From an optimization exercise on the open Yosys and OpenROAD flow, aimed at small area; shortcuts taken in it are not production practice.
Only simulation tests tie the RTL to the original design; equivalence was not proved.
Not every run is shown, and edits may drop behaviour that the tests do not exercise.
The flow treats the clock pin as an ideal source, which a real chip does not have.
No activity file was given, so power comes from the tool's default toggle rates.

[flow/design.v]
 `timescale 1ns / 1ps
module TIA(A,  
			Din,  
			Dout,  
			CS_n,  
			CS,  
			R_W_n,  
			RDY,  
			MASTERCLK,  
			BUS_EN,  
			idump_in,  
			Ilatch,  
			HSYNC,  
			HBLANK,  
			VSYNC,  
			VBLANK,  
			COLOROUT,  
			RES_n,  
			audv0,  
			audv1);  
   input [5:0] A;
   input [7:0] Din;
   output [7:0] Dout;
   input [2:0] 	CS_n;
   input 	CS;
   input 	R_W_n;
   output 	RDY;
   input 	MASTERCLK;
   input 	BUS_EN;
   input [1:0] 	Ilatch; 			 
   input [3:0] 	idump_in; 		 
   output 	HSYNC, HBLANK;
   output 	VSYNC, VBLANK;
   output [7:0] COLOROUT;
   input wire	RES_n;
   output reg [3:0] audv0, audv1;
   reg [7:0] 	Dout;
   wire 	HSYNC;
   reg 		VSYNC, VBLANK;
   reg [7:0] 	hCount;
   reg [3:0] 	hCountReset;
   reg clk_30;
   reg [7:0] clk_30_count;
   wire [3:0] Idump;
   wire [1:0] latchedInputsValue;
   reg 	      inputLatchEnabled, inputLatchReset;
   reg [1:0]  latchedInputs;
   always @(posedge MASTERCLK  )  
   begin
		if (~RES_n) begin
			hCount <= 8'd0;
			hCountReset[3:1] <= 3'd0;
			clk_30 <= 0;
			clk_30_count <= 0;
			latchedInputs <= 2'b11;
		end
		else begin
			if (inputLatchReset)
				 latchedInputs <= 2'b11;
			 else
				 latchedInputs <= latchedInputs & Ilatch;
			if (clk_30_count == 57) begin
				 clk_30 <= ~clk_30;
				 clk_30_count <= 0;
			 end else begin
				 clk_30_count <= clk_30_count + 1;
			 end
	 		 if ((hCountReset[3]) ||(hCount == 8'd227))			 
			    hCount <= 8'd0;
			 else
				 hCount <= hCount + 8'd1;
			 hCountReset[3:1] <= hCountReset[2:0];
		end
   end  
   assign HSYNC = (hCount >= 8'd20) && (hCount <  8'd36);
   assign HBLANK = (hCount < 8'd68);
   reg [7:0] player0Pos, r_player0Pos, player1Pos, r_player1Pos, missile0Pos, missile1Pos, ballPos;
   reg [4:0] player0Size, player1Size;
   reg [7:0] player0Color, player1Color, ballColor, pfColor, bgColor;
   reg [3:0] player0Motion, player1Motion, missile0Motion, missile1Motion,
				 ballMotion;
   reg 	     missile0Enable, missile1Enable, ballEnable, R_ballEnable;
   reg [1:0] ballSize;
   reg [19:0] pfGraphic, r_pfGraphic;
   reg [7:0]  player0Graphic, player1Graphic;
   reg [7:0]  R_player0Graphic, R_player1Graphic;
   reg 	      pfReflect, player0Reflect, player1Reflect;
   reg 	      prioCtrl;
   reg 	      pfColorCtrl;
   reg [14:0] collisionLatch;
   reg 	      missile0Lock, missile1Lock;
   reg 	      player0VertDelay, player1VertDelay, ballVertDelay;
   reg [3:0]  audc0, audc1;
   reg [4:0]  audf0, audf1;
   wire [7:0] pixelNum;
	assign pixelNum = (hCount >= 8'd68) ? (hCount - 8'd68) : 8'd227;
   wire [5:0] pfPixelNum;
   wire       pfPixelOn, pfLeftPixelVal, pfRightPixelVal;
   assign pfPixelNum = pixelNum[7:2];							 
   wire [63:0] pfGraphicExt = {44'd0, pfGraphic};	 
   assign pfLeftPixelVal  = pfGraphicExt[pfPixelNum];
   assign pfRightPixelVal = (pfReflect == 1'b0) ? pfGraphicExt[pfPixelNum - 6'd20]:
										pfGraphicExt[6'd39 - pfPixelNum];
   assign pfPixelOn = (pfPixelNum < 6'd20)? pfLeftPixelVal : pfRightPixelVal;
   wire       pl0PixelOn;
   wire [7:0] pl0Mask, pl0MaskDel;
	reg  [7:0] player0Gfx_2clk;							 
	reg        HBLANKdelay;
	assign pl0MaskDel = (player0VertDelay)? R_player0Graphic : player0Gfx_2clk;
   assign pl0Mask = (!player0Reflect)? pl0MaskDel : {pl0MaskDel[0], pl0MaskDel[1],
																	  pl0MaskDel[2], pl0MaskDel[3],
																	  pl0MaskDel[4], pl0MaskDel[5],
																	  pl0MaskDel[6], pl0MaskDel[7]};
	reg [7:0] r1_player0Pos, r2_player0Pos, r3_player0Pos;
	reg [7:0] r1_player1Pos, r2_player1Pos, r3_player1Pos;
	reg pl0Reset, pl1Reset;
	always @ (posedge MASTERCLK)
	if (~RES_n) begin
		r1_player0Pos <= 0; r2_player0Pos <= 0; r3_player0Pos <= 0; r_player0Pos <= 0;
		r1_player1Pos <= 0; r2_player1Pos <= 0; r3_player1Pos <= 0; r_player1Pos <= 0;
		pfGraphic <= 0; player0Gfx_2clk <= 0;
	end
	else if (BUS_EN)
	begin
		r1_player0Pos <= player0Pos;
		r2_player0Pos <= r1_player0Pos;
		r3_player0Pos <= r2_player0Pos;
		r_player0Pos  <= r3_player0Pos;
		r1_player1Pos <= player1Pos;
		r2_player1Pos <= r1_player1Pos;
		r3_player1Pos <= r2_player1Pos;
		r_player1Pos  <= r3_player1Pos;
		pfGraphic     	 <= r_pfGraphic;
		player0Gfx_2clk <= player0Graphic;
	end
	objPlayersPixelOn objpl0 (pixelNum, r_player0Pos, player0Size[2:0], pl0Mask, pl0Reset, pl0PixelOn);
   wire       pl1PixelOn;
   wire [7:0] pl1Mask, pl1MaskDel;
   assign pl1MaskDel = (player1VertDelay)? R_player1Graphic : player1Graphic;
   assign pl1Mask = (!player1Reflect)? pl1MaskDel : {pl1MaskDel[0], pl1MaskDel[1],
																	  pl1MaskDel[2], pl1MaskDel[3],
																	  pl1MaskDel[4], pl1MaskDel[5],
																	  pl1MaskDel[6], pl1MaskDel[7]};
   objPlayersPixelOn objpl1 (pixelNum, r_player1Pos, player1Size[2:0], pl1Mask, pl1Reset, pl1PixelOn);
   wire       mis0PixelOn, mis0PixelOut;
   wire [7:0] mis0ActualPos;
   reg  [7:0] mis0Mask;
   always @*
   begin
		case(player0Size[4:3])
		  2'd0: mis0Mask <= 8'h01;
		  2'd1: mis0Mask <= 8'h03;
		  2'd2: mis0Mask <= 8'h0F;
		  2'd3: mis0Mask <= 8'hFF;
		endcase
   end  
   assign mis0ActualPos = (missile0Lock)? player0Pos : missile0Pos;
   objPixelOn objpix1 (pixelNum, mis0ActualPos, player0Size[2:0], mis0Mask, mis0PixelOut);
   assign mis0PixelOn = mis0PixelOut && missile0Enable;
   wire mis1PixelOn, mis1PixelOut;
   wire [7:0] mis1ActualPos;
   reg [7:0]  mis1Mask;
	always @*
   begin
		case(player1Size[4:3])
		  2'd0: mis1Mask <= 8'h01;
		  2'd1: mis1Mask <= 8'h03;
		  2'd2: mis1Mask <= 8'h0F;
		  2'd3: mis1Mask <= 8'hFF;
		endcase
   end   
   assign mis1ActualPos = (missile1Lock) ? player1Pos : missile1Pos;
   objPixelOn objpix4 (pixelNum, mis1ActualPos, player1Size[2:0], mis1Mask, mis1PixelOut);
   assign mis1PixelOn = mis1PixelOut  & missile1Enable;			 
   wire ballPixelOut, ballPixelOn, ballEnableDel;
   reg [7:0] ballMask  ;
   always @*
   begin
		case(ballSize)
		  2'd0: ballMask <= 8'h01;
		  2'd1: ballMask <= 8'h03;
		  2'd2: ballMask <= 8'h0F;
		  2'd3: ballMask <= 8'hFF;
		endcase
   end  
   objPixelOn objball (pixelNum, ballPos, 3'd0, ballMask, ballPixelOut);
   assign ballEnableDel = ((ballVertDelay)? R_ballEnable : ballEnable);
   assign ballPixelOn = ballPixelOut && ballEnableDel;
   reg [7:0] pfActualColor;
   always @*
   begin
		if (pfColorCtrl)
		begin
	     if (pfPixelNum < 6'd20)
	       pfActualColor <= player0Color;
	     else
	       pfActualColor <= player1Color;
		end
		else
			pfActualColor <= pfColor;
   end  
   reg [7:0] pixelColor;
   assign COLOROUT = (HBLANK || HBLANKdelay) ? 8'b0 : pixelColor;				 
   always @*
   begin
		if (!prioCtrl)
		begin
		  if (pl0PixelOn || mis0PixelOn)
				 pixelColor <= player0Color;
		  else if( ballPixelOn)		 
				 pixelColor <=  pfColor  ;			 
		  else if (pl1PixelOn || mis1PixelOn)
				 pixelColor <= player1Color;
		  else if (pfPixelOn)
				 pixelColor <= pfActualColor;
		  else
				 pixelColor <= bgColor;
		end
		else begin
			if (pfPixelOn)
			  pixelColor <= pfActualColor;
		   else if( ballPixelOn)
				 pixelColor <=  pfColor;
			else if (pl0PixelOn || mis0PixelOn)
			  pixelColor <= player0Color;
		   else if (pl1PixelOn || mis1PixelOn)
			  pixelColor <= player1Color;
		   else if( ballPixelOn)
				 pixelColor <=  pfColor;
			else
			  pixelColor <= bgColor;
		end
   end  
   wire [14:0] collisions;
   reg 	      collisionLatchReset;
   assign collisions = {pl0PixelOn && pl1PixelOn, mis0PixelOn && mis1PixelOn,
								ballPixelOn && pfPixelOn,
								mis1PixelOn && pfPixelOn, mis1PixelOn && ballPixelOn,
								mis0PixelOn && pfPixelOn, mis0PixelOn && ballPixelOn,
								pl1PixelOn && pfPixelOn, pl1PixelOn && ballPixelOn,
								pl0PixelOn && pfPixelOn, pl0PixelOn && ballPixelOn,
								mis1PixelOn && pl0PixelOn, mis1PixelOn && pl1PixelOn,
								mis0PixelOn && pl1PixelOn, mis0PixelOn && pl0PixelOn};
	always @(posedge MASTERCLK)
   begin
		if (~RES_n || collisionLatchReset)
		  collisionLatch <= 15'b000000000000000;
		else
		  collisionLatch <= collisionLatch | collisions;
   end  
   reg wSync, wSyncReset;
   always @(posedge MASTERCLK)
   begin
		if (~RES_n)
			wSync <= 1'b0;
		else if (hCount == 8'd3)
			wSync <= 1'b0;
		else if (wSyncReset && hCount > 8'd5)
			wSync <= 1'b1;
   end  
   assign RDY = ~wSync;
   assign latchedInputsValue = (inputLatchEnabled)? latchedInputs : Ilatch;
   reg inputDumpEnabled;
   assign Idump = (inputDumpEnabled)? 4'b0000 : idump_in;
   always @(posedge MASTERCLK)
   begin
		if (~RES_n) begin
			inputLatchEnabled <= 1'b0;
			inputDumpEnabled <= 1'b0;
			VSYNC <= 1'b0;
			player0Pos <= 8'd0; player1Pos <= 8'd0;
			missile0Pos <= 8'd0; missile1Pos <= 8'd0; ballPos <= 8'd0;
			player0Size <= 5'd0; player1Size <= 5'd0;
			player0Color <= 8'd0; player1Color <= 8'd0; pfColor <= 8'd0; bgColor <= 8'd0;
			pfReflect <= 1'b0; pfColorCtrl <= 1'b0; prioCtrl <= 1'b0; ballSize <= 2'd0;
			player0Reflect <= 1'b0; player1Reflect <= 1'b0;
			r_pfGraphic <= 20'd0;
			audc0 <= 4'd0; audc1 <= 4'd0; audf0 <= 5'd0; audf1 <= 5'd0;
			audv0 <= 4'd0; audv1 <= 4'd0;
			player0Graphic <= 8'd0; player1Graphic <= 8'd0;
			R_player0Graphic <= 8'd0; R_player1Graphic <= 8'd0;
			ballEnable <= 1'b0; R_ballEnable <= 1'b0;
			missile0Enable <= 1'b0; missile1Enable <= 1'b0;
			player0Motion <= 4'd0; player1Motion <= 4'd0; missile0Motion <= 4'd0;
			missile1Motion <= 4'd0; ballMotion <= 4'd0;
			player0VertDelay <= 1'b0; player1VertDelay <= 1'b0; ballVertDelay <= 1'b0;
			missile0Lock <= 1'b0; missile1Lock <= 1'b0;
			inputLatchReset <= 1'b0;
			collisionLatchReset <= 1'b0;
			hCountReset[0] <= 1'b0;
			wSyncReset <= 1'b0;
			Dout <= 8'b00000000;
			VBLANK <= 0;
			pl0Reset <= 0;
			pl1Reset <= 0;
			HBLANKdelay <= 0;
		end
		else if (!BUS_EN) begin
		end
		else if (CS && !CS_n) begin
			inputLatchReset <= ({R_W_n, A[5:0]} == 7'h01 && Din[6] && !inputLatchEnabled);
			collisionLatchReset <= ({R_W_n, A[5:0]} == 7'h2C);
			hCountReset[0] <= ({R_W_n, A[5:0]} == 7'h03);
			wSyncReset <= ({R_W_n, A[5:0]} == 7'h02) && !wSync;
			case({R_W_n, A[5:0]})
			  7'h70: 	Dout <= {collisionLatch[1:0],6'b000000};
			  7'h71: 	Dout <= {collisionLatch[3:2],6'b000000};
			  7'h72: 	Dout <= {collisionLatch[5:4],6'b000000};
			  7'h73: 	Dout <= {collisionLatch[7:6],6'b000000};
			  7'h74: 	Dout <= {collisionLatch[9:8],6'b000000};
			  7'h75: 	Dout <= {collisionLatch[11:10],6'b000000};
			  7'h76: 	Dout <= {collisionLatch[12],7'b0000000};
			  7'h77: 	Dout <= {collisionLatch[14:13],6'b000000};
			  7'h78: 	Dout <= {Idump[0], 7'b0000000};
			  7'h79: 	Dout <= {Idump[1], 7'b0000000};
			  7'h7A: 	Dout <= {Idump[2], 7'b0000000};
			  7'h7B: 	Dout <= {Idump[3], 7'b0000000};
			  7'h7C: 	Dout <= {latchedInputsValue[0], 7'b0000000};
			  7'h7D: 	Dout <= {latchedInputsValue[1], 7'b0000000};
			  7'h00: VSYNC <= Din[1];
			  7'h01: begin
					inputLatchEnabled <= Din[6];
					inputDumpEnabled <= Din[7];
					VBLANK <= Din[1];
			  end
			  7'h02:	begin
			  		pl0Reset <= 0;
					pl1Reset <= 0;
				end
			  7'h03:;
			  7'h04: player0Size <= {Din[5:4],Din[2:0]};
			  7'h05: player1Size <= {Din[5:4],Din[2:0]};
			  7'h06: player0Color <= Din;
			  7'h07: player1Color <= Din;
			  7'h08: pfColor <= Din;
			  7'h09: bgColor <= Din;
			  7'h0A: begin
					pfReflect <= Din[0];
					pfColorCtrl <= Din[1];
					prioCtrl <= Din[2];
					ballSize <= Din[5:4];
			  end
			  7'h0B: player0Reflect <= Din[3];
			  7'h0C: player1Reflect <= Din[3];
			  7'h0D: r_pfGraphic[3:0] <= Din[7:4];    
			  7'h0E: r_pfGraphic[11:4] <= {Din[0], Din[1], Din[2], Din[3], Din[4], Din[5], Din[6], Din[7]};  
			  7'h0F: r_pfGraphic[19:12] <= Din[7:0];   
			  7'h10:
			   begin
						player0Pos <= pixelNum + 2;   	 
						if( hCount <  8'd68)					 
						   player0Pos <= 0;
						pl0Reset <= 1;
			   end
			  7'h11:
			   begin
						player1Pos <= pixelNum + 2;		 
						if( hCount <  8'd68)					 
						   player1Pos <= 0;
						pl1Reset <= 1;
			   end
			  7'h12: missile0Pos <= pixelNum + 1;
			  7'h13: missile1Pos <= pixelNum + 1;
			  7'h14:
			   begin
					ballPos <= pixelNum   - 1 +  1;					 
					if( hCount <  8'd68)				 
						ballPos <= hCount - 8'd68 + 8'd2;
				end
			  7'h15: audc0 <= Din[3:0];
			  7'h16: audc1 <= Din[3:0];
			  7'h17: audf0 <= Din[4:0];
			  7'h18: audf1 <= Din[4:0];
			  7'h19: audv0 <= Din[3:0];
			  7'h1A: audv1 <= Din[3:0];
			  7'h1B: begin
					player0Graphic <= {Din[0], Din[1], Din[2], Din[3],
										  	 Din[4], Din[5], Din[6], Din[7]};
					R_player1Graphic <= player1Graphic;
			  end
			  7'h1C: begin
					player1Graphic <= {Din[0], Din[1], Din[2], Din[3],
											 Din[4], Din[5], Din[6], Din[7]};
					R_player0Graphic <= player0Graphic;
					R_ballEnable <= ballEnable;
			  end
			  7'h1D: missile0Enable <= Din[1];
			  7'h1E: missile1Enable <= Din[1];
			  7'h1F: ballEnable <= Din[1];
			  7'h20: player0Motion <= Din[7:4];
			  7'h21: player1Motion <= Din[7:4];
			  7'h22: missile0Motion <= Din[7:4];
			  7'h23: missile1Motion <= Din[7:4];
			  7'h24: ballMotion <= Din[7:4];
			  7'h25: player0VertDelay <= Din[0];
			  7'h26: player1VertDelay <= Din[0];
			  7'h27: ballVertDelay <= Din[0];
			  7'h28: missile0Lock <= Din[1];
			  7'h29: missile1Lock <= Din[1];
			  7'h2A: begin
					player0Pos <= player0Pos - {{4{player0Motion[3]}}, player0Motion[3:0]};
					player1Pos <= player1Pos - {{4{player1Motion[3]}},	player1Motion[3:0]};
					missile0Pos <= missile0Pos - {{4{missile0Motion[3]}},	missile0Motion[3:0]};
					missile1Pos <= missile1Pos - {{4{missile1Motion[3]}},	missile1Motion[3:0]};
					ballPos <= ballPos - {{4{ballMotion[3]}},ballMotion[3:0]};
					if( ballPos - {{4{ballMotion[3]}},ballMotion[3:0]} >= 8'd227)
						ballPos <= 0;
					if( HBLANK) begin
						HBLANKdelay <= 1;
					end
			  end
			  7'h2B: begin
					player0Motion <= 0;  
					player1Motion <= 0;  
					missile0Motion <= 0;  
					missile1Motion <= 0;  
					ballMotion <= 0;  
			  end
			  7'h2C:;
			  default: Dout <= 8'b00000000;
			endcase
		end  
		else begin
			inputLatchReset <= 1'b0;
			collisionLatchReset <= 1'b0;
			hCountReset[0] <= 1'b0;
			wSyncReset <= 1'b0;
			Dout <= 8'b00000000;
			if( HBLANK) begin
				pl0Reset <= 0;
				pl1Reset <= 0;
			end
			if( hCount >= (8'd68 + 8'd7)) HBLANKdelay <= 0;
		end
  end  
endmodule
module objPixelOn(pixelNum, objPos, objSize, objMask, pixelOn);
   input [7:0] pixelNum, objPos, objMask;
   input [2:0] objSize;
   output      pixelOn;
   wire [7:0]  objIndex;
   wire [8:0]  objByteIndex;
   wire        objMaskOn, objPosOn;
   reg 	       objSizeOn;
   reg [2:0]   objMaskSel;
	assign objIndex = pixelNum - objPos - 8'd1;
   assign objByteIndex = 9'b1 << (objIndex[7:3]);
   always @*
   begin
		case (objSize)
		  3'd0: objSizeOn <= (objByteIndex & 9'b00000001) != 0;
		  3'd1: objSizeOn <= (objByteIndex & 9'b00000101) != 0;		 
		  3'd2: objSizeOn <= (objByteIndex & 9'b00010001) != 0;
		  3'd3: objSizeOn <= (objByteIndex & 9'b00010101) != 0;
		  3'd4: objSizeOn <= (objByteIndex & 9'b10000001) != 0;
		  3'd5: objSizeOn <= (objByteIndex & 9'b00000011) != 0;
		  3'd6: objSizeOn <= (objByteIndex &  9'b100010001) != 0;		 
		  3'd7: objSizeOn <= (objByteIndex & 9'b00001111) != 0;
		endcase
   end  
   always @*
   begin
		case (objSize)
		  3'd5: objMaskSel <= objIndex[3:1];
		  3'd7: objMaskSel <= objIndex[4:2];
		  default: objMaskSel <= objIndex[2:0];
		endcase
   end  
   assign objMaskOn = objMask[objMaskSel];
   assign objPosOn = (pixelNum > objPos) && ({1'b0, pixelNum} <= {1'b0, objPos} + 9'd72);
   assign pixelOn = objSizeOn && objMaskOn && objPosOn;
endmodule
module objPlayersPixelOn(pixelNum, objPos, objSize, objMask, plReset, pixelOn);
   input [7:0] pixelNum, objPos, objMask;
   input [2:0] objSize;
	input  		plReset;
   output      pixelOn;
   wire [7:0]  objIndex;
   wire [8:0]  objByteIndex;
   wire        objMaskOn, objPosOn;
   reg 	       objSizeOn;
   reg [2:0]   objMaskSel;
	assign objIndex = pixelNum - objPos - 8'd1;
   assign objByteIndex = 9'b1 << (objIndex[7:3]);
   always @*
   begin
		case (objSize)
		  3'd0: objSizeOn <= (objByteIndex & 9'b00000001 & ~plReset) != 0;
		  3'd1: objSizeOn <= (plReset) ? ((objByteIndex & 9'b00000100) != 0) : ((objByteIndex & 9'b0000101) != 0);
		  3'd2: objSizeOn <= (plReset) ? ((objByteIndex & 9'b00010000) != 0) : ((objByteIndex & 9'b00010001) != 0);
		  3'd3: objSizeOn <= (plReset) ? ((objByteIndex & 9'b00010100) != 0) : ((objByteIndex & 9'b00010101) != 0);
		  3'd4: objSizeOn <= (objByteIndex & 9'b10000001 & ~plReset) != 0;
		  3'd5: objSizeOn <= (objByteIndex & 9'b00000011 & ~plReset) != 0;
		  3'd6: objSizeOn <= (plReset) ? ((objByteIndex &  9'b100010000) != 0) : ((objByteIndex &  9'b100010001) != 0);
		  3'd7: objSizeOn <= (objByteIndex & 9'b00001111 & ~plReset) != 0;
		endcase
   end  
   always @*
   begin
		case (objSize)
		  3'd5: objMaskSel <= objIndex[3:1];
		  3'd7: objMaskSel <= objIndex[4:2];
		  default: objMaskSel <= objIndex[2:0];
		endcase
   end  
   assign objMaskOn = objMask[objMaskSel];
   assign objPosOn = (pixelNum > objPos) && ({1'b0, pixelNum} <= {1'b0, objPos} + 9'd72);
   assign pixelOn = objSizeOn && objMaskOn && objPosOn;
endmodule
[flow/run.sh]
#!/bin/bash
# synth_recipe.tcl (not shown) runs the flow's synth.tcl, then flattens the netlist and writes it again
# the make line also repeats each setting of config.mk as NAME=value (left out here)
make -C /OpenROAD-flow-scripts/flow DESIGN_CONFIG=/design/flow/config.mk WORK_HOME=/design/flow/orfs CLKGATE_MAP_FILE= SYNTH_SCRIPT=/design/flow/synth_recipe.tcl finish
[flow/config.mk]
export PLATFORM = sky130hd
export DESIGN_NAME = TIA
export DESIGN_NICKNAME = TIA
export VERILOG_FILES = /design/flow/design.v
export SDC_FILE = /design/flow/constraint.sdc
export NUM_CORES = 4
export LEC_CHECK = 0
export CAP_MARGIN = 20
export CORE_MARGIN = 2
export CORE_UTILIZATION = 40
export PLACE_DENSITY = 0.6
export SLEW_MARGIN = 20
[flow/constraint.sdc]
create_clock -name core_clock -period 12.0 [get_ports {MASTERCLK}]
set_input_delay 2.4000 -clock core_clock [delete_from_list [all_inputs] [get_ports {MASTERCLK}]]
set_output_delay 2.4000 -clock core_clock [all_outputs]
set_load 0.01 [all_outputs]
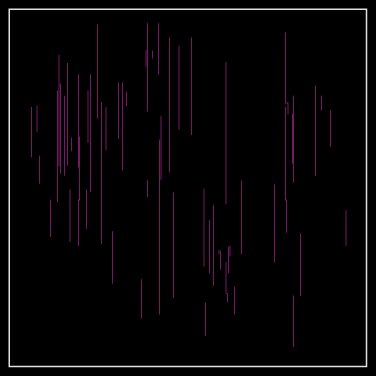
**Above:** run 1 (M4 wires).
Drawn at 1.5 px/um.
The layer holds 3.5% of the routed length. The wires run mostly vertical.
final wirelength: 71100 um
via count: 19600

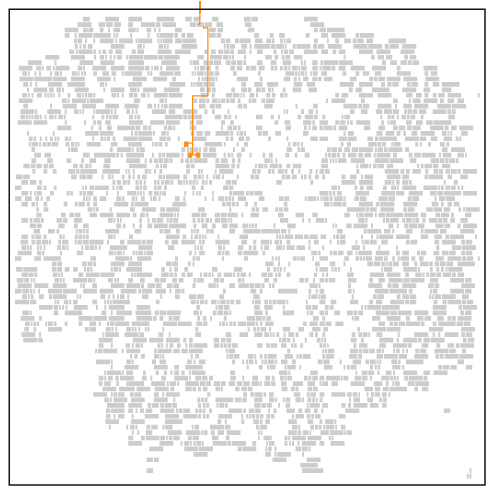
**Above:** run 1 (nets reached from selected ports).
Drawn at 2 px/um.
Orange is `R_W_n`, bits 1, direction input, end cells 3, buffers 1, wire 89.4 um.
I/O pins: 57
port bufs: 50

==> impl_metrics.toml, run 1 <==
[status]
outcome = "timing/DRC/antenna clean"

[detailed_routing]
drc_errors = 0
drt_iter0_markers = 1854
viasPerCell = 5.86
post_drt_wl_per_cell_um = 21.2
drt_pre_antenna_iters = 5

[clock_tree]
post_cts_resized = 0
clock_latency_ns = 0.58
cts_buffer_depth = 3
htreeDepth = 2
cts_tree = "done"
cts_buffers = 38
hold_buffers = 0
post_cts_buffers = 0
cts.sinks = 312

[timing]
setup_viol = 0
fin_skew_ns = 0.0274
drv_slew = 0
tightest_slew_ns = 1.13
slew-limit-headroom = 0.250
fin_crit_sh = 0.892
finalCriticalPeriod_ns = 10.70
clock.fmax_mhz = 93.4
fin_tns_setup_ns = 0
rsz0062_at_grt = "no"

[critical_path]
required_ns = 9.60
worst-r2r-setup-slack_ns = 5.56
worst_setup_path_end_kind = "primary output"
critPathTopFamily = "compound AO/OA/AOI/OAI gates"
crit_path_frequent_cell = "ha_1"
path_cells = "buf_4 > clkinv_1 > ha_1 > or3b_4 > a221oi_2 > buf_4 > nor2_1 > inv_1 > ha_1 > ha_1 > o21ai_0 > a31oi_1 > a221o_1 > nor3_2 > nand2_1 > o41ai_1 > nand4_1 > a211oi_4 > or2_1 > a32oi_1 > o211a_1 > o21ai_1 > clkdlybuf4s50_1"
arrival_ns = 8.30
slowest_delay_ns = 0.65
worstPathMaxFanout = 27

[synthesis]
synth_cell_types = 115
synthAdderAreaFrac = 0.0722
synth-compound-area-share = 0.228
synth_top_area_cell = "dfxtp_1"
synth_flop_cell = "dfxtp_1"
yosysSeqAreaShare = 0.287
muxShareOfSynthArea = 0.0954
yosys-top-cells-area = "dfxtp_1, mux2i_1, ha_1"
synth_edf_count = 0
synth_xor_area_frac = 0.0452
synth_area_sq_mm = 0.0217
synth_top_area_share = 0.287
ys_ff_latch = 312
synthSimpleGateAreaFrac = 0.219
yosys_warnings = 3
syn_area_per_cell_sq_um = 8.19
synth_top_family_by_area = "compound AO/OA/AOI/OAI gates"
synth_commonest_cells = "nand2_1, dfxtp_1, nor2b_1"
async_flop_share = 0

[power_and_ir_drop]
power.density_mw_per_mm2 = 96.9
total_power_uw = 2320
power_leakage_uw = 0.00876

[cells_and_area]
largestClassByArea = "multi-input combinational cells"
fill_cells = 5344
multi_input_area_share = 0.600
clkCellAreaFrac = 0.0520
diodes = 0
seq_cell_count = 312
nClkBuffers = 54
seqCellArea_sq_mm = 0.00625
multi_input_area_sq_mm = 0.0144
fin_nets = 2775
largestRegisters = "pfGraphic (20), r_pfGraphic (20), collisionLatch (15)"
drive_gt1_frac = 0.0663
inv_count = 125
buffers = 85
multi_input_cells = 2065
area_growth_pct = 10.3

[place]
hpwl_um = 52200
gp_congestion = 0.931

[min_path]
hold_class = "flip-flop to flip-flop"

[floorplan]
core_area_sq_mm = 0.0538
tap_cells = 696
die_width_um = 237
die_area_sq_mm = 0.0562
fp.dieH_um = 237

[flow_run]
drv_cap = 0

[grt]
grt_antenna_before_repair = 2
first_global_vias = 18900
grt_first_pass_wirelength_um = 110000
overflow = 0
grt_use_total = 0.249
grt_max_degree = 124
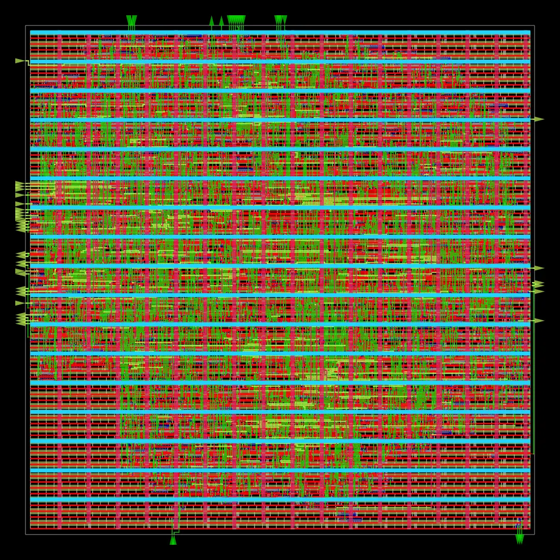
**Above:** run 1 (finished layout with every layer on).
final std cells w/o fill: 3350
cell area after layout: 0.0240 sq mm
Final Util: 0.445

run 1: through the flow:
stage          area [sq um]  std cells  setup WS [ns]  hold slack [ns]  utilization
2_1_floorplan         21800       2660           4.24            0.412            -
4_1_cts               24000       3349           1.25            0.431        0.445
5_1_grt               24000       3350          0.822            0.458        0.445
3_5_place_dp          22700       3282           1.88            0.417        0.422
6_report              24000       3350           1.30            0.430        0.445
3_3_place_gp          22700       3282           2.34            0.414        0.422
run 1: cells by family (layout without fill, tap and decap cells):
| group | count (synthesis) | in the layout |
|---|---|---|
| AO/OA/AOI/OAI | 678 | 678 |
| XOR/XNOR | 108 | 108 |
| adder cells (fa/ha/maj) | 123 | 123 |
| buffers and inverters | 283 | 277 |
| flip-flops | 312 | 312 |
| multiplexers | 185 | 185 |
| other | 1 | 6 |
| AND/OR/NAND/NOR | 965 | 965 |
run 1: report_power, final:
part | internal (uW) | switching [uW]
registers | 1040 | 1.71
logic | 44.3 | 81.4
clock network | 687 | 471
total | 1770 | 554
run 1: worst paths after layout:
| check | start | end | cells after the start |
|---|---|---|---|
| max | hCount[2]$_SDFF_PP0_ | COLOROUT[3] | 23 |
| max reg2reg | hCount[2]$_SDFF_PP0_ | collisionLatch[1]$_SDFF_PP0_ | 19 |
| min | hCountReset[1]$_SDFF_PN0_ | hCountReset[2]$_SDFF_PN0_ | 1 |
| min reg2reg | hCountReset[1]$_SDFF_PN0_ | hCountReset[2]$_SDFF_PN0_ | 1 |
run 1: layer usage:
layer,GRT usage,up-vias,wire length [um]
met5,0,-,0
met4,0.0909,0,2520
met3,0.0422,136,4260
met2,0.412,597,32600
met1,0.325,9449,31700
li1,-,9446,-
run 1: placed cells by master, fill, tap and decap left out, drive strengths merged, types with 10 or more instances in the layout:
master	instances
a211oi	25
a21boi	113
a21o	41
a21oi	117
a22oi	23
a31oi	37
a32oi	13
and2	19
and3	19
buf	37
clkbuf	54
clkdlybuf4s50	48
clkinv	10
dfxtp	312
ha	115
inv	125
mux2i	160
mux4	17
nand2	348
nand2b	35
nand3	83
nand4	28
nor2	150
nor2b	169
nor3	41
nor4	10
o211a	38
o211ai	22
o21ai	98
o22ai	12
o311ai	13
o31ai	13
or3	16
xnor2	84
xor2	23
==> run 2: a larger rewrite; changed files in full <==
==> flow/design.v <==
`timescale 1ns / 1ps
module TIA(A, Din, Dout, CS_n, CS, R_W_n, RDY, MASTERCLK, BUS_EN, idump_in,
           Ilatch, HSYNC, HBLANK, VSYNC, VBLANK, COLOROUT, RES_n, audv0, audv1);
   input [5:0]  A;
   input [7:0]  Din;
   output [7:0] Dout;
   input [2:0]  CS_n;
   input        CS;
   input        R_W_n;
   output       RDY;
   input        MASTERCLK;
   input        BUS_EN;
   input [1:0]  Ilatch;
   input [3:0]  idump_in;
   output       HSYNC, HBLANK;
   output       VSYNC, VBLANK;
   output [7:0] COLOROUT;
   input        RES_n;
   output [3:0] audv0, audv1;
   wire       sel  = CS & ~(|CS_n);
   wire [6:0] op   = {R_W_n, A};
   wire       bsel = RES_n & BUS_EN & sel;       
   wire       E1   = RES_n & BUS_EN;             
   wire       E0   = RES_n & ~BUS_EN;            
   wire       bns  = E1 & ~sel;                  
   wire w_vsync  = bsel & (op == 7'h00);
   wire w_vblank = bsel & (op == 7'h01);
   wire w_nusiz0 = bsel & (op == 7'h04);
   wire w_nusiz1 = bsel & (op == 7'h05);
   wire w_colup0 = bsel & (op == 7'h06);
   wire w_colup1 = bsel & (op == 7'h07);
   wire w_colupf = bsel & (op == 7'h08);
   wire w_colubk = bsel & (op == 7'h09);
   wire w_ctrlpf = bsel & (op == 7'h0A);
   wire w_refp0  = bsel & (op == 7'h0B);
   wire w_refp1  = bsel & (op == 7'h0C);
   wire w_pf0    = bsel & (op == 7'h0D);
   wire w_pf1    = bsel & (op == 7'h0E);
   wire w_pf2    = bsel & (op == 7'h0F);
   wire w_resp0  = bsel & (op == 7'h10);
   wire w_resp1  = bsel & (op == 7'h11);
   wire w_resm0  = bsel & (op == 7'h12);
   wire w_resm1  = bsel & (op == 7'h13);
   wire w_resbl  = bsel & (op == 7'h14);
   wire w_audv0  = bsel & (op == 7'h19);
   wire w_audv1  = bsel & (op == 7'h1A);
   wire w_grp0   = bsel & (op == 7'h1B);
   wire w_grp1   = bsel & (op == 7'h1C);
   wire w_enam0  = bsel & (op == 7'h1D);
   wire w_enam1  = bsel & (op == 7'h1E);
   wire w_enabl  = bsel & (op == 7'h1F);
   wire w_hmp0   = bsel & (op == 7'h20);
   wire w_hmp1   = bsel & (op == 7'h21);
   wire w_hmm0   = bsel & (op == 7'h22);
   wire w_hmm1   = bsel & (op == 7'h23);
   wire w_hmbl   = bsel & (op == 7'h24);
   wire w_vdelp0 = bsel & (op == 7'h25);
   wire w_vdelp1 = bsel & (op == 7'h26);
   wire w_vdelbl = bsel & (op == 7'h27);
   wire w_resmp0 = bsel & (op == 7'h28);
   wire w_resmp1 = bsel & (op == 7'h29);
   wire w_hmove  = bsel & (op == 7'h2A);
   wire w_hmclr  = bsel & (op == 7'h2B);
   wire w_wsync  = bsel & (op == 7'h02);
   wire w_pf     = w_pf0 | w_pf1 | w_pf2;
   wire h_vsync  = RES_n & ~w_vsync;
   wire h_vblank = RES_n & ~w_vblank;
   wire h_nusiz0 = RES_n & ~w_nusiz0;
   wire h_nusiz1 = RES_n & ~w_nusiz1;
   wire h_colup0 = RES_n & ~w_colup0;
   wire h_colup1 = RES_n & ~w_colup1;
   wire h_colupf = RES_n & ~w_colupf;
   wire h_colubk = RES_n & ~w_colubk;
   wire h_ctrlpf = RES_n & ~w_ctrlpf;
   wire h_refp0  = RES_n & ~w_refp0;
   wire h_refp1  = RES_n & ~w_refp1;
   wire h_audv0  = RES_n & ~w_audv0;
   wire h_audv1  = RES_n & ~w_audv1;
   wire h_grp0   = RES_n & ~w_grp0;
   wire h_grp1   = RES_n & ~w_grp1;
   wire h_enam0  = RES_n & ~w_enam0;
   wire h_enam1  = RES_n & ~w_enam1;
   wire h_enabl  = RES_n & ~w_enabl;
   wire h_hmp0   = RES_n & ~w_hmp0 & ~w_hmclr;
   wire h_hmp1   = RES_n & ~w_hmp1 & ~w_hmclr;
   wire h_hmm0   = RES_n & ~w_hmm0 & ~w_hmclr;
   wire h_hmm1   = RES_n & ~w_hmm1 & ~w_hmclr;
   wire h_hmbl   = RES_n & ~w_hmbl & ~w_hmclr;
   wire h_vdelp0 = RES_n & ~w_vdelp0;
   wire h_vdelp1 = RES_n & ~w_vdelp1;
   wire h_vdelbl = RES_n & ~w_vdelbl;
   wire h_resmp0 = RES_n & ~w_resmp0;
   wire h_resmp1 = RES_n & ~w_resmp1;
   wire h_pf     = RES_n & ~w_pf;
   reg [7:0] hc;
   reg [3:0] hCountReset;
   wire      hb = hc[7] & (hc[6] | hc[5]);       
   wire [7:0] hc1 = hc + 8'd1;
   wire [7:0] hc2 = {hc[7:1] + 7'd1, hc[0]};
   wire      hwrap = hCountReset[3] | (hc == 8'd159);
   always @(posedge MASTERCLK) begin
      hc <= (~RES_n | hwrap) ? 8'd188 : hc1;
      hCountReset[3:1] <= {3{RES_n}} & hCountReset[2:0];
   end
   assign HSYNC  = (hc[7:4] == 4'b1101);         
   assign HBLANK = hb;
   wire [7:0] pn = hb ? 8'd227 : hc;
   reg       VSYNC, VBLANK, inputLatchEnabled, inputDumpEnabled;
   reg [4:0] player0Size, player1Size;
   reg [7:0] player0Color, player1Color, pfColor, bgColor;
   reg       pfReflect, pfColorCtrl, prioCtrl;
   reg [1:0] ballSize;
   reg       player0Reflect, player1Reflect;
   reg [3:0] audv0, audv1;
   reg [7:0] player0Graphic, player1Graphic, R_player0Graphic, R_player1Graphic;
   reg       missile0Enable, missile1Enable, ballEnable, R_ballEnable;
   reg [3:0] player0Motion, player1Motion, missile0Motion, missile1Motion, ballMotion;
   reg       player0VertDelay, player1VertDelay, ballVertDelay;
   reg       missile0Lock, missile1Lock;
   wire [7:0] Dr = {Din[0], Din[1], Din[2], Din[3], Din[4], Din[5], Din[6], Din[7]};
   always @(posedge MASTERCLK) begin
      VSYNC            <= (w_vsync  & Din[1]) | (h_vsync  & VSYNC);
      VBLANK           <= (w_vblank & Din[1]) | (h_vblank & VBLANK);
      inputLatchEnabled<= (w_vblank & Din[6]) | (h_vblank & inputLatchEnabled);
      inputDumpEnabled <= (w_vblank & Din[7]) | (h_vblank & inputDumpEnabled);
      player0Size  <= ({5{w_nusiz0}} & {Din[5:4], Din[2:0]}) | ({5{h_nusiz0}} & player0Size);
      player1Size  <= ({5{w_nusiz1}} & {Din[5:4], Din[2:0]}) | ({5{h_nusiz1}} & player1Size);
      player0Color <= ({8{w_colup0}} & Din) | ({8{h_colup0}} & player0Color);
      player1Color <= ({8{w_colup1}} & Din) | ({8{h_colup1}} & player1Color);
      pfColor      <= ({8{w_colupf}} & Din) | ({8{h_colupf}} & pfColor);
      bgColor      <= ({8{w_colubk}} & Din) | ({8{h_colubk}} & bgColor);
      pfReflect    <= (w_ctrlpf & Din[0]) | (h_ctrlpf & pfReflect);
      pfColorCtrl  <= (w_ctrlpf & Din[1]) | (h_ctrlpf & pfColorCtrl);
      prioCtrl     <= (w_ctrlpf & Din[2]) | (h_ctrlpf & prioCtrl);
      ballSize     <= ({2{w_ctrlpf}} & Din[5:4]) | ({2{h_ctrlpf}} & ballSize);
      player0Reflect <= (w_refp0 & Din[3]) | (h_refp0 & player0Reflect);
      player1Reflect <= (w_refp1 & Din[3]) | (h_refp1 & player1Reflect);
      audv0 <= ({4{w_audv0}} & Din[3:0]) | ({4{h_audv0}} & audv0);
      audv1 <= ({4{w_audv1}} & Din[3:0]) | ({4{h_audv1}} & audv1);
      player0Graphic   <= ({8{w_grp0}} & Dr) | ({8{h_grp0}} & player0Graphic);
      player1Graphic   <= ({8{w_grp1}} & Dr) | ({8{h_grp1}} & player1Graphic);
      R_player1Graphic <= ({8{w_grp0}} & player1Graphic) | ({8{h_grp0}} & R_player1Graphic);
      R_player0Graphic <= ({8{w_grp1}} & player0Graphic) | ({8{h_grp1}} & R_player0Graphic);
      R_ballEnable     <= (w_grp1 & ballEnable) | (h_grp1 & R_ballEnable);
      missile0Enable <= (w_enam0 & Din[1]) | (h_enam0 & missile0Enable);
      missile1Enable <= (w_enam1 & Din[1]) | (h_enam1 & missile1Enable);
      ballEnable     <= (w_enabl & Din[1]) | (h_enabl & ballEnable);
      player0Motion  <= ({4{w_hmp0}} & Din[7:4]) | ({4{h_hmp0}} & player0Motion);
      player1Motion  <= ({4{w_hmp1}} & Din[7:4]) | ({4{h_hmp1}} & player1Motion);
      missile0Motion <= ({4{w_hmm0}} & Din[7:4]) | ({4{h_hmm0}} & missile0Motion);
      missile1Motion <= ({4{w_hmm1}} & Din[7:4]) | ({4{h_hmm1}} & missile1Motion);
      ballMotion     <= ({4{w_hmbl}} & Din[7:4]) | ({4{h_hmbl}} & ballMotion);
      player0VertDelay <= (w_vdelp0 & Din[0]) | (h_vdelp0 & player0VertDelay);
      player1VertDelay <= (w_vdelp1 & Din[0]) | (h_vdelp1 & player1VertDelay);
      ballVertDelay    <= (w_vdelbl & Din[0]) | (h_vdelbl & ballVertDelay);
      missile0Lock <= (w_resmp0 & Din[1]) | (h_resmp0 & missile0Lock);
      missile1Lock <= (w_resmp1 & Din[1]) | (h_resmp1 & missile1Lock);
   end
   reg [19:0] pfGraphic;
   reg [7:0]  pfPend;         
   reg [1:0]  pfWhich;        
   wire u_pf0 = E1 & (pfWhich == 2'd1);
   wire u_pf1 = E1 & (pfWhich == 2'd2);
   wire u_pf2 = E1 & (pfWhich == 2'd3);
   wire k_pf0 = RES_n & ~u_pf0;
   wire k_pf1 = RES_n & ~u_pf1;
   wire k_pf2 = RES_n & ~u_pf2;
   wire [7:0] pfPendR = {pfPend[0], pfPend[1], pfPend[2], pfPend[3],
                         pfPend[4], pfPend[5], pfPend[6], pfPend[7]};
   always @(posedge MASTERCLK) begin
      pfPend  <= ({8{w_pf}} & Din) | ({8{h_pf}} & pfPend);
      pfWhich <= ({2{E1}} & {w_pf1 | w_pf2, w_pf0 | w_pf2}) | ({2{E0}} & pfWhich);
      pfGraphic[3:0]   <= ({4{u_pf0}} & pfPend[7:4]) | ({4{k_pf0}} & pfGraphic[3:0]);
      pfGraphic[11:4]  <= ({8{u_pf1}} & pfPendR)     | ({8{k_pf1}} & pfGraphic[11:4]);
      pfGraphic[19:12] <= ({8{u_pf2}} & pfPend)      | ({8{k_pf2}} & pfGraphic[19:12]);
   end
   reg [7:0] player0Pos, player1Pos, missile0Pos, missile1Pos, ballPos;
   reg [7:0] r1_player0Pos, r2_player0Pos, r3_player0Pos, r_player0Pos;
   reg [7:0] r1_player1Pos, r2_player1Pos, r3_player1Pos, r_player1Pos;
   reg [7:0] player0Gfx_2clk;
   wire [7:0] p0m = player0Pos  - {{4{player0Motion[3]}},  player0Motion};
   wire [7:0] p1m = player1Pos  - {{4{player1Motion[3]}},  player1Motion};
   wire [7:0] m0m = missile0Pos - {{4{missile0Motion[3]}}, missile0Motion};
   wire [7:0] m1m = missile1Pos - {{4{missile1Motion[3]}}, missile1Motion};
   wire [7:0] blm = ballPos     - {{4{ballMotion[3]}},     ballMotion};
   wire       blwrap = (blm >= 8'd227);
   wire [7:0] resP  = hb ? 8'd0 : hc2;
   wire [7:0] resM  = hb ? 8'd228 : hc1;
   wire [7:0] resBL = hb ? hc2 : hc;
   wire h_p0 = RES_n & ~w_resp0 & ~w_hmove;
   wire h_p1 = RES_n & ~w_resp1 & ~w_hmove;
   wire h_m0 = RES_n & ~w_resm0 & ~w_hmove;
   wire h_m1 = RES_n & ~w_resm1 & ~w_hmove;
   wire h_bl = RES_n & ~w_resbl & ~w_hmove;
   wire w_hmbl_nw = w_hmove & ~blwrap;
   always @(posedge MASTERCLK) begin
      player0Pos  <= ({8{w_resp0}} & resP)  | ({8{w_hmove}} & p0m) | ({8{h_p0}} & player0Pos);
      player1Pos  <= ({8{w_resp1}} & resP)  | ({8{w_hmove}} & p1m) | ({8{h_p1}} & player1Pos);
      missile0Pos <= ({8{w_resm0}} & resM)  | ({8{w_hmove}} & m0m) | ({8{h_m0}} & missile0Pos);
      missile1Pos <= ({8{w_resm1}} & resM)  | ({8{w_hmove}} & m1m) | ({8{h_m1}} & missile1Pos);
      ballPos     <= ({8{w_resbl}} & resBL) | ({8{w_hmbl_nw}} & blm) | ({8{h_bl}} & ballPos);
      r1_player0Pos <= ({8{E1}} & player0Pos)    | ({8{E0}} & r1_player0Pos);
      r2_player0Pos <= ({8{E1}} & r1_player0Pos) | ({8{E0}} & r2_player0Pos);
      r3_player0Pos <= ({8{E1}} & r2_player0Pos) | ({8{E0}} & r3_player0Pos);
      r_player0Pos  <= ({8{E1}} & r3_player0Pos) | ({8{E0}} & r_player0Pos);
      r1_player1Pos <= ({8{E1}} & player1Pos)    | ({8{E0}} & r1_player1Pos);
      r2_player1Pos <= ({8{E1}} & r1_player1Pos) | ({8{E0}} & r2_player1Pos);
      r3_player1Pos <= ({8{E1}} & r2_player1Pos) | ({8{E0}} & r3_player1Pos);
      r_player1Pos  <= ({8{E1}} & r3_player1Pos) | ({8{E0}} & r_player1Pos);
      player0Gfx_2clk <= ({8{E1}} & player0Graphic) | ({8{E0}} & player0Gfx_2clk);
   end
   reg inputLatchReset, collisionLatchReset, wSyncReset, wSync;
   reg pl0Reset, pl1Reset, HBLANKdelay;
   reg [1:0] latchedInputs;
   reg [1:0] Dout_hi;
   always @(posedge MASTERCLK) begin
      inputLatchReset     <= (w_vblank & Din[6] & ~inputLatchEnabled) | (E0 & inputLatchReset);
      collisionLatchReset <= (bsel & (op == 7'h2C)) | (E0 & collisionLatchReset);
      hCountReset[0]      <= (bsel & (op == 7'h03)) | (E0 & hCountReset[0]);
      wSyncReset          <= (w_wsync & ~wSync) | (E0 & wSyncReset);
      if (~RES_n | (hc == 8'd191))                        
         wSync <= 1'b0;
      else if (wSyncReset & ~(hc >= 8'd188 && hc <= 8'd193))    
         wSync <= 1'b1;
      pl0Reset <= w_resp0 | (pl0Reset & RES_n & ~w_wsync & ~(bns & hb));
      pl1Reset <= w_resp1 | (pl1Reset & RES_n & ~w_wsync & ~(bns & hb));
      HBLANKdelay <= (w_hmove & hb) |
                     (HBLANKdelay & RES_n & ~(bns & ~hb & (hc >= 8'd7)));
      latchedInputs <= {2{~RES_n | inputLatchReset}} | (latchedInputs & Ilatch);
   end
   assign RDY = ~wSync;
   wire [5:0] pp = hc[7:2];                        
   wire       pfLeft = (pp < 6'd20);
   wire [4:0] pq = pfLeft ? pp[4:0] : (pp[4:0] - 5'd20);
   wire [4:0] pi = (~pfLeft & pfReflect) ? (5'd19 - pq) : pq;
   wire [31:0] pfExt = {12'd0, pfGraphic};
   wire       pfPixelOn = ~hb & pfExt[pi];
   wire pl0PixelOn, pl1PixelOn, mis0Out, mis1Out, ballOut;
   wire [7:0] pl0Gfx = player0VertDelay ? R_player0Graphic : player0Gfx_2clk;
   wire [7:0] pl1Gfx = player1VertDelay ? R_player1Graphic : player1Graphic;
   tia_obj #(.PLAYER(1)) objpl0 (.pn(pn), .pos(r_player0Pos), .size(player0Size[2:0]),
      .gfx(pl0Gfx), .refl(player0Reflect), .msz(2'd0), .plReset(pl0Reset), .on(pl0PixelOn));
   tia_obj #(.PLAYER(1)) objpl1 (.pn(pn), .pos(r_player1Pos), .size(player1Size[2:0]),
      .gfx(pl1Gfx), .refl(player1Reflect), .msz(2'd0), .plReset(pl1Reset), .on(pl1PixelOn));
   tia_obj #(.PLAYER(0)) objm0 (.pn(pn), .pos(missile0Lock ? player0Pos : missile0Pos),
      .size(player0Size[2:0]), .gfx(8'd0), .refl(1'b0), .msz(player0Size[4:3]),
      .plReset(1'b0), .on(mis0Out));
   tia_obj #(.PLAYER(0)) objm1 (.pn(pn), .pos(missile1Lock ? player1Pos : missile1Pos),
      .size(player1Size[2:0]), .gfx(8'd0), .refl(1'b0), .msz(player1Size[4:3]),
      .plReset(1'b0), .on(mis1Out));
   tia_obj #(.PLAYER(0)) objbl (.pn(pn), .pos(ballPos), .size(3'd0), .gfx(8'd0),
      .refl(1'b0), .msz(ballSize), .plReset(1'b0), .on(ballOut));
   wire mis0PixelOn = mis0Out & missile0Enable;
   wire mis1PixelOn = mis1Out & missile1Enable;
   wire ballPixelOn = ballOut & (ballVertDelay ? R_ballEnable : ballEnable);
   wire o0 = pl0PixelOn | mis0PixelOn;
   wire o1 = pl1PixelOn | mis1PixelOn;
   wire [7:0] pfActualColor = pfColorCtrl ? (pfLeft ? player0Color : player1Color) : pfColor;
   reg  [7:0] pixelColor;
   always @* begin
      if (!prioCtrl) begin
         if (o0)               pixelColor = player0Color;
         else if (ballPixelOn) pixelColor = pfColor;
         else if (o1)          pixelColor = player1Color;
         else if (pfPixelOn)   pixelColor = pfActualColor;
         else                  pixelColor = bgColor;
      end else begin
         if (pfPixelOn)        pixelColor = pfActualColor;
         else if (ballPixelOn) pixelColor = pfColor;
         else if (o0)          pixelColor = player0Color;
         else if (o1)          pixelColor = player1Color;
         else                  pixelColor = bgColor;
      end
   end
   assign COLOROUT = (hb | HBLANKdelay) ? 8'd0 : pixelColor;
   reg [14:0] collisionLatch;
   wire [14:0] collisions = {pl0PixelOn & pl1PixelOn, mis0PixelOn & mis1PixelOn,
                             ballPixelOn & pfPixelOn,
                             mis1PixelOn & pfPixelOn, mis1PixelOn & ballPixelOn,
                             mis0PixelOn & pfPixelOn, mis0PixelOn & ballPixelOn,
                             pl1PixelOn & pfPixelOn, pl1PixelOn & ballPixelOn,
                             pl0PixelOn & pfPixelOn, pl0PixelOn & ballPixelOn,
                             mis1PixelOn & pl0PixelOn, mis1PixelOn & pl1PixelOn,
                             mis0PixelOn & pl1PixelOn, mis0PixelOn & pl0PixelOn};
   wire cl_keep = RES_n & ~collisionLatchReset;
   always @(posedge MASTERCLK)
      collisionLatch <= {15{cl_keep}} & (collisionLatch | collisions);
   wire [3:0] Idump = inputDumpEnabled ? 4'b0000 : idump_in;
   wire [1:0] latchedInputsValue = inputLatchEnabled ? latchedInputs : Ilatch;
   reg  [1:0] rd;       
   reg        rd_hold;  
   always @* begin
      rd = 2'b00;
      case (op)
        7'h70:  rd = collisionLatch[1:0];
        7'h71:  rd = collisionLatch[3:2];
        7'h72: rd = collisionLatch[5:4];
        7'h73: rd = collisionLatch[7:6];
        7'h74: rd = collisionLatch[9:8];
        7'h75: rd = collisionLatch[11:10];
        7'h76: rd = {collisionLatch[12], 1'b0};
        7'h77: rd = collisionLatch[14:13];
        7'h78:  rd = {Idump[0], 1'b0};
        7'h79:  rd = {Idump[1], 1'b0};
        7'h7A:  rd = {Idump[2], 1'b0};
        7'h7B:  rd = {Idump[3], 1'b0};
        7'h7C:  rd = {latchedInputsValue[0], 1'b0};
        7'h7D:  rd = {latchedInputsValue[1], 1'b0};
        default: rd = 2'b00;
      endcase
      rd_hold = ~op[6] & (op[5:0] <= 6'h2C);
   end
   wire d_keep = E0 | (bsel & rd_hold);
   always @(posedge MASTERCLK)
      Dout_hi <= ({2{bsel}} & rd) | ({2{d_keep}} & Dout_hi);
   assign Dout = {Dout_hi, 6'd0};
endmodule
module tia_obj(pn, pos, size, gfx, refl, msz, plReset, on);
   parameter PLAYER = 1;
   input [7:0] pn, pos, gfx;
   input [2:0] size;
   input       refl;
   input [1:0] msz;
   input       plReset;
   output      on;
   wire [8:0] sum = {1'b0, pn} + {1'b0, ~pos};
   wire       after = sum[8];                    
   wire [7:0] idx = sum[7:0];
   wire [4:0] k = idx[7:3];
   reg [8:0] pat;
   always @* begin
      case (size)
        3'd0: pat = 9'b000000001;
        3'd1: pat = 9'b000000101;
        3'd2: pat = 9'b000010001;
        3'd3: pat = 9'b000010101;
        3'd4: pat = 9'b010000001;
        3'd5: pat = 9'b000000011;
        3'd6: pat = 9'b100010001;
        default: pat = 9'b000001111;
      endcase
      pat[0] = pat[0] & ~plReset;
   end
   wire [15:0] patExt = {7'd0, pat};
   wire copyOn = ~k[4] & patExt[k[3:0]];
   reg [2:0] s;
   always @* begin
      case (size)
        3'd5: s = idx[3:1];
        3'd7: s = idx[4:2];
        default: s = idx[2:0];
      endcase
   end
   wire maskOn;
   generate
      if (PLAYER) begin : g_pl
         assign maskOn = gfx[s ^ {3{refl}}];
      end else begin : g_ms
         assign maskOn = (msz == 2'd3) | ((msz == 2'd2) & ~s[2]) |
                         ((msz == 2'd1) & ~s[2] & ~s[1]) | (s == 3'd0);
      end
   endgenerate
   assign on = after & copyOn & maskOn;
endmodule
==> flow/config.mk <==
export PLATFORM = sky130hd
export DESIGN_NAME = TIA
export DESIGN_NICKNAME = TIA
export VERILOG_FILES = /design/flow/design.v
export SDC_FILE = /design/flow/constraint.sdc
export NUM_CORES = 4
export LEC_CHECK = 0
export ABC_AREA = 1
export CAP_MARGIN = 20
export CORE_MARGIN = 2
export CORE_UTILIZATION = 40
export PLACE_DENSITY = 0.6
export SLEW_MARGIN = 20
==> run 2 against run 1 <==
Net effect: sequential share of layout area is 6.3 points higher; global-route usage is 0.41 points lower; area after synthesis down 23%; still clean on timing, DRC and antenna; die area down 23%; count of clock-buffer cells in the layout down 7; final cell count down 11%; sequential power barely moved; fmax increased by 24%.
==> impl_metrics.toml, run 2 <==
[critical_path]
start_kind = "flip-flop"
required_ns = 9.60
slowest_delay_ns = 0.76
r2r_start = "hc[7]$_SDFF_PP1_"
worstPathMaxFanout = 21
slowest_stage = "dfxtp_1"
path_depth = 33
path_buf_inv = 5
r2r_end = "collisionLatch[4]$_DFF_P_"
path_class = "flip-flop to primary output"
r2r_cells = 15
worst-r2r-setup-slack_ns = 7.11
arrival_ns = 6.24
critPathTopFamily = "simple AND/OR/NAND/NOR gates"
worst_setup_path_end_kind = "primary output"
crit_path_frequent_cell = "nand2_1"

[floorplan]
initial_core_util = 0.407
pin_count = 57
core_area_sq_mm = 0.0409
die_area_sq_mm = 0.0433
rows = 74

[clock_tree]
cts.sinks = 302
cts_buffers = 35
post_cts_buffers = 0
post_cts_resized = 0
root_buffer = "clkbuf_16"
clock_latency_ns = 0.54
cts_buffer_depth = 3
htreeDepth = 2
hold_buffers = 0
cts_tree = "done"
clkTransAtPathRegs_ns = 0.06

[place]
dp_cells = 2920
pre_cts_ws_ns = 3.99
gp_congestion = 0.947
hpwl_um = 39700
io_buffers = 50

[min_path]
hold_path_end = "hCountReset[2]$_DFF_P_"
worstHoldStart = "hCountReset[1]$_DFF_P_"
hold-path-cell-count = 2
hold_class = "flip-flop to flip-flop"

[power_and_ir_drop]
power_leakage_uw = 0.00759
peakVddDrop_uv = 99.3
power.density_mw_per_mm2 = 127

[synthesis]
yosys_warnings = 3
synthCells = 2401
synth_flop_cell = "dfxtp_1"
synth_cell_types = 63
ys_ff_latch = 302
synth_edf_count = 0
synth_top_area_cell = "dfxtp_1"
synth_top_area_share = 0.363
syn_area_per_cell_sq_um = 6.94
synth_area_sq_mm = 0.0167
async_flop_share = 0
yosys-top-cells-area = "dfxtp_1, nand2_1, inv_1"
yosysSeqAreaShare = 0.363
synth_commonest_cells = "nand2_1, inv_1, dfxtp_1"
synth_most_common_cell = "nand2_1"

[cells_and_area]
mostFrequentLayoutCells = "nand2_1, inv_1, dfxtp_1"
seqCellArea_sq_mm = 0.00605
drive_gt1_frac = 0.0583
fill_cells = 4212
final_common_cell = "nand2_1"
area_growth_pct = 12.2
largestRegisters = "pfGraphic (20), collisionLatch (15)"
largest_reg_flops = 20
multi_input_area_sq_mm = 0.00885
fin_cells = 2984
diodes = 0
top_register = "pfGraphic"
fin_nets = 2534

[timing]
worst_slack_ns = 3.36
tightest_slew_ns = 1.06
clock.fmax_mhz = 116
fin_crit_sh = 0.720
rsz0062_at_grt = "no"
slew-limit-headroom = 0.295
setup_viol = 0
fin_tns_setup_ns = 0
drv_slew = 0
finalHoldViolations = 0
fin_skew_ns = 0.0280
finalCriticalPeriod_ns = 8.64

[detailed_routing]
viasPerCell = 5.38
final_antenna_net_count = 0
drt_iter0_markers = 1228
drt_pre_antenna_iters = 5
drc_errors = 0

[flow_run]
drv_cap = 0

[grt]
grt_first_pass_wirelength_um = 84300
first_global_vias = 15100
grt_max_degree = 73
grt_antenna_before_repair = 0
overflow = 0

[status]
outcome = "timing/DRC/antenna clean"
## run 2: changes by cell type after synthesis, moves of 109 or more
cell	before	now
a21boi_0	113	1
inv_1	119	367
mux2i_1	160	0
nand2_1	348	561
nand3_1	83	192
nor2b_1	169	0
o22ai_1	12	131
## run 2: kinds of logic after synthesis
family | share of synthesized area
mux | 0.00135
other cells | 0.000225
compound gates | 0.178
flops | 0.363
fa+ha+maj | 0.0631
xor+xnor | 0.0251
buf+inv | 0.107
simple gates | 0.262
## run 2: power breakdown
group          internal [uW]  switching [uW]  total, uW
combinational           95.7             215        311
clock                    612             445       1060
sequential              1010            5.55       1010
## run 2: final cells by class
class / instances / area share
Inverter: 381 / 0.0765
Multi-Input combinational cell: 1646 / 0.474
Clock inverter: 17 / 0.00710
Clock buffer: 47 / 0.0536
Sequential cell: 302 / 0.323
Timing Repair Buffer: 59 / 0.0301
Tap cell: 532 / 0.0356
## run 2: worst min-delay path, stage by stage (launching register included)
cell     delay [ns]
dfxtp_1        0.30
nand2_1        0.04
inv_1          0.05
## run 2: how the worst max path moves through the flow
stage,start,endpoint,slack [ns]
2_1_floorplan,hc[7]$_SDFF_PP1_,COLOROUT[6],5.76
3_3_place_gp,hc[7]$_SDFF_PP1_,COLOROUT[6],4.08
3_5_place_dp,hc[7]$_SDFF_PP1_,COLOROUT[7],3.99
4_1_cts,hc[7]$_SDFF_PP1_,COLOROUT[0],3.37
5_1_grt,hc[7]$_SDFF_PP1_,COLOROUT[7],2.82
6_report,hc[7]$_SDFF_PP1_,COLOROUT[0],3.36
## run 2: per-layer routing
metal	GRT usage	routed length (um)
met1	0.328	24500
met4	0.0765	1380
met3	0.0294	3170
met5	0	0
met2	0.410	25100
## run 2: through the flow
step	power (uW)	hold slack (ns)	instance area, sq um
finish	2380	0.425	18700
global route	2480	0.456	18700
CTS	2390	0.427	18700
detailed placement	1340	0.400	17600
global placement	1340	0.393	17600
floorplan	1250	0.390	16700
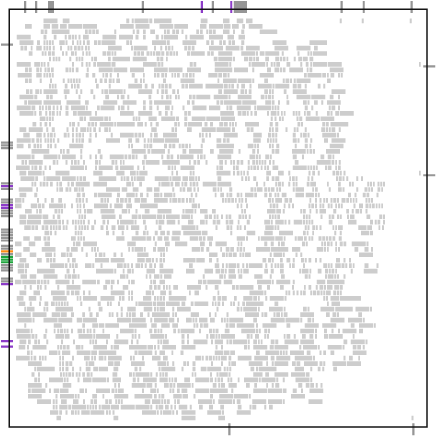
**Above:** run 2 (I/O pins on the die edge).
Drawn at 2 px/um. Pins as bars across the die edge, other pins in gray.
Orange is `R_W_n`, pins 1, direction input, edge left. Purple is `Din`, pins 8, direction input, edge 6 left, 2 top. Green is `CS_n`, pins 3, direction input, edge left.
All pins by edge: 34 left, 19 top, 2 bottom, 2 right.
Die Ht: 208 um
width of the die: 208 um

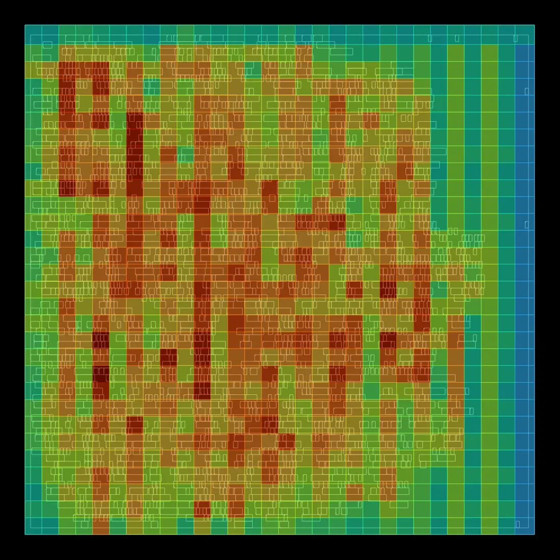
**Above:** run 2 (track usage over the die).
met3 Use GR: 0.0294
Most Crowded Layer GR: met2
Final Util: 0.457
overall global routing resource usage: 0.245
GR met2 Demand/Resource: 0.410

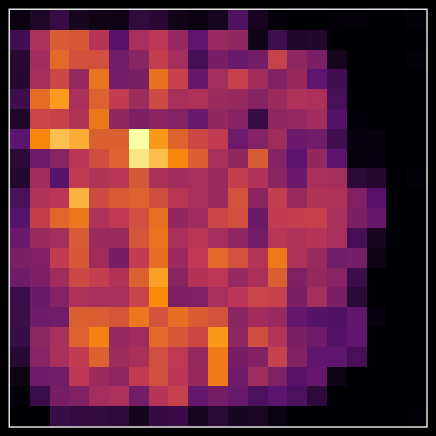
**Above:** run 2 (wiring heat map).
Drawn at 2 px/um. The die is cut into 21 by 21 equal tiles; black is low, pale yellow is high, scaled to the fullest tile. Values are wire area over tile area, all layers added.
18% of the tiles are nearly empty. The mean over all tiles is 0.20. 23% of the tiles are over half the peak. The fullest tile reaches 0.61.
wire length per cell: 18.1 um
via count: 16100
final wirelength: 54100 um

## Run 3: what changed since run 2
--- a/flow/design.v
+++ b/flow/design.v
@@ -93,9 +93,34 @@
    wire h_resmp1 = RES_n & ~w_resmp1;
    wire h_pf     = RES_n & ~w_pf;
+   function automatic [6:0] inc7(input [6:0] x);
+      integer i;
+      reg c;
+      begin
+         c = 1'b1;
+         for (i = 0; i < 7; i = i + 1) begin
+            inc7[i] = x[i] ^ c;
+            c = c & x[i];
+         end
+      end
+   endfunction
+   function automatic [7:0] hsub(input [7:0] p, input [3:0] m);
+      integer i;
+      reg c;
+      reg [7:0] b;
+      begin
+         b = ~{{4{m[3]}}, m};
+         c = 1'b1;
+         for (i = 0; i < 8; i = i + 1) begin
+            hsub[i] = p[i] ^ b[i] ^ c;
+            c = (p[i] & b[i]) | (c & (p[i] ^ b[i]));
+         end
+      end
+   endfunction
    reg [7:0] hc;
    reg [3:0] hCountReset;
    wire      hb = hc[7] & (hc[6] | hc[5]);       
-   wire [7:0] hc1 = hc + 8'd1;
-   wire [7:0] hc2 = {hc[7:1] + 7'd1, hc[0]};
+   wire [6:0] hcu = inc7(hc[7:1]);
+   wire [7:0] hc2 = {hcu, hc[0]};
+   wire [7:0] hc1 = hc[0] ? {hcu, 1'b0} : {hc[7:1], 1'b1};
    wire      hwrap = hCountReset[3] | (hc == 8'd159);
    always @(posedge MASTERCLK) begin
@@ -179,10 +204,11 @@
    reg [7:0] r1_player1Pos, r2_player1Pos, r3_player1Pos, r_player1Pos;
    reg [7:0] player0Gfx_2clk;
-   wire [7:0] p0m = player0Pos  - {{4{player0Motion[3]}},  player0Motion};
-   wire [7:0] p1m = player1Pos  - {{4{player1Motion[3]}},  player1Motion};
-   wire [7:0] m0m = missile0Pos - {{4{missile0Motion[3]}}, missile0Motion};
-   wire [7:0] m1m = missile1Pos - {{4{missile1Motion[3]}}, missile1Motion};
-   wire [7:0] blm = ballPos     - {{4{ballMotion[3]}},     ballMotion};
-   wire       blwrap = (blm >= 8'd227);
+   wire [7:0] p0m = hsub(player0Pos,  player0Motion);
+   wire [7:0] p1m = hsub(player1Pos,  player1Motion);
+   wire [7:0] m0m = hsub(missile0Pos, missile0Motion);
+   wire [7:0] m1m = hsub(missile1Pos, missile1Motion);
+   wire [7:0] blm = hsub(ballPos,     ballMotion);
+   wire       blwrap = blm[7] & blm[6] & blm[5] &
+                       (blm[4] | blm[3] | blm[2] | (blm[1] & blm[0]));    
    wire [7:0] resP  = hb ? 8'd0 : hc2;
    wire [7:0] resM  = hb ? 8'd228 : hc1;
@@ -221,17 +247,23 @@
       if (~RES_n | (hc == 8'd191))                        
          wSync <= 1'b0;
-      else if (wSyncReset & ~(hc >= 8'd188 && hc <= 8'd193))    
+      else if (wSyncReset & ~((hc[7:2] == 6'b101111) | (hc[7:1] == 7'b1100000)))    
          wSync <= 1'b1;
       pl0Reset <= w_resp0 | (pl0Reset & RES_n & ~w_wsync & ~(bns & hb));
       pl1Reset <= w_resp1 | (pl1Reset & RES_n & ~w_wsync & ~(bns & hb));
       HBLANKdelay <= (w_hmove & hb) |
-                     (HBLANKdelay & RES_n & ~(bns & ~hb & (hc >= 8'd7)));
+                     (HBLANKdelay & RES_n & ~(bns & ~hb & ((hc[7:3] != 5'd0) | (hc[2:0] == 3'd7))));
       latchedInputs <= {2{~RES_n | inputLatchReset}} | (latchedInputs & Ilatch);
    end
    assign RDY = ~wSync;
    wire [5:0] pp = hc[7:2];                        
-   wire       pfLeft = (pp < 6'd20);
-   wire [4:0] pq = pfLeft ? pp[4:0] : (pp[4:0] - 5'd20);
-   wire [4:0] pi = (~pfLeft & pfReflect) ? (5'd19 - pq) : pq;
+   wire       pfLeft = ~pp[5] & (~pp[4] | (~pp[3] & ~pp[2]));
+   reg  [4:0] pi;
+   integer j;
+   always @* begin
+      pi = 5'd0;
+      for (j = 0; j < 40; j = j + 1)
+         if (pp == j)
+            pi = (j < 20) ? j : (pfReflect ? (39 - j) : (j - 20));
+   end
    wire [31:0] pfExt = {12'd0, pfGraphic};
    wire       pfPixelOn = ~hb & pfExt[pi];
@@ -256,22 +288,15 @@
    wire o0 = pl0PixelOn | mis0PixelOn;
    wire o1 = pl1PixelOn | mis1PixelOn;
-   wire [7:0] pfActualColor = pfColorCtrl ? (pfLeft ? player0Color : player1Color) : pfColor;
-   reg  [7:0] pixelColor;
-   always @* begin
-      if (!prioCtrl) begin
-         if (o0)               pixelColor = player0Color;
-         else if (ballPixelOn) pixelColor = pfColor;
-         else if (o1)          pixelColor = player1Color;
-         else if (pfPixelOn)   pixelColor = pfActualColor;
-         else                  pixelColor = bgColor;
-      end else begin
-         if (pfPixelOn)        pixelColor = pfActualColor;
-         else if (ballPixelOn) pixelColor = pfColor;
-         else if (o0)          pixelColor = player0Color;
-         else if (o1)          pixelColor = player1Color;
-         else                  pixelColor = bgColor;
-      end
-   end
-   assign COLOROUT = (hb | HBLANKdelay) ? 8'd0 : pixelColor;
+   wire vis   = ~(hb | HBLANKdelay);
+   wire pfsel = prioCtrl ? pfPixelOn : (~o0 & ~ballPixelOn & ~o1 & pfPixelOn);
+   wire blsel = prioCtrl ? (~pfPixelOn & ballPixelOn) : (~o0 & ballPixelOn);
+   wire o0sel = prioCtrl ? (~pfPixelOn & ~ballPixelOn & o0) : o0;
+   wire o1sel = ~o0 & ~ballPixelOn & o1 & ~(prioCtrl & pfPixelOn);
+   wire s_c0  = vis & (o0sel | (pfsel & pfColorCtrl & pfLeft));
+   wire s_c1  = vis & (o1sel | (pfsel & pfColorCtrl & ~pfLeft));
+   wire s_pf  = vis & (blsel | (pfsel & ~pfColorCtrl));
+   wire s_bk  = vis & ~(o0 | o1 | pfPixelOn | ballPixelOn);
+   assign COLOROUT = ({8{s_c0}} & player0Color) | ({8{s_c1}} & player1Color) |
+                     ({8{s_pf}} & pfColor) | ({8{s_bk}} & bgColor);
    reg [14:0] collisionLatch;
    wire [14:0] collisions = {pl0PixelOn & pl1PixelOn, mis0PixelOn & mis1PixelOn,
@@ -288,30 +313,25 @@
    wire [3:0] Idump = inputDumpEnabled ? 4'b0000 : idump_in;
    wire [1:0] latchedInputsValue = inputLatchEnabled ? latchedInputs : Ilatch;
-   reg  [1:0] rd;       
-   reg        rd_hold;  
-   always @* begin
-      rd = 2'b00;
-      case (op)
-        7'h70:  rd = collisionLatch[1:0];
-        7'h71:  rd = collisionLatch[3:2];
-        7'h72: rd = collisionLatch[5:4];
-        7'h73: rd = collisionLatch[7:6];
-        7'h74: rd = collisionLatch[9:8];
-        7'h75: rd = collisionLatch[11:10];
-        7'h76: rd = {collisionLatch[12], 1'b0};
-        7'h77: rd = collisionLatch[14:13];
-        7'h78:  rd = {Idump[0], 1'b0};
-        7'h79:  rd = {Idump[1], 1'b0};
-        7'h7A:  rd = {Idump[2], 1'b0};
-        7'h7B:  rd = {Idump[3], 1'b0};
-        7'h7C:  rd = {latchedInputsValue[0], 1'b0};
-        7'h7D:  rd = {latchedInputsValue[1], 1'b0};
-        default: rd = 2'b00;
-      endcase
-      rd_hold = ~op[6] & (op[5:0] <= 6'h2C);
-   end
+   wire rdx = bsel & op[6] & op[5] & op[4];      
+   wire [15:0] ra;
+   genvar ga;
+   generate for (ga = 0; ga < 16; ga = ga + 1) begin : g_ra
+      assign ra[ga] = (op[3:0] == ga);
+   end endgenerate
+   wire [1:0] rd = {(ra[0] & collisionLatch[1]) | (ra[1] & collisionLatch[3]) |
+                    (ra[2] & collisionLatch[5]) | (ra[3] & collisionLatch[7]) |
+                    (ra[4] & collisionLatch[9]) | (ra[5] & collisionLatch[11]) |
+                    (ra[6] & collisionLatch[12]) | (ra[7] & collisionLatch[14]) |
+                    (ra[8] & Idump[0]) | (ra[9] & Idump[1]) | (ra[10] & Idump[2]) |
+                    (ra[11] & Idump[3]) | (ra[12] & latchedInputsValue[0]) |
+                    (ra[13] & latchedInputsValue[1]),
+                    (ra[0] & collisionLatch[0]) | (ra[1] & collisionLatch[2]) |
+                    (ra[2] & collisionLatch[4]) | (ra[3] & collisionLatch[6]) |
+                    (ra[4] & collisionLatch[8]) | (ra[5] & collisionLatch[10]) |
+                    (ra[7] & collisionLatch[13])};
+   wire rd_hold = ~op[6] & (~op[5] | ~op[4] & (~(op[3] & op[2]) | (op[1:0] == 2'b00)));
    wire d_keep = E0 | (bsel & rd_hold);
    always @(posedge MASTERCLK)
-      Dout_hi <= ({2{bsel}} & rd) | ({2{d_keep}} & Dout_hi);
+      Dout_hi <= ({2{rdx}} & rd) | ({2{d_keep}} & Dout_hi);
    assign Dout = {Dout_hi, 6'd0};
 endmodule
@@ -324,7 +344,14 @@
    input       plReset;
    output      on;
-   wire [8:0] sum = {1'b0, pn} + {1'b0, ~pos};
-   wire       after = sum[8];                    
-   wire [7:0] idx = sum[7:0];
+   reg [7:0] idx;
+   reg       after;
+   integer i;
+   always @* begin
+      after = 1'b0;
+      for (i = 0; i < 8; i = i + 1) begin
+         idx[i] = pn[i] ^ ~pos[i] ^ after;
+         after  = (pn[i] & ~pos[i]) | (after & (pn[i] ^ ~pos[i]));
+      end
+   end
    wire [4:0] k = idx[7:3];
    reg [8:0] pat;
==> flow/flow/run.sh (new file) <==
#!/bin/bash
# Own layout flow:
#  1. the standard synthesis;
#  2. an area-oriented re-mapping of the combinational logic only: every flip-flop
#     instance of the standard synthesis is kept as it is (name and cell type), as
#     are the adder cells and tie cells;
set -euo pipefail
W=$(pwd)
PLAT=${FLOW_PLATFORM:-sky130hd}
R=$W/orfs/results/$PLAT/TIA/base
LIB=$FLOW_HOME/platforms/$PLAT/lib/sky130_fd_sc_hd__tt_025C_1v80.lib
YOSYS=$FLOW_HOME/../tools/install/yosys/bin/yosys
[[ -x $YOSYS ]] || YOSYS=yosys
OPENROAD=$FLOW_HOME/../tools/install/OpenROAD/bin/openroad
[[ -x $OPENROAD ]] || OPENROAD=openroad

# 1. standard synthesis
bash standard.sh synth > $W/log_1_standard_synth.txt 2>&1
cp $R/1_2_yosys.v $W/synth_standard.v

# 2. re-map combinational logic
{
  echo "read_liberty -ignore_miss_func -ignore_miss_dir $LIB"
  echo "read_verilog $W/synth_standard.v"
  echo "hierarchy -top $FLOW_TOP"
  for c in $(grep -oE "sky130_fd_sc_hd__[a-z0-9_]+" $W/synth_standard.v | sort -u | grep -E "df|dl|edf|sdf|conb|__fa_|__ha_"); do
    echo "blackbox $c"
  done
  echo "flatten"
  echo "opt_clean -purge"
  echo "opt -purge"
  echo "abc -script $W/flow/area.abc -liberty $LIB -dont_use sky130_fd_sc_hd__probe_p_8 -dont_use sky130_fd_sc_hd__probec_p_8 -dont_use sky130_fd_sc_hd__lpflow_* -dont_use sky130_fd_sc_hd__o22ai_* -dont_use sky130_fd_sc_hd__o21ai_*"
  echo "opt_clean -purge"
  echo "hilomap -singleton -hicell sky130_fd_sc_hd__conb_1 HI -locell sky130_fd_sc_hd__conb_1 LO"
  echo "opt_clean -purge"
  echo "stat -liberty $LIB"
  echo "write_verilog -noattr -nohex -nodec $W/synth_remap.v"
} > $W/remap.ys
$YOSYS -s $W/remap.ys > $W/log_2_remap.txt 2>&1
cp $W/synth_remap.v $R/1_2_yosys.v
rm -f $R/1_synth.odb $R/1_synth.sdc

# 3. standard floorplan and placement; ports get the smallest buffer
export BUFFER_PORTS_ARGS="-buffer_cell sky130_fd_sc_hd__buf_1"
bash standard.sh place > $W/log_3_standard_place.txt 2>&1

# 4. pick the clock tree: largest sink clusters whose clock pin slew (placement
#    parasitics) stays under 110 ps
CTS_BASE="-sink_clustering_enable -repair_clock_nets -dont_use_dummy_load -buf_list sky130_fd_sc_hd__clkbuf_8 -root_buf sky130_fd_sc_hd__clkbuf_8"
PICK=""
for cfg in "16 100" "16 60" "14 60" "12 50" "10 40"; do
  set -- $cfg
  ARGS="$CTS_BASE -sink_clustering_size $1 -sink_clustering_max_diameter $2"
  S=$(CTSA="$ARGS" P=$R LIB=$LIB $OPENROAD -no_init -exit $W/flow/cts_try.tcl 2>&1 | tee -a $W/log_4_cts_try.txt | sed -n 's/^CTS_SLEW //p')
  echo "cfg $cfg slew $S" >> $W/log_4_cts_try.txt
  if [[ -n "$S" ]] && python3 -c "import sys; sys.exit(0 if float('$S') <= 0.110 else 1)"; then
    PICK="$ARGS"; break
  fi
done
[[ -n "$PICK" ]] || PICK="-sink_clustering_enable -repair_clock_nets -dont_use_dummy_load"
echo "picked: $PICK" >> $W/log_4_cts_try.txt
export CTS_ARGS="$PICK"

# 5. standard CTS, routing and finish
bash standard.sh finish > $W/log_5_standard_finish.txt 2>&1
==> flow/flow/area.abc (new file) <==
strash
dc2
dch -f
amap -m
==> flow/flow/cts_try.tcl (new file) <==
# Trial clock tree on the placed design (not saved): prints the worst flip-flop clock pin slew.
set P $::env(P)
read_db $P/3_place.odb
read_liberty $::env(LIB)
read_sdc $P/3_place.sdc
source $::env(FLOW_HOME)/platforms/$::env(FLOW_PLATFORM)/setRC.tcl
clock_tree_synthesis {*}$::env(CTSA)
set_propagated_clock [all_clocks]
estimate_parasitics -placement
set worst 0
foreach p [get_pins -hierarchical */CLK] {
  foreach k {slew_max_rise slew_max_fall} {
    set s [get_property $p $k]
    if {$s > $worst} { set worst $s }
  }
}
puts "CTS_SLEW $worst"
==> flow/standard.sh (new file) <==
#!/bin/bash
# synth_recipe.tcl (not shown) runs the flow's synth.tcl, then flattens the netlist and writes it again
# the make line also repeats each setting of config.mk as NAME=value (left out here)
make -C /OpenROAD-flow-scripts/flow DESIGN_CONFIG=/design/flow/config.mk WORK_HOME=/design/flow/orfs CLKGATE_MAP_FILE= SYNTH_SCRIPT=/design/flow/synth_recipe.tcl "${@:-finish}"
--- a/flow/config.mk
+++ b/flow/config.mk
@@ -10,4 +10,5 @@
 export CORE_MARGIN = 2
 export CORE_UTILIZATION = 40
+export GPL_TIMING_DRIVEN = 0
 export PLACE_DENSITY = 0.6
 export SLEW_MARGIN = 20
removed: flow/run.sh
==> run 3 against run 2 <==
Net effect: via count shrank 31%; count of clock-buffer cells in the layout shrank 21; die area shrank 19%; still clean on timing, DRC and antenna.
==> impl_metrics.toml, run 3 <==
[status]
outcome = "timing/DRC/antenna clean"

[floorplan]
pin_count = 57
initial_core_util = 0.404
core_area_sq_mm = 0.0334
die_area_sq_mm = 0.0352
rows = 67

[clock_tree]
cts_buffers = 26
cts.sinks = 302
clkTransAtPathRegs_ns = 0.10
cts_tree = "done"
post_cts_buffers = 0
hold_buffers = 0
clock_latency_ns = 0.61

[cells_and_area]
top_register = "pfGraphic"
fin_cells = 1884
drive_gt1_frac = 0.0418
largestRegisters = "pfGraphic (20), collisionLatch (15)"
mostFrequentLayoutCells = "dfxtp_1, a22o_1, clkinv_1"
area_growth_pct = 9.93
largest_reg_flops = 20
final_common_cell = "dfxtp_1"
diodes = 0
final_util = 0.444
fin_nets = 1549

[timing]
rsz0062_at_grt = "no"
finalCriticalPeriod_ns = 11.50
drv_slew = 0
finalHoldViolations = 0
fin_skew_ns = 0.0675
tightest_slew_ns = 1.18
fin_crit_sh = 0.958
clock.fmax_mhz = 87.0
slew-limit-headroom = 0.208
setup_viol = 0

[critical_path]
arrival_ns = 9.10
worst_setup_path_end_kind = "primary output"
start_kind = "flip-flop"
path_class = "flip-flop to primary output"
slowest_delay_ns = 0.79
slowest_stage = "dfxtp_1"
required_ns = 9.60
worstPathMaxFanout = 14

[synthesis]
yosys_warnings = 3
synthCells = 1348
syn_area_per_cell_sq_um = 9.99
synth_area_sq_mm = 0.0135

[detailed_routing]
drc_errors = 0
final_antenna_net_count = 0
post_drt_wl_per_cell_um = 21.6
viasPerCell = 5.92
num_vias = 11200
drt_iter0_markers = 1016
drt_pre_antenna_iters = 6

[place]
dp_cells = 1857
io_buffers = 50
gp_congestion = 0.893
hpwl_um = 28600

[power_and_ir_drop]
peakVddDrop_uv = 67.2
power_leakage_uw = 0.00516
power.density_mw_per_mm2 = 113

[grt]
grt_max_degree = 45
overflow = 0
first_global_vias = 10500
grt_first_pass_wirelength_um = 63000
grt_antenna_before_repair = 0

[min_path]
hold_class = "flip-flop to flip-flop"

[flow_run]
drv_cap = 0
-- run 3: worst max-delay path, delay by kind of cell (launching register included) --
family | cells | cell delay, ns
buf+inv | 8 | 1.64
simple gates | 9 | 2.92
compound gates | 4 | 1.14
fa+ha+maj | 7 | 2.02
flops | 1 | 0.79
-- run 3: layout make-up --
| type | instances | area (sq um) |
|---|---|---|
| timing repair buffer | 56 | 295 |
| multi-input combinational | 871 | 6860 |
| tap | 448 | 561 |
| inverter | 181 | 686 |
| fill | 3335 | 18600 |
| clock buffer | 26 | 358 |
| sequential | 302 | 6050 |
-- run 3: worst paths after layout --
check | from | to | slack (ns) | cells past startpoint
worst min register to register | hCountReset[0]$_DFF_P_ | hCountReset[1]$_DFF_P_ | 0.43 | 2
worst max-delay path | hc[7]$_SDFF_PP1_ | COLOROUT[3] | 0.50 | 28
worst max register to register | hc[7]$_SDFF_PP1_ | collisionLatch[8]$_DFF_P_ | 5.12 | 19
worst min-delay path | hCountReset[0]$_DFF_P_ | hCountReset[1]$_DFF_P_ | 0.43 | 2
-- run 3: repair_timing --
item | CTS | global route
pin swaps | 1 | 0
endpoints found under the setup margin | 8 | 8
resized for setup | 0 | 3
gates cloned | 1 | 0
-- run 3: layer usage --
| layer | wire [um] | up-vias | GRT usage |
|---|---|---|---|
| met4 | 1360 | 0 | 0.0784 |
| met1 | 19000 | 5506 | 0.329 |
| li1 | - | 5186 | - |
| met3 | 2310 | 86 | 0.0296 |
| met2 | 18000 | 384 | 0.356 |
| met5 | 0 | - | 0 |
-- run 3: where the power goes --
| part | switching, uW | total, uW | internal [uW] | leakage (uW) |
|---|---|---|---|---|
| combinational | 107 | 142 | 34.8 | 0.00254 |
| clock | 331 | 524 | 193 | 0.000187 |
| sequential | 4.05 | 1010 | 1000 | 0.00243 |
| total | 442 | 1670 | 1230 | 0.00516 |
-- run 3: per-stage QoR --
stage | setup slack, ns | total power (uW) | area, sq um | setup TNS [ns] | hold WS (ns)
after detailed placement | 0.531 | 1170 | 14400 | 0 | 0.419
after global placement | -1.08 | 1160 | 14200 | -8.49 | 0.413
after floorplan | 2.25 | 1110 | 13500 | 0 | 0.398
after CTS | 0.103 | 1680 | 14800 | 0 | 0.437
after global routing | 0.131 | 1730 | 14800 | 0 | 0.455
final | 0.501 | 1670 | 14800 | 0 | 0.432
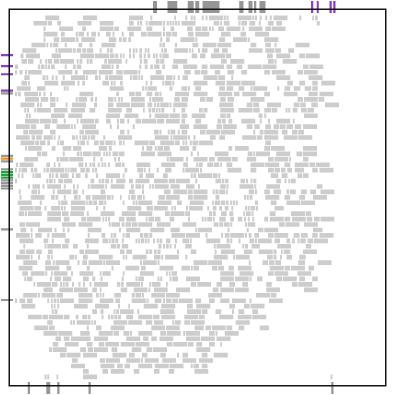
**Above:** run 3 (I/O pins on the die edge).
Drawn at 2 px/um. Pins as bars across the die edge, other pins in gray.
Orange is `R_W_n`, pins 1, direction input, edge left. Purple is `Din`, pins 8, direction input, edge 4 top, 4 left. Green is `CS_n`, pins 3, direction input, edge left.
All pins by edge: 33 top, 18 left, 6 bottom.
width of the die: 188 um
Die Ht: 188 um

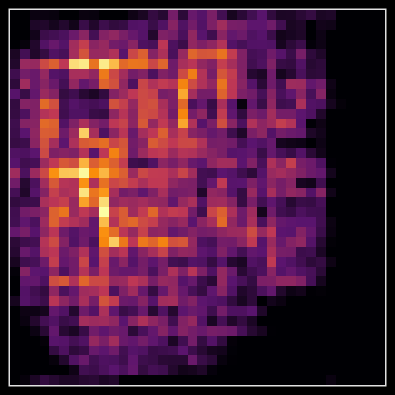
**Above:** run 3 (wiring heat map).
Drawn at 2 px/um. The die is cut into 38 by 38 equal tiles; black is low, pale yellow is high, scaled to the fullest tile. Values are wire area over tile area, all layers added.
12% of the tiles are over half the peak. The mean over all tiles is 0.19. The emptiest ninth of the die: lower right. The fullest tile reaches 0.77.
final wirelength: 40700 um
overall global routing resource usage: 0.229

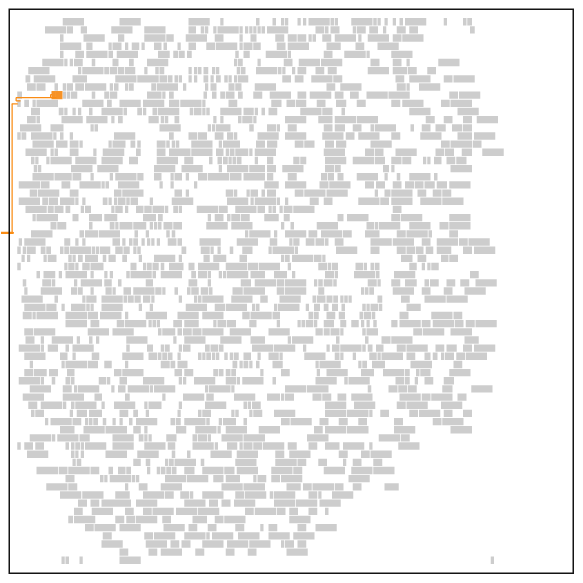
**Above:** run 3 (nets reached from selected ports).
Drawn at 3 px/um.
Orange is `R_W_n`, bits 1, direction input, end cells 2, buffers 1, wire 63.2 um.

## Run 4: what changed since run 3
--- a/flow/flow/run.sh
+++ b/flow/flow/run.sh
@@ -24,5 +24,5 @@
   echo "read_verilog $W/synth_standard.v"
   echo "hierarchy -top $FLOW_TOP"
-  for c in $(grep -oE "sky130_fd_sc_hd__[a-z0-9_]+" $W/synth_standard.v | sort -u | grep -E "df|dl|edf|sdf|conb|__fa_|__ha_"); do
+  for c in $(grep -oE "sky130_fd_sc_hd__[a-z0-9_]+" $W/synth_standard.v | sort -u | grep -E "df|dl|edf|sdf|conb|__fa_"); do
     echo "blackbox $c"
   done
==> flow/flow/area.abc (replaced) <==
strash
dc2
dc2
dch -f
amap -m -F 3 -A 10 -C 1000
==> run 4 against run 3 <==
Net effect: still clean on timing, DRC and antenna; sequential share of layout area up 0.39 points; global-route usage down 0.74 points; core utilization up 0.58 points; power down 1.3%; via count down 2.6%; sequential power about the same; non-clock buffer count unchanged; combinational power down 22%; worst setup slack better by 0.39 ns; area after synthesis down 1.4%; critical path type unchanged; largest power group unchanged.
==> impl_metrics.toml, run 4 <==
[status]
outcome = "timing/DRC/antenna clean"

[timing]
tightest_slew_ns = 1.03
worst_slack_ns = 0.896
slew-limit-headroom = 0.307
rsz0062_at_grt = "no"
clock.fmax_mhz = 90.1
finalHoldViolations = 0
fin_crit_sh = 0.925
fin_skew_ns = 0.0420
setup_viol = 0
drv_slew = 0
finalCriticalPeriod_ns = 11.10

[critical_path]
slowest_delay_ns = 0.91
path_class = "flip-flop to primary output"
arrival_ns = 8.70
worst-r2r-setup-slack_ns = 5.07
r2r_end = "collisionLatch[3]$_DFF_P_"
crit_path_frequent_cell = "fa_1"
start_kind = "flip-flop"
path_buf_inv = 4
required_ns = 9.60
critPathTopFamily = "compound AO/OA/AOI/OAI gates"
worst_setup_path_end_kind = "primary output"
path_cells = "clkinv_1 > a21oi_4 > nor2_1 > fa_1 > fa_1 > fa_1 > clkinv_1 > fa_1 > clkinv_1 > fa_1 > nor2b_1 > a222oi_1 > a21oi_1 > or4b_1 > a311oi_2 > nor2_1 > nand3_1 > nand2_1 > nand2_1 > o32ai_2 > a222oi_1 > a21oi_1 > buf_1"
r2r_cells = 17
worstPathMaxFanout = 27
r2r_start = "hc[7]$_SDFF_PP1_"
slowest_stage = "dfxtp_1"

[place]
io_buffers = 50
hpwl_um = 27200
pre_cts_ws_ns = 1.18
gp_congestion = 0.899

[detailed_routing]
drt_pre_antenna_iters = 9
drt_iter0_markers = 1058
drc_errors = 0
viasPerCell = 5.82
final_antenna_net_count = 0

[clock_tree]
clock_latency_ns = 0.60
cts_buffers = 28
hold_buffers = 0
clkTransAtPathRegs_ns = 0.09
cts.sinks = 302
cts_tree = "done"

[synthesis]
synthCells = 1337
synth_area_sq_mm = 0.0133
yosys_warnings = 3
syn_area_per_cell_sq_um = 9.94

[floorplan]
rows = 66
die_width_um = 186
pin_count = 57
die_area_sq_mm = 0.0347
fp.dieH_um = 186
core_area_sq_mm = 0.0326
initial_core_util = 0.407

[power_and_ir_drop]
combPwrFrac = 0.067
peakVddDrop_uv = 66.4
switching_share = 0.251
power_frac_seq = 0.609
total_power_uw = 1650
power.switching_uw = 415
intPower_uw = 1240
power.density_mw_per_mm2 = 113
power_leakage_uw = 0.00510
clockPowerShare = 0.324

[cells_and_area]
diodes = 0
drive_gt1_frac = 0.0421
top_register = "pfGraphic"
area_growth_pct = 10.4
mostFrequentLayoutCells = "dfxtp_1, a22o_1, clkinv_1"
largest_reg_flops = 20
final_common_cell = "dfxtp_1"
fill_cells = 3154
largestRegisters = "pfGraphic (20), collisionLatch (15)"
fin_nets = 1521

[grt]
first_global_vias = 10300
overflow = 0
grt_max_degree = 51
grt_first_pass_wirelength_um = 59300
grt_antenna_before_repair = 0

[flow_run]
drv_cap = 0

[min_path]
hold_class = "flip-flop to flip-flop"
worstHoldStart = "r2_player0Pos[5]$_DFF_P_"
hold-path-cell-count = 1
hold_path_end = "r3_player0Pos[5]$_DFF_P_"
==> run 4: changes by cell type in the layout (fill, tap and decap cells not counted), moves of 5 or more <==
cell / delta
a21oi_1: +26
or2_0: +8
nand3_1: -7
o21bai_1: +9
o2bb2ai_1: -9
a221o_1: -14
o211ai_1: -5
o22a_1: +7
a222oi_1: +32
o221ai_1: -17
o31ai_1: -10
ha_1: -18
==> run 4: metal layers <==
metal | part of all wire | wire length, um | GRT usage
met3 | 0.062 | 2350 | 0.0271
met5 | 0 | 0 | 0
met4 | 0.030 | 1130 | 0.0668
met1 | 0.46 | 17700 | 0.320
met2 | 0.44 | 17000 | 0.347
==> run 4: power by group through the flow <==
stage / clock, uW / sequential [uW] / combinational, uW
finish: 535 / 1010 / 111
global route: 589 / 1010 / 120
CTS: 552 / 1010 / 110
detailed placement: 0 / 1030 / 109
global placement: 0 / 1030 / 103
floorplan: 0 / 1030 / 60.3
==> run 4: area by class of cell <==
type | instances | area, sq um | share of cell area
clock buffer | 28 | 385 | 0.0263
inverter | 178 | 671 | 0.0457
multi-input combinational | 862 | 6700 | 0.457
sequential | 302 | 6050 | 0.412
tap | 442 | 553 | 0.0377
timing repair buffer | 56 | 309 | 0.0211
==> run 4: metrics by stage <==
step,hold slack [ns],setup TNS (ns),cell area [sq um],std cells
finish,0.431,0,14700,1868
global route,0.439,0,14700,1868
CTS,0.432,0,14600,1868
detailed placement,0.431,0,14200,1840
global placement,0.435,-3.73,14000,1834
floorplan,0.414,0,13300,1342
==> run 4: repair_timing <==
action | 4_1_cts | 5_1_grt
gates resized for setup | 0 | 1
endpoints found under the hold margin | 0 | 0
endpoints found under the setup margin | 0 | 1
setup buffers | 0 | 0
==> run 4: how the worst max path moves through the flow <==
stage,start,end,slack (ns),cells after the start
global route,hc[7]$_SDFF_PP1_,COLOROUT[2],0.38,26
CTS,hc[7]$_SDFF_PP1_,COLOROUT[2],0.49,25
finish,hc[7]$_SDFF_PP1_,COLOROUT[2],0.90,23
global placement,hc[7]$_SDFF_PP1_,COLOROUT[6],-0.54,23
detailed placement,hc[7]$_SDFF_PP1_,COLOROUT[2],1.18,25
floorplan,hc[7]$_SDFF_PP1_,COLOROUT[1],2.40,19
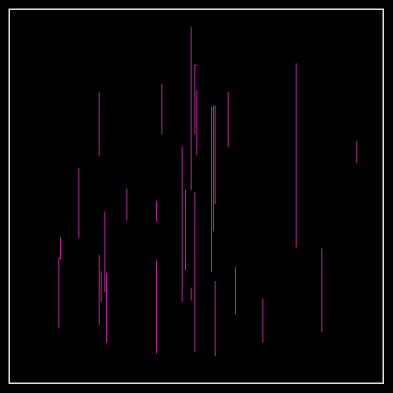
**Above:** run 4 (M4 wires).
Drawn at 2 px/um.
The wires run mostly vertical. The layer holds 3.0% of the routed length. The longest straight run is 91.8 um. The layer carries 1130 um of wire.
final wirelength: 38100 um
via count: 10900

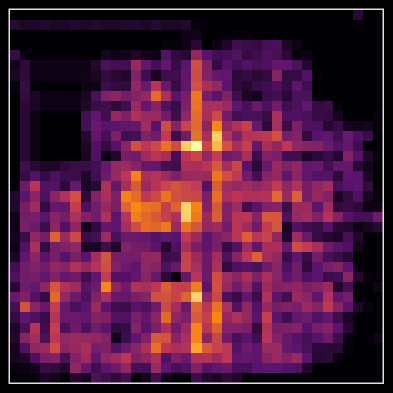
**Above:** run 4 (wiring heat map).
Drawn at 2 px/um. The die is cut into 37 by 37 equal tiles; black is low, pale yellow is high, scaled to the fullest tile. Values are wire area over tile area, all layers added.
The densest ninth of the die: center. 9.6% of the tiles are over half the peak. 20% of the tiles are nearly empty. The fullest tile reaches 0.74.
wire length per cell: 20.4 um
overall global routing resource usage: 0.221

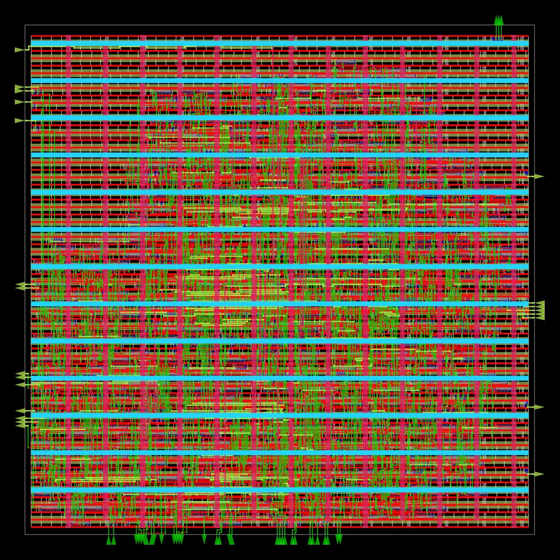
**Above:** run 4 (finished layout with every layer on).
Final Util: 0.450
cell area after layout: 0.0147 sq mm
final std cells w/o fill: 1868

## Run 5: what changed since run 4
--- a/flow/flow/run.sh
+++ b/flow/flow/run.sh
@@ -45,19 +45,20 @@
 bash standard.sh place > $W/log_3_standard_place.txt 2>&1
 
-# 4. pick the clock tree: largest sink clusters whose clock pin slew (placement
-#    parasitics) stays under 110 ps
+# 4. pick the clock tree: among trial trees on the placed design, the smallest one
+#    whose worst flip-flop clock pin slew (placement parasitics) is under 115 ps
 CTS_BASE="-sink_clustering_enable -repair_clock_nets -dont_use_dummy_load -buf_list sky130_fd_sc_hd__clkbuf_8 -root_buf sky130_fd_sc_hd__clkbuf_8"
-PICK=""
-for cfg in "16 100" "16 60" "14 60" "12 50" "10 40"; do
+PICK=""; BEST=""
+for cfg in "24 80" "20 80" "20 60" "18 70" "18 60" "16 80" "16 60" "14 60" "12 50" "10 40"; do
   set -- $cfg
   ARGS="$CTS_BASE -sink_clustering_size $1 -sink_clustering_max_diameter $2"
-  S=$(CTSA="$ARGS" P=$R LIB=$LIB $OPENROAD -no_init -exit $W/flow/cts_try.tcl 2>&1 | tee -a $W/log_4_cts_try.txt | sed -n 's/^CTS_SLEW //p')
-  echo "cfg $cfg slew $S" >> $W/log_4_cts_try.txt
-  if [[ -n "$S" ]] && python3 -c "import sys; sys.exit(0 if float('$S') <= 0.110 else 1)"; then
-    PICK="$ARGS"; break
+  OUT=$(CTSA="$ARGS" P=$R LIB=$LIB $OPENROAD -no_init -exit $W/flow/cts_try.tcl 2>&1 | tee -a $W/log_4_cts_try.txt)
+  S=$(echo "$OUT" | sed -n 's/^CTS_SLEW //p'); A=$(echo "$OUT" | sed -n 's/^CTS_AREA //p')
+  echo "cfg $cfg slew $S area $A" >> $W/log_4_cts_try.txt
+  if [[ -n "$S" && -n "$A" ]] && python3 -c "import sys; sys.exit(0 if float('$S') <= 0.115 and ('$BEST' == '' or float('$A') < float('${BEST:-0}')) else 1)"; then
+    PICK="$ARGS"; BEST="$A"
   fi
 done
 [[ -n "$PICK" ]] || PICK="-sink_clustering_enable -repair_clock_nets -dont_use_dummy_load"
-echo "picked: $PICK" >> $W/log_4_cts_try.txt
+echo "picked: $PICK (area $BEST)" >> $W/log_4_cts_try.txt
 export CTS_ARGS="$PICK"
 
--- a/flow/flow/cts_try.tcl
+++ b/flow/flow/cts_try.tcl
@@ -5,5 +5,15 @@
 read_sdc $P/3_place.sdc
 source $::env(FLOW_HOME)/platforms/$::env(FLOW_PLATFORM)/setRC.tcl
+proc cell_area {} {
+  set a 0
+  foreach inst [[ord::get_db_block] getInsts] {
+    set m [$inst getMaster]
+    set a [expr {$a + [$m getWidth] * [$m getHeight] / 1e6}]
+  }
+  return $a
+}
+set a0 [cell_area]
 clock_tree_synthesis {*}$::env(CTSA)
+set a1 [cell_area]
 set_propagated_clock [all_clocks]
 estimate_parasitics -placement
@@ -16,2 +26,3 @@
 }
 puts "CTS_SLEW $worst"
+puts "CTS_AREA [expr {$a1 - $a0}]"
--- a/flow/config.mk
+++ b/flow/config.mk
@@ -7,8 +7,8 @@
 export LEC_CHECK = 0
 export ABC_AREA = 1
-export CAP_MARGIN = 20
+export CAP_MARGIN = 10
 export CORE_MARGIN = 2
 export CORE_UTILIZATION = 40
 export GPL_TIMING_DRIVEN = 0
 export PLACE_DENSITY = 0.6
-export SLEW_MARGIN = 20
+export SLEW_MARGIN = 10
==> run 5 against run 4 <==
Net effect: still clean; fmax shrank 1.6%; area after synthesis is the same; final area shrank 0.85%; highest routed layer unchanged.
==> impl_metrics.toml, run 5 <==
[status]
outcome = "timing/DRC/antenna clean"

[timing]
fin_skew_ns = 0.0322
clock.fmax_mhz = 88.6
rsz0062_at_grt = "no"
tightest_slew_ns = 1.40
drv_slew = 0
fin_tns_setup_ns = 0
setup_viol = 0
fin_crit_sh = 0.941
finalCriticalPeriod_ns = 11.29
slew-limit-headroom = 0.0698
finalHoldViolations = 0
timing.hold.ws_ns = 0.456

[power_and_ir_drop]
power_leakage_uw = 0.00504
total_power_uw = 1610
power.density_mw_per_mm2 = 110
power_frac_seq = 0.627
switching_share = 0.252

[place]
dp_cells = 1841
gp_congestion = 0.899
dpl_cell_area_sq_mm = 0.0142

[detailed_routing]
final_antenna_net_count = 0
drc_errors = 0
drt_pre_antenna_iters = 7
drt_iter0_markers = 1063

[min_path]
worstHoldStart = "hCountReset[2]$_DFF_P_"
hold-path-cell-count = 1
hold_path_end = "hCountReset[3]$_DFF_P_"

[cells_and_area]
diodes = 0
final_common_cell = "dfxtp_1"
top_register = "pfGraphic"
multi_input_area_sq_mm = 0.00665
seqCellArea_sq_mm = 0.00605
fin_nets = 1517
fill_cells = 3125
drive_gt1_frac = 0.0316
largestRegisters = "pfGraphic (20), collisionLatch (15)"
area_growth_pct = 9.44
largest_reg_flops = 20
mostFrequentLayoutCells = "dfxtp_1, a22o_1, clkinv_1"

[floorplan]
rows = 66
die_width_um = 186
core_area_sq_mm = 0.0326
initial_core_util = 0.407
pin_count = 57

[critical_path]
worst_setup_path_end_kind = "primary output"
slowest_delay_ns = 0.96
r2r_end = "collisionLatch[3]$_DFF_P_"
crit_path_frequent_cell = "fa_1"
required_ns = 9.60
arrival_ns = 8.89
r2r_cells = 19

[grt]
overflow = 0
first_global_vias = 10200
grt_max_degree = 51

[clock_tree]
cts.sinks = 302
clock_latency_ns = 0.57
post_cts_resized = 0
post_cts_buffers = 0
hold_buffers = 0
clkTransAtPathRegs_ns = 0.10

[synthesis]
synthCells = 1337
synth_area_sq_mm = 0.0133

[flow_run]
drv_cap = 0
-- run 5: stage by stage --
stage | utilization | setup WS, ns
floorplan | - | 2.40
global placement | 0.431 | -0.539
detailed placement | 0.435 | 1.10
CTS | 0.445 | 0.451
global route | 0.446 | 0.239
finish | 0.446 | 0.714
-- run 5: how the worst max path moves through the flow --
stage,start,to,slack (ns),cells after the start
after detailed placement,hc[7]$_SDFF_PP1_,COLOROUT[6],1.10,22
after floorplan,hc[7]$_SDFF_PP1_,COLOROUT[1],2.40,19
after global placement,hc[7]$_SDFF_PP1_,COLOROUT[6],-0.54,23
after CTS,hc[7]$_SDFF_PP1_,COLOROUT[6],0.45,22
final,hc[7]$_SDFF_PP1_,COLOROUT[2],0.71,25
after global routing,hc[7]$_SDFF_PP1_,COLOROUT[2],0.24,24
-- run 5: layer usage --
layer / wire, um / up-vias / global-route usage
met4: 1060 / 0 / 0.0674
li1: - / 5159 / -
met1: 17700 / 5304 / 0.320
met3: 2130 / 59 / 0.0241
met5: 0 / - / 0
met2: 17000 / 354 / 0.346
-- run 5: critical path: cells and delay by family, from the launching register on --
family,cells,cell delay [ns]
buffers and inverters,5,0.80
flip-flops,1,0.62
AO/OA/AOI/OAI,7,2.38
AND/OR/NAND/NOR,7,2.19
adder cells (fa/ha/maj),6,2.32
-- run 5: power by group through the flow --
stage               registers (uW)  logic [uW]  clock network (uW)
floorplan                     1030        60.3                   0
global route                  1010         119                 539
detailed placement            1030         108                   0
global placement              1030         103                   0
CTS                           1010         108                 506
finish                        1010         110                 490
-- run 5: cell type report --
class                           instances  share of cell area
Sequential cell                       302               0.416
Clock buffer                           23              0.0218
Multi-Input combinational cell        862               0.458
Timing Repair Buffer                   57              0.0208
Tap cell                              442              0.0380
Inverter                              178              0.0460
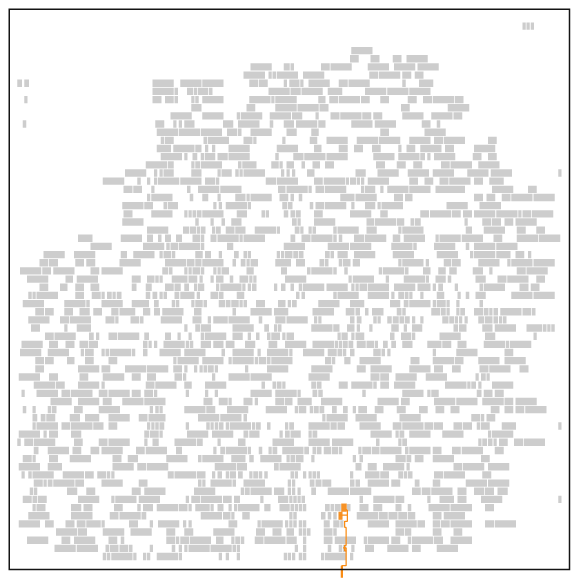
**Above:** run 5 (nets reached from selected ports).
Drawn at 3 px/um.
Orange is `R_W_n`, bits 1, direction input, end cells 2, buffers 1, wire 28.4 um.

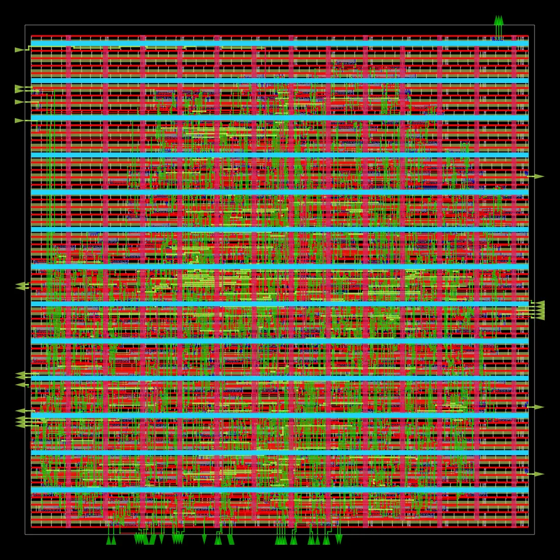
**Above:** run 5 (finished layout with every layer on).
Die Ht: 186 um
final std cells w/o fill: 1864
cell area after layout: 0.0145 sq mm
die area: 0.0347 sq mm
final wirelength: 37900 um

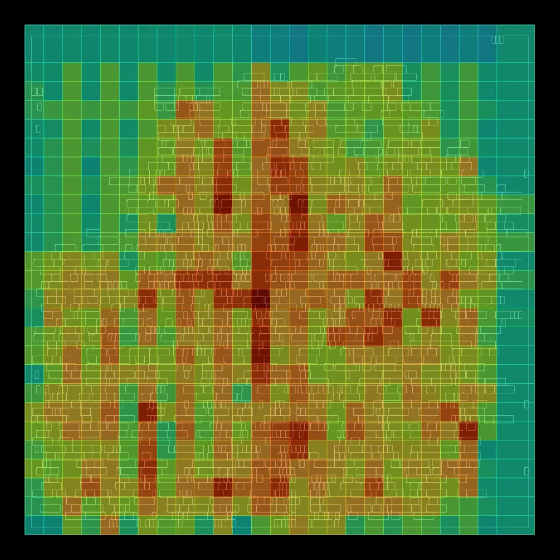
**Above:** run 5 (track usage over the die).
wire length per cell: 20.3 um
GR met2 Demand/Resource: 0.346
overall global routing resource usage: 0.221

## Run 6: what changed since run 5
--- a/flow/design.v
+++ b/flow/design.v
@@ -117,4 +117,8 @@
       end
    endfunction
+   reg [7:0] r1_player0Pos, r2_player0Pos, r3_player0Pos, r_player0Pos;
+   reg [7:0] r1_player1Pos, r2_player1Pos, r3_player1Pos, r_player1Pos;
+   reg [7:0] player0Gfx_2clk;
+   wire [7:0] player0Graphic;
    reg [7:0] hc;
    reg [3:0] hCountReset;
@@ -138,5 +142,5 @@
    reg       player0Reflect, player1Reflect;
    reg [3:0] audv0, audv1;
-   reg [7:0] player0Graphic, player1Graphic, R_player0Graphic, R_player1Graphic;
+   reg [7:0] player1Graphic, R_player0Graphic, R_player1Graphic;
    reg       missile0Enable, missile1Enable, ballEnable, R_ballEnable;
    reg [3:0] player0Motion, player1Motion, missile0Motion, missile1Motion, ballMotion;
@@ -163,5 +167,4 @@
       audv0 <= ({4{w_audv0}} & Din[3:0]) | ({4{h_audv0}} & audv0);
       audv1 <= ({4{w_audv1}} & Din[3:0]) | ({4{h_audv1}} & audv1);
-      player0Graphic   <= ({8{w_grp0}} & Dr) | ({8{h_grp0}} & player0Graphic);
       player1Graphic   <= ({8{w_grp1}} & Dr) | ({8{h_grp1}} & player1Graphic);
       R_player1Graphic <= ({8{w_grp0}} & player1Graphic) | ({8{h_grp0}} & R_player1Graphic);
@@ -182,28 +185,39 @@
       missile1Lock <= (w_resmp1 & Din[1]) | (h_resmp1 & missile1Lock);
    end
+   localparam LO_NONE = 3'd0, LO_PF0 = 3'd1, LO_PF1 = 3'd2, LO_PF2 = 3'd3,
+              LO_GRP0 = 3'd4, LO_RESP0 = 3'd5, LO_RESP1 = 3'd6, LO_HMOVE = 3'd7;
+   reg [2:0]  lastOp;
+   reg [7:0]  pend;
    reg [19:0] pfGraphic;
-   reg [7:0]  pfPend;         
-   reg [1:0]  pfWhich;        
-   wire u_pf0 = E1 & (pfWhich == 2'd1);
-   wire u_pf1 = E1 & (pfWhich == 2'd2);
-   wire u_pf2 = E1 & (pfWhich == 2'd3);
+   wire lo_grp0  = (lastOp == LO_GRP0);
+   wire lo_resp0 = (lastOp == LO_RESP0);
+   wire lo_resp1 = (lastOp == LO_RESP1);
+   wire lo_hmove = (lastOp == LO_HMOVE);
+   wire u_pf0 = E1 & (lastOp == LO_PF0);
+   wire u_pf1 = E1 & (lastOp == LO_PF1);
+   wire u_pf2 = E1 & (lastOp == LO_PF2);
    wire k_pf0 = RES_n & ~u_pf0;
    wire k_pf1 = RES_n & ~u_pf1;
    wire k_pf2 = RES_n & ~u_pf2;
-   wire [7:0] pfPendR = {pfPend[0], pfPend[1], pfPend[2], pfPend[3],
-                         pfPend[4], pfPend[5], pfPend[6], pfPend[7]};
+   wire [7:0] pendR = {pend[0], pend[1], pend[2], pend[3],
+                       pend[4], pend[5], pend[6], pend[7]};
+   assign player0Graphic = lo_grp0 ? pendR : player0Gfx_2clk;
+   wire [7:0] resP  = hb ? 8'd0 : hc2;
+   wire       w_resp = w_resp0 | w_resp1;
+   wire [2:0] opCode = {w_grp0 | w_resp0 | w_resp1 | w_hmove,
+                        w_pf1 | w_pf2 | w_resp1 | w_hmove,
+                        w_pf0 | w_pf2 | w_resp0 | w_hmove};
    always @(posedge MASTERCLK) begin
-      pfPend  <= ({8{w_pf}} & Din) | ({8{h_pf}} & pfPend);
-      pfWhich <= ({2{E1}} & {w_pf1 | w_pf2, w_pf0 | w_pf2}) | ({2{E0}} & pfWhich);
-      pfGraphic[3:0]   <= ({4{u_pf0}} & pfPend[7:4]) | ({4{k_pf0}} & pfGraphic[3:0]);
-      pfGraphic[11:4]  <= ({8{u_pf1}} & pfPendR)     | ({8{k_pf1}} & pfGraphic[11:4]);
-      pfGraphic[19:12] <= ({8{u_pf2}} & pfPend)      | ({8{k_pf2}} & pfGraphic[19:12]);
+      lastOp <= ({3{E1}} & opCode) | ({3{E0}} & lastOp);
+      pend   <= ({8{E1}} & (w_resp ? resP : Din)) | ({8{E0}} & pend);
+      pfGraphic[3:0]   <= ({4{u_pf0}} & pend[7:4]) | ({4{k_pf0}} & pfGraphic[3:0]);
+      pfGraphic[11:4]  <= ({8{u_pf1}} & pendR)     | ({8{k_pf1}} & pfGraphic[11:4]);
+      pfGraphic[19:12] <= ({8{u_pf2}} & pend)      | ({8{k_pf2}} & pfGraphic[19:12]);
    end
-   reg [7:0] player0Pos, player1Pos, missile0Pos, missile1Pos, ballPos;
-   reg [7:0] r1_player0Pos, r2_player0Pos, r3_player0Pos, r_player0Pos;
-   reg [7:0] r1_player1Pos, r2_player1Pos, r3_player1Pos, r_player1Pos;
-   reg [7:0] player0Gfx_2clk;
-   wire [7:0] p0m = hsub(player0Pos,  player0Motion);
-   wire [7:0] p1m = hsub(player1Pos,  player1Motion);
+   reg [7:0] missile0Pos, missile1Pos, ballPos;
+   wire [7:0] p0m = hsub(r1_player0Pos, player0Motion);
+   wire [7:0] p1m = hsub(r1_player1Pos, player1Motion);
+   wire [7:0] player0Pos = lo_resp0 ? pend : lo_hmove ? p0m : r1_player0Pos;
+   wire [7:0] player1Pos = lo_resp1 ? pend : lo_hmove ? p1m : r1_player1Pos;
    wire [7:0] m0m = hsub(missile0Pos, missile0Motion);
    wire [7:0] m1m = hsub(missile1Pos, missile1Motion);
@@ -211,9 +225,6 @@
    wire       blwrap = blm[7] & blm[6] & blm[5] &
                        (blm[4] | blm[3] | blm[2] | (blm[1] & blm[0]));    
-   wire [7:0] resP  = hb ? 8'd0 : hc2;
    wire [7:0] resM  = hb ? 8'd228 : hc1;
    wire [7:0] resBL = hb ? hc2 : hc;
-   wire h_p0 = RES_n & ~w_resp0 & ~w_hmove;
-   wire h_p1 = RES_n & ~w_resp1 & ~w_hmove;
    wire h_m0 = RES_n & ~w_resm0 & ~w_hmove;
    wire h_m1 = RES_n & ~w_resm1 & ~w_hmove;
@@ -221,6 +232,4 @@
    wire w_hmbl_nw = w_hmove & ~blwrap;
    always @(posedge MASTERCLK) begin
-      player0Pos  <= ({8{w_resp0}} & resP)  | ({8{w_hmove}} & p0m) | ({8{h_p0}} & player0Pos);
-      player1Pos  <= ({8{w_resp1}} & resP)  | ({8{w_hmove}} & p1m) | ({8{h_p1}} & player1Pos);
       missile0Pos <= ({8{w_resm0}} & resM)  | ({8{w_hmove}} & m0m) | ({8{h_m0}} & missile0Pos);
       missile1Pos <= ({8{w_resm1}} & resM)  | ({8{w_hmove}} & m1m) | ({8{h_m1}} & missile1Pos);
--- a/flow/flow/run.sh
+++ b/flow/flow/run.sh
@@ -46,21 +46,34 @@
 
 # 4. pick the clock tree: among trial trees on the placed design, the smallest one
-#    whose worst flip-flop clock pin slew (placement parasitics) is under 115 ps
+#    whose worst flip-flop clock pin slew (placement parasitics) is under a limit
 CTS_BASE="-sink_clustering_enable -repair_clock_nets -dont_use_dummy_load -buf_list sky130_fd_sc_hd__clkbuf_8 -root_buf sky130_fd_sc_hd__clkbuf_8"
-PICK=""; BEST=""
-for cfg in "24 80" "20 80" "20 60" "18 70" "18 60" "16 80" "16 60" "14 60" "12 50" "10 40"; do
-  set -- $cfg
-  ARGS="$CTS_BASE -sink_clustering_size $1 -sink_clustering_max_diameter $2"
-  OUT=$(CTSA="$ARGS" P=$R LIB=$LIB $OPENROAD -no_init -exit $W/flow/cts_try.tcl 2>&1 | tee -a $W/log_4_cts_try.txt)
-  S=$(echo "$OUT" | sed -n 's/^CTS_SLEW //p'); A=$(echo "$OUT" | sed -n 's/^CTS_AREA //p')
-  echo "cfg $cfg slew $S area $A" >> $W/log_4_cts_try.txt
-  if [[ -n "$S" && -n "$A" ]] && python3 -c "import sys; sys.exit(0 if float('$S') <= 0.115 and ('$BEST' == '' or float('$A') < float('${BEST:-0}')) else 1)"; then
-    PICK="$ARGS"; BEST="$A"
-  fi
-done
-[[ -n "$PICK" ]] || PICK="-sink_clustering_enable -repair_clock_nets -dont_use_dummy_load"
-echo "picked: $PICK (area $BEST)" >> $W/log_4_cts_try.txt
+pick_cts() {
+  local LIMIT=$1 cfg ARGS OUT S A
+  PICK=""; BEST=""
+  for cfg in "24 80" "20 80" "20 60" "18 70" "18 60" "16 80" "16 60" "14 60" "12 50" "10 40" "8 30"; do
+    set -- $cfg
+    ARGS="$CTS_BASE -sink_clustering_size $1 -sink_clustering_max_diameter $2"
+    OUT=$(CTSA="$ARGS" P=$R LIB=$LIB $OPENROAD -no_init -exit $W/flow/cts_try.tcl 2>&1 | tee -a $W/log_4_cts_try.txt)
+    S=$(echo "$OUT" | sed -n 's/^CTS_SLEW //p'); A=$(echo "$OUT" | sed -n 's/^CTS_AREA //p')
+    echo "limit $LIMIT cfg $cfg slew $S area $A" >> $W/log_4_cts_try.txt
+    if [[ -n "$S" && -n "$A" ]] && python3 -c "import sys; sys.exit(0 if float('$S') <= $LIMIT and ('$BEST' == '' or float('$A') < float('${BEST:-0}')) else 1)"; then
+      PICK="$ARGS"; BEST="$A"
+    fi
+  done
+  [[ -n "$PICK" ]] || PICK="-sink_clustering_enable -repair_clock_nets -dont_use_dummy_load"
+  echo "picked (limit $LIMIT): $PICK (area $BEST)" >> $W/log_4_cts_try.txt
+}
+pick_cts 0.115
 export CTS_ARGS="$PICK"
 
 # 5. standard CTS, routing and finish
 bash standard.sh finish > $W/log_5_standard_finish.txt 2>&1
+
+FS=$(P=$R LIB=$LIB $OPENROAD -no_init -exit $W/flow/final_slew.tcl 2>&1 | tee $W/log_6_final_slew.txt | sed -n 's/^FINAL_SLEW //p')
+if [[ -z "$FS" ]] || python3 -c "import sys; sys.exit(0 if float('$FS') > 0.120 else 1)"; then
+  rm -f $R/4_* $R/5_* $R/6_* $W/out/final.def
+  pick_cts 0.095
+  export CTS_ARGS="$PICK"
+  bash standard.sh finish > $W/log_7_standard_finish_retry.txt 2>&1
+  P=$R LIB=$LIB $OPENROAD -no_init -exit $W/flow/final_slew.tcl > $W/log_8_final_slew_retry.txt 2>&1 || true
+fi
==> flow/flow/final_slew.tcl (new file) <==
# Worst flip-flop clock pin slew of the routed layout, with its extracted parasitics.
set P $::env(P)
read_db $P/6_final.odb
read_liberty $::env(LIB)
read_sdc $P/6_final.sdc
read_spef $P/6_final.spef
set_propagated_clock [all_clocks]
set worst 0
foreach p [get_pins -hierarchical */CLK] {
  foreach k {slew_max_rise slew_max_fall} {
    set s [get_property $p $k]
    if {$s > $worst} { set worst $s }
  }
}
puts "FINAL_SLEW $worst"
==> run 6 against run 5 <==
Net effect: count of clock-buffer cells in the layout up 8; non-clock buffer count down 1; final area down 1.0%; hold slack worse by 0.0075 ns; core utilization about the same; power down 0.20%; combinational power up 13%; fmax down 1.8%; first-iteration DRC count down 23%.
==> impl_metrics.toml, run 6 <==
[timing]
clock.fmax_mhz = 87.0
slew-limit-headroom = 0.0922
tightest_slew_ns = 1.36
setup_viol = 0
fin_skew_ns = 0.0838
finalCriticalPeriod_ns = 11.50
fin_crit_sh = 0.958

[cells_and_area]
largestRegisters = "pfGraphic (20), collisionLatch (15)"
fill_cells = 3235
final_util = 0.446
drive_gt1_frac = 0.0378
largest_reg_flops = 20
top_register = "pfGraphic"
area_growth_pct = 10.6
fin_nets = 1551

[synthesis]
yosys_warnings = 3

[place]
gp_congestion = 0.930
io_buffers = 50
dpl_cell_area_sq_mm = 0.0139

[critical_path]
worst_setup_path_end_kind = "primary output"
critPathTopFamily = "adder cells"
worstPathMaxFanout = 10
path_buf_inv = 7
slowest_stage = "o32ai_1"
path_class = "flip-flop to primary output"
required_ns = 9.60
arrival_ns = 9.10

[flow_run]
drv_cap = 0

[power_and_ir_drop]
power.density_mw_per_mm2 = 111

[detailed_routing]
drt_pre_antenna_iters = 6
drc_errors = 0
final_antenna_net_count = 0

[grt]
first_global_vias = 10500

[clock_tree]
cts.sinks = 279
cts_buffers = 31
post_cts_buffers = 0

[floorplan]
rows = 66
core_area_sq_mm = 0.0323
initial_core_util = 0.403

[status]
outcome = "timing/DRC/antenna clean"
==> run 6: cell types whose count changed in the layout (fill, tap and decap cells not counted), sizes merged, moves of 7 or more <==
| cell | previous run | this run |
|---|---|---|
| o2bb2ai | 5 | 13 |
| a221o | 17 | 7 |
| nor2 | 161 | 183 |
| a22o | 216 | 205 |
| clkinv | 178 | 187 |
| nand2 | 55 | 62 |
| a211oi | 4 | 15 |
| nor3 | 29 | 17 |
| clkbuf | 23 | 31 |
| a21oi | 81 | 103 |
| a22oi | 37 | 30 |
| a221oi | 12 | 21 |
| dfxtp | 302 | 279 |
==> run 6: per-stage QoR <==
stage                     TNS, ns  instances  setup WS, ns
after floorplan                 0       1368          2.33
after global placement      -1.85       1860        -0.337
after detailed placement   -0.307       1866        -0.150
after CTS                       0       1897         0.115
after global routing            0       1898        0.0827
final                           0       1898         0.502
==> run 6: final cells by class <==
class / count / area [sq um] / area share
repair inverters: 1 / 5.00 / 0.000348
repair buffers: 56 / 297 / 0.0206
well taps: 442 / 553 / 0.0384
flip-flops and latches: 279 / 5590 / 0.388
inverters: 188 / 711 / 0.0494
multi-input cells: 901 / 6820 / 0.474
clock buffers: 31 / 427 / 0.0296
==> run 6: repair_timing <==
action | 4_1_cts | 5_1_grt
gates cloned | 0 | 1
endpoints found under the hold margin | 0 | 0
endpoints found under the setup margin | 8 | 8
resized for setup | 2 | 2
==> run 6: report_power, final <==
| group | switching, uW | total, uW | internal [uW] |
|---|---|---|---|
| logic | 92.7 | 124 | 31.3 |
| clock network | 316 | 544 | 227 |
| registers | 6.54 | 936 | 929 |
| total | 416 | 1600 | 1190 |
==> run 6: final timing paths <==
kind,startpoint,to,slack [ns],depth (start not counted)
worst min-delay path,hCountReset[2]$_DFF_P_,hCountReset[3]$_DFF_P_,0.45,1
worst min register to register,hCountReset[2]$_DFF_P_,hCountReset[3]$_DFF_P_,0.45,1
worst max-delay path,lastOp[0]$_DFF_P_,COLOROUT[6],0.50,26
worst max register to register,lastOp[0]$_DFF_P_,collisionLatch[3]$_DFF_P_,5.08,23
==> run 6: per-layer routing <==
layer  GRT usage  vias to the layer above  routed length (um)
met5           0                        -                   0
met4      0.0634                        0                1110
met3      0.0294                       67                2200
met2       0.367                      321               17600
met1       0.333                     5506               18500
li1            -                     5245                   -
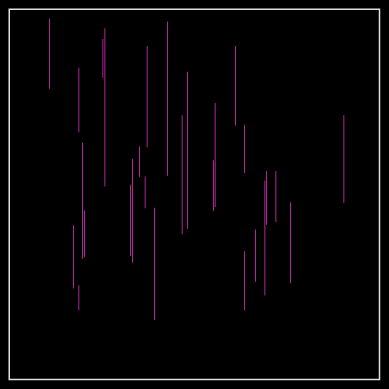
**Above:** run 6 (M4 wires).
Drawn at 2 px/um.
18 nets have wire on it. The wires run mostly vertical. The layer carries 1110 um of wire. The longest straight run is 78.9 um. The layer holds 2.8% of the routed length.
final wirelength: 39500 um
via count: 11100

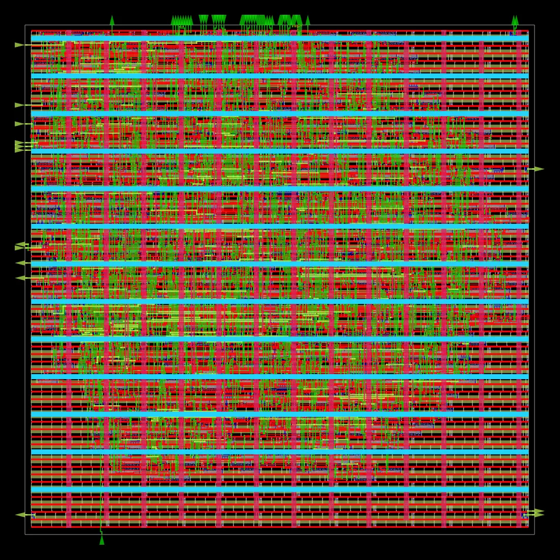
**Above:** run 6 (finished layout with every layer on).
die area: 0.0340 sq mm
width of the die: 184 um
Die Ht: 184 um
final std cells w/o fill: 1898

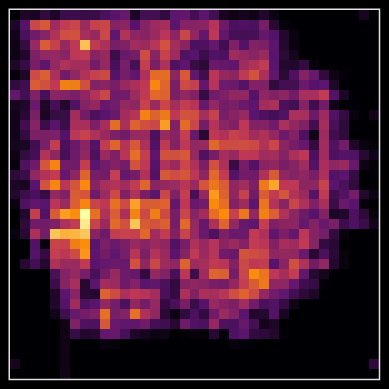
**Above:** run 6 (wiring heat map).
Drawn at 2 px/um. The die is cut into 37 by 37 equal tiles; black is low, pale yellow is high, scaled to the fullest tile. Values are wire area over tile area, all layers added.
16% of the tiles are over half the peak. The mean over all tiles is 0.19. The emptiest ninth of the die: lower right.
overall global routing resource usage: 0.232
wire length per cell: 20.8 um


==> layout pictures side by side <==
Nets reached from selected ports.
Drawn at 3 px/um.
Plate I
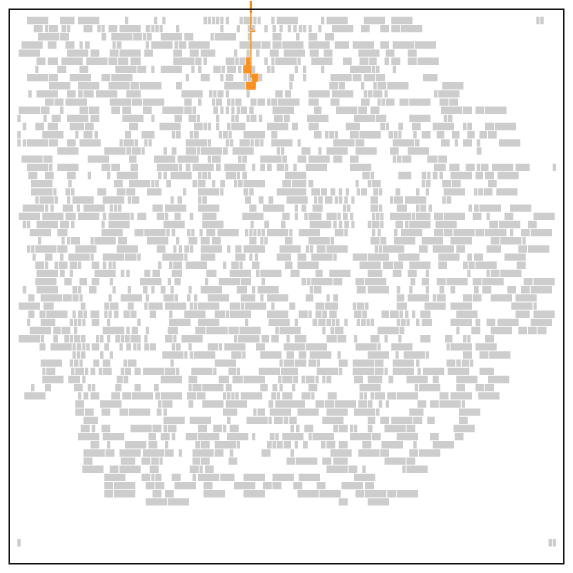
Plate II
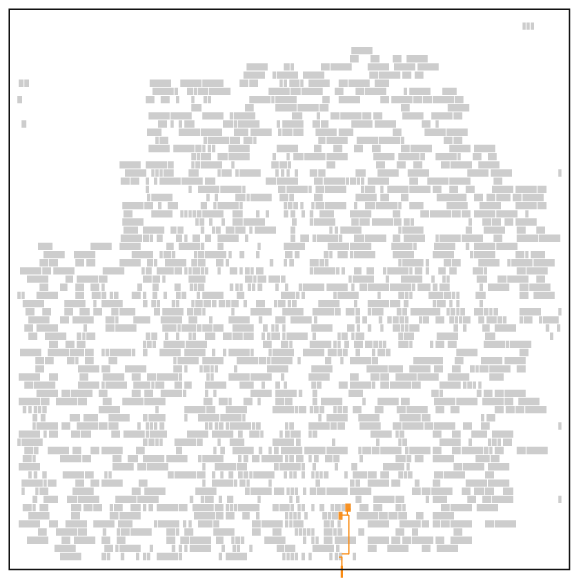
Plate III
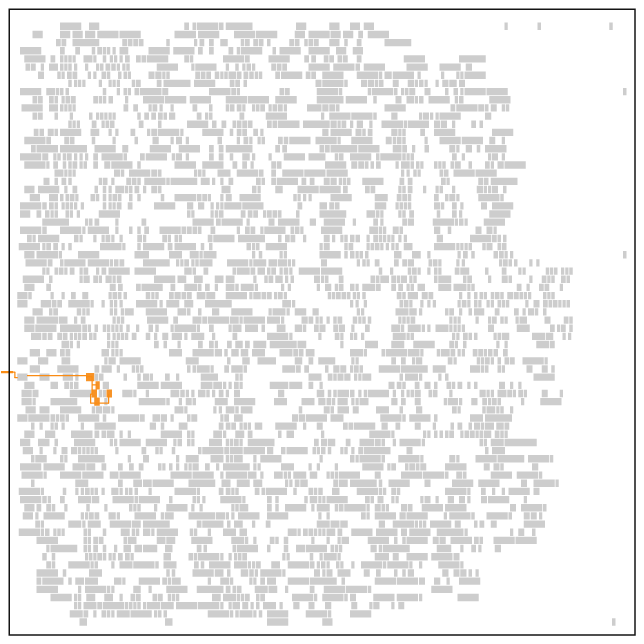
- largest die: Plate III
- most cells: Plate III
- run 6 = Plate I
- run 2 = Plate III
- run 4 = Plate II


==> layout pictures side by side <==
M4 wires.
Drawn at 2 px/um.
shot_01.png
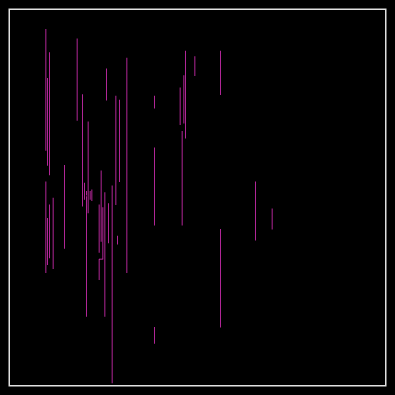
shot_02.png
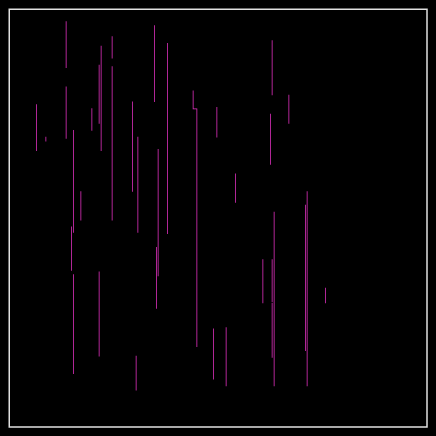
shot_03.png
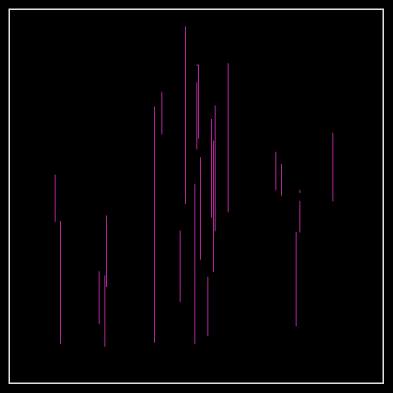
Of these, largest die: shot_02.png
shot_02.png -> run 2
shot_01.png -> run 3
shot_03.png -> run 5

Key to shot_01.png:
The wires run mostly vertical. 32 nets have wire on it. The layer holds 3.4% of the routed length. The longest straight run is 107 um. The layer carries 1360 um of wire.

re-timing with driven ports:
The flow's constraints put no driver on any port. The routed layouts listed below were extracted and timed again, unchanged, in two steps.
Step 1 (the two cells are an assumption about what drives the block):
set clk [get_ports {MASTERCLK}]
set_driving_cell -lib_cell sky130_fd_sc_hd__clkbuf_16 $clk
set_driving_cell -lib_cell sky130_fd_sc_hd__buf_2 [delete_from_list [all_inputs] $clk]
Step 2 also shifts input and output timing later by t, the mid clock arrival at the registers, as if the neighbouring blocks saw the same clock.
Slacks: ideal / step 1 / step 2; pairs: ideal / step 1.
| run | t, ns | slack for setup (ns) | slew at the worst register clock pin (ns) | worst slew at a driven data input, ns |
|---|---|---|---|---|
| run 1 | 0.626 | 1.299 / 1.239 / 1.865 | 0.07 / 0.07 | 0.07 |
| run 2 | 0.587 | 3.362 / 3.306 / 3.893 | 0.06 / 0.06 | 0.04 |
| run 3 | 0.617 | 0.501 / 0.456 / 1.073 | 0.11 / 0.11 | 0.06 |
| run 4 | 0.627 | 0.896 / 0.849 / 1.475 | 0.10 / 0.10 | 0.03 |
| run 5 | 0.592 | 0.714 / 0.666 / 1.257 | 0.11 / 0.11 | 0.03 |
| run 6 | 0.631 | 0.502 / 0.450 / 1.081 | 0.09 / 0.09 | 0.05 |
After both steps setup and hold are still met in every run listed.
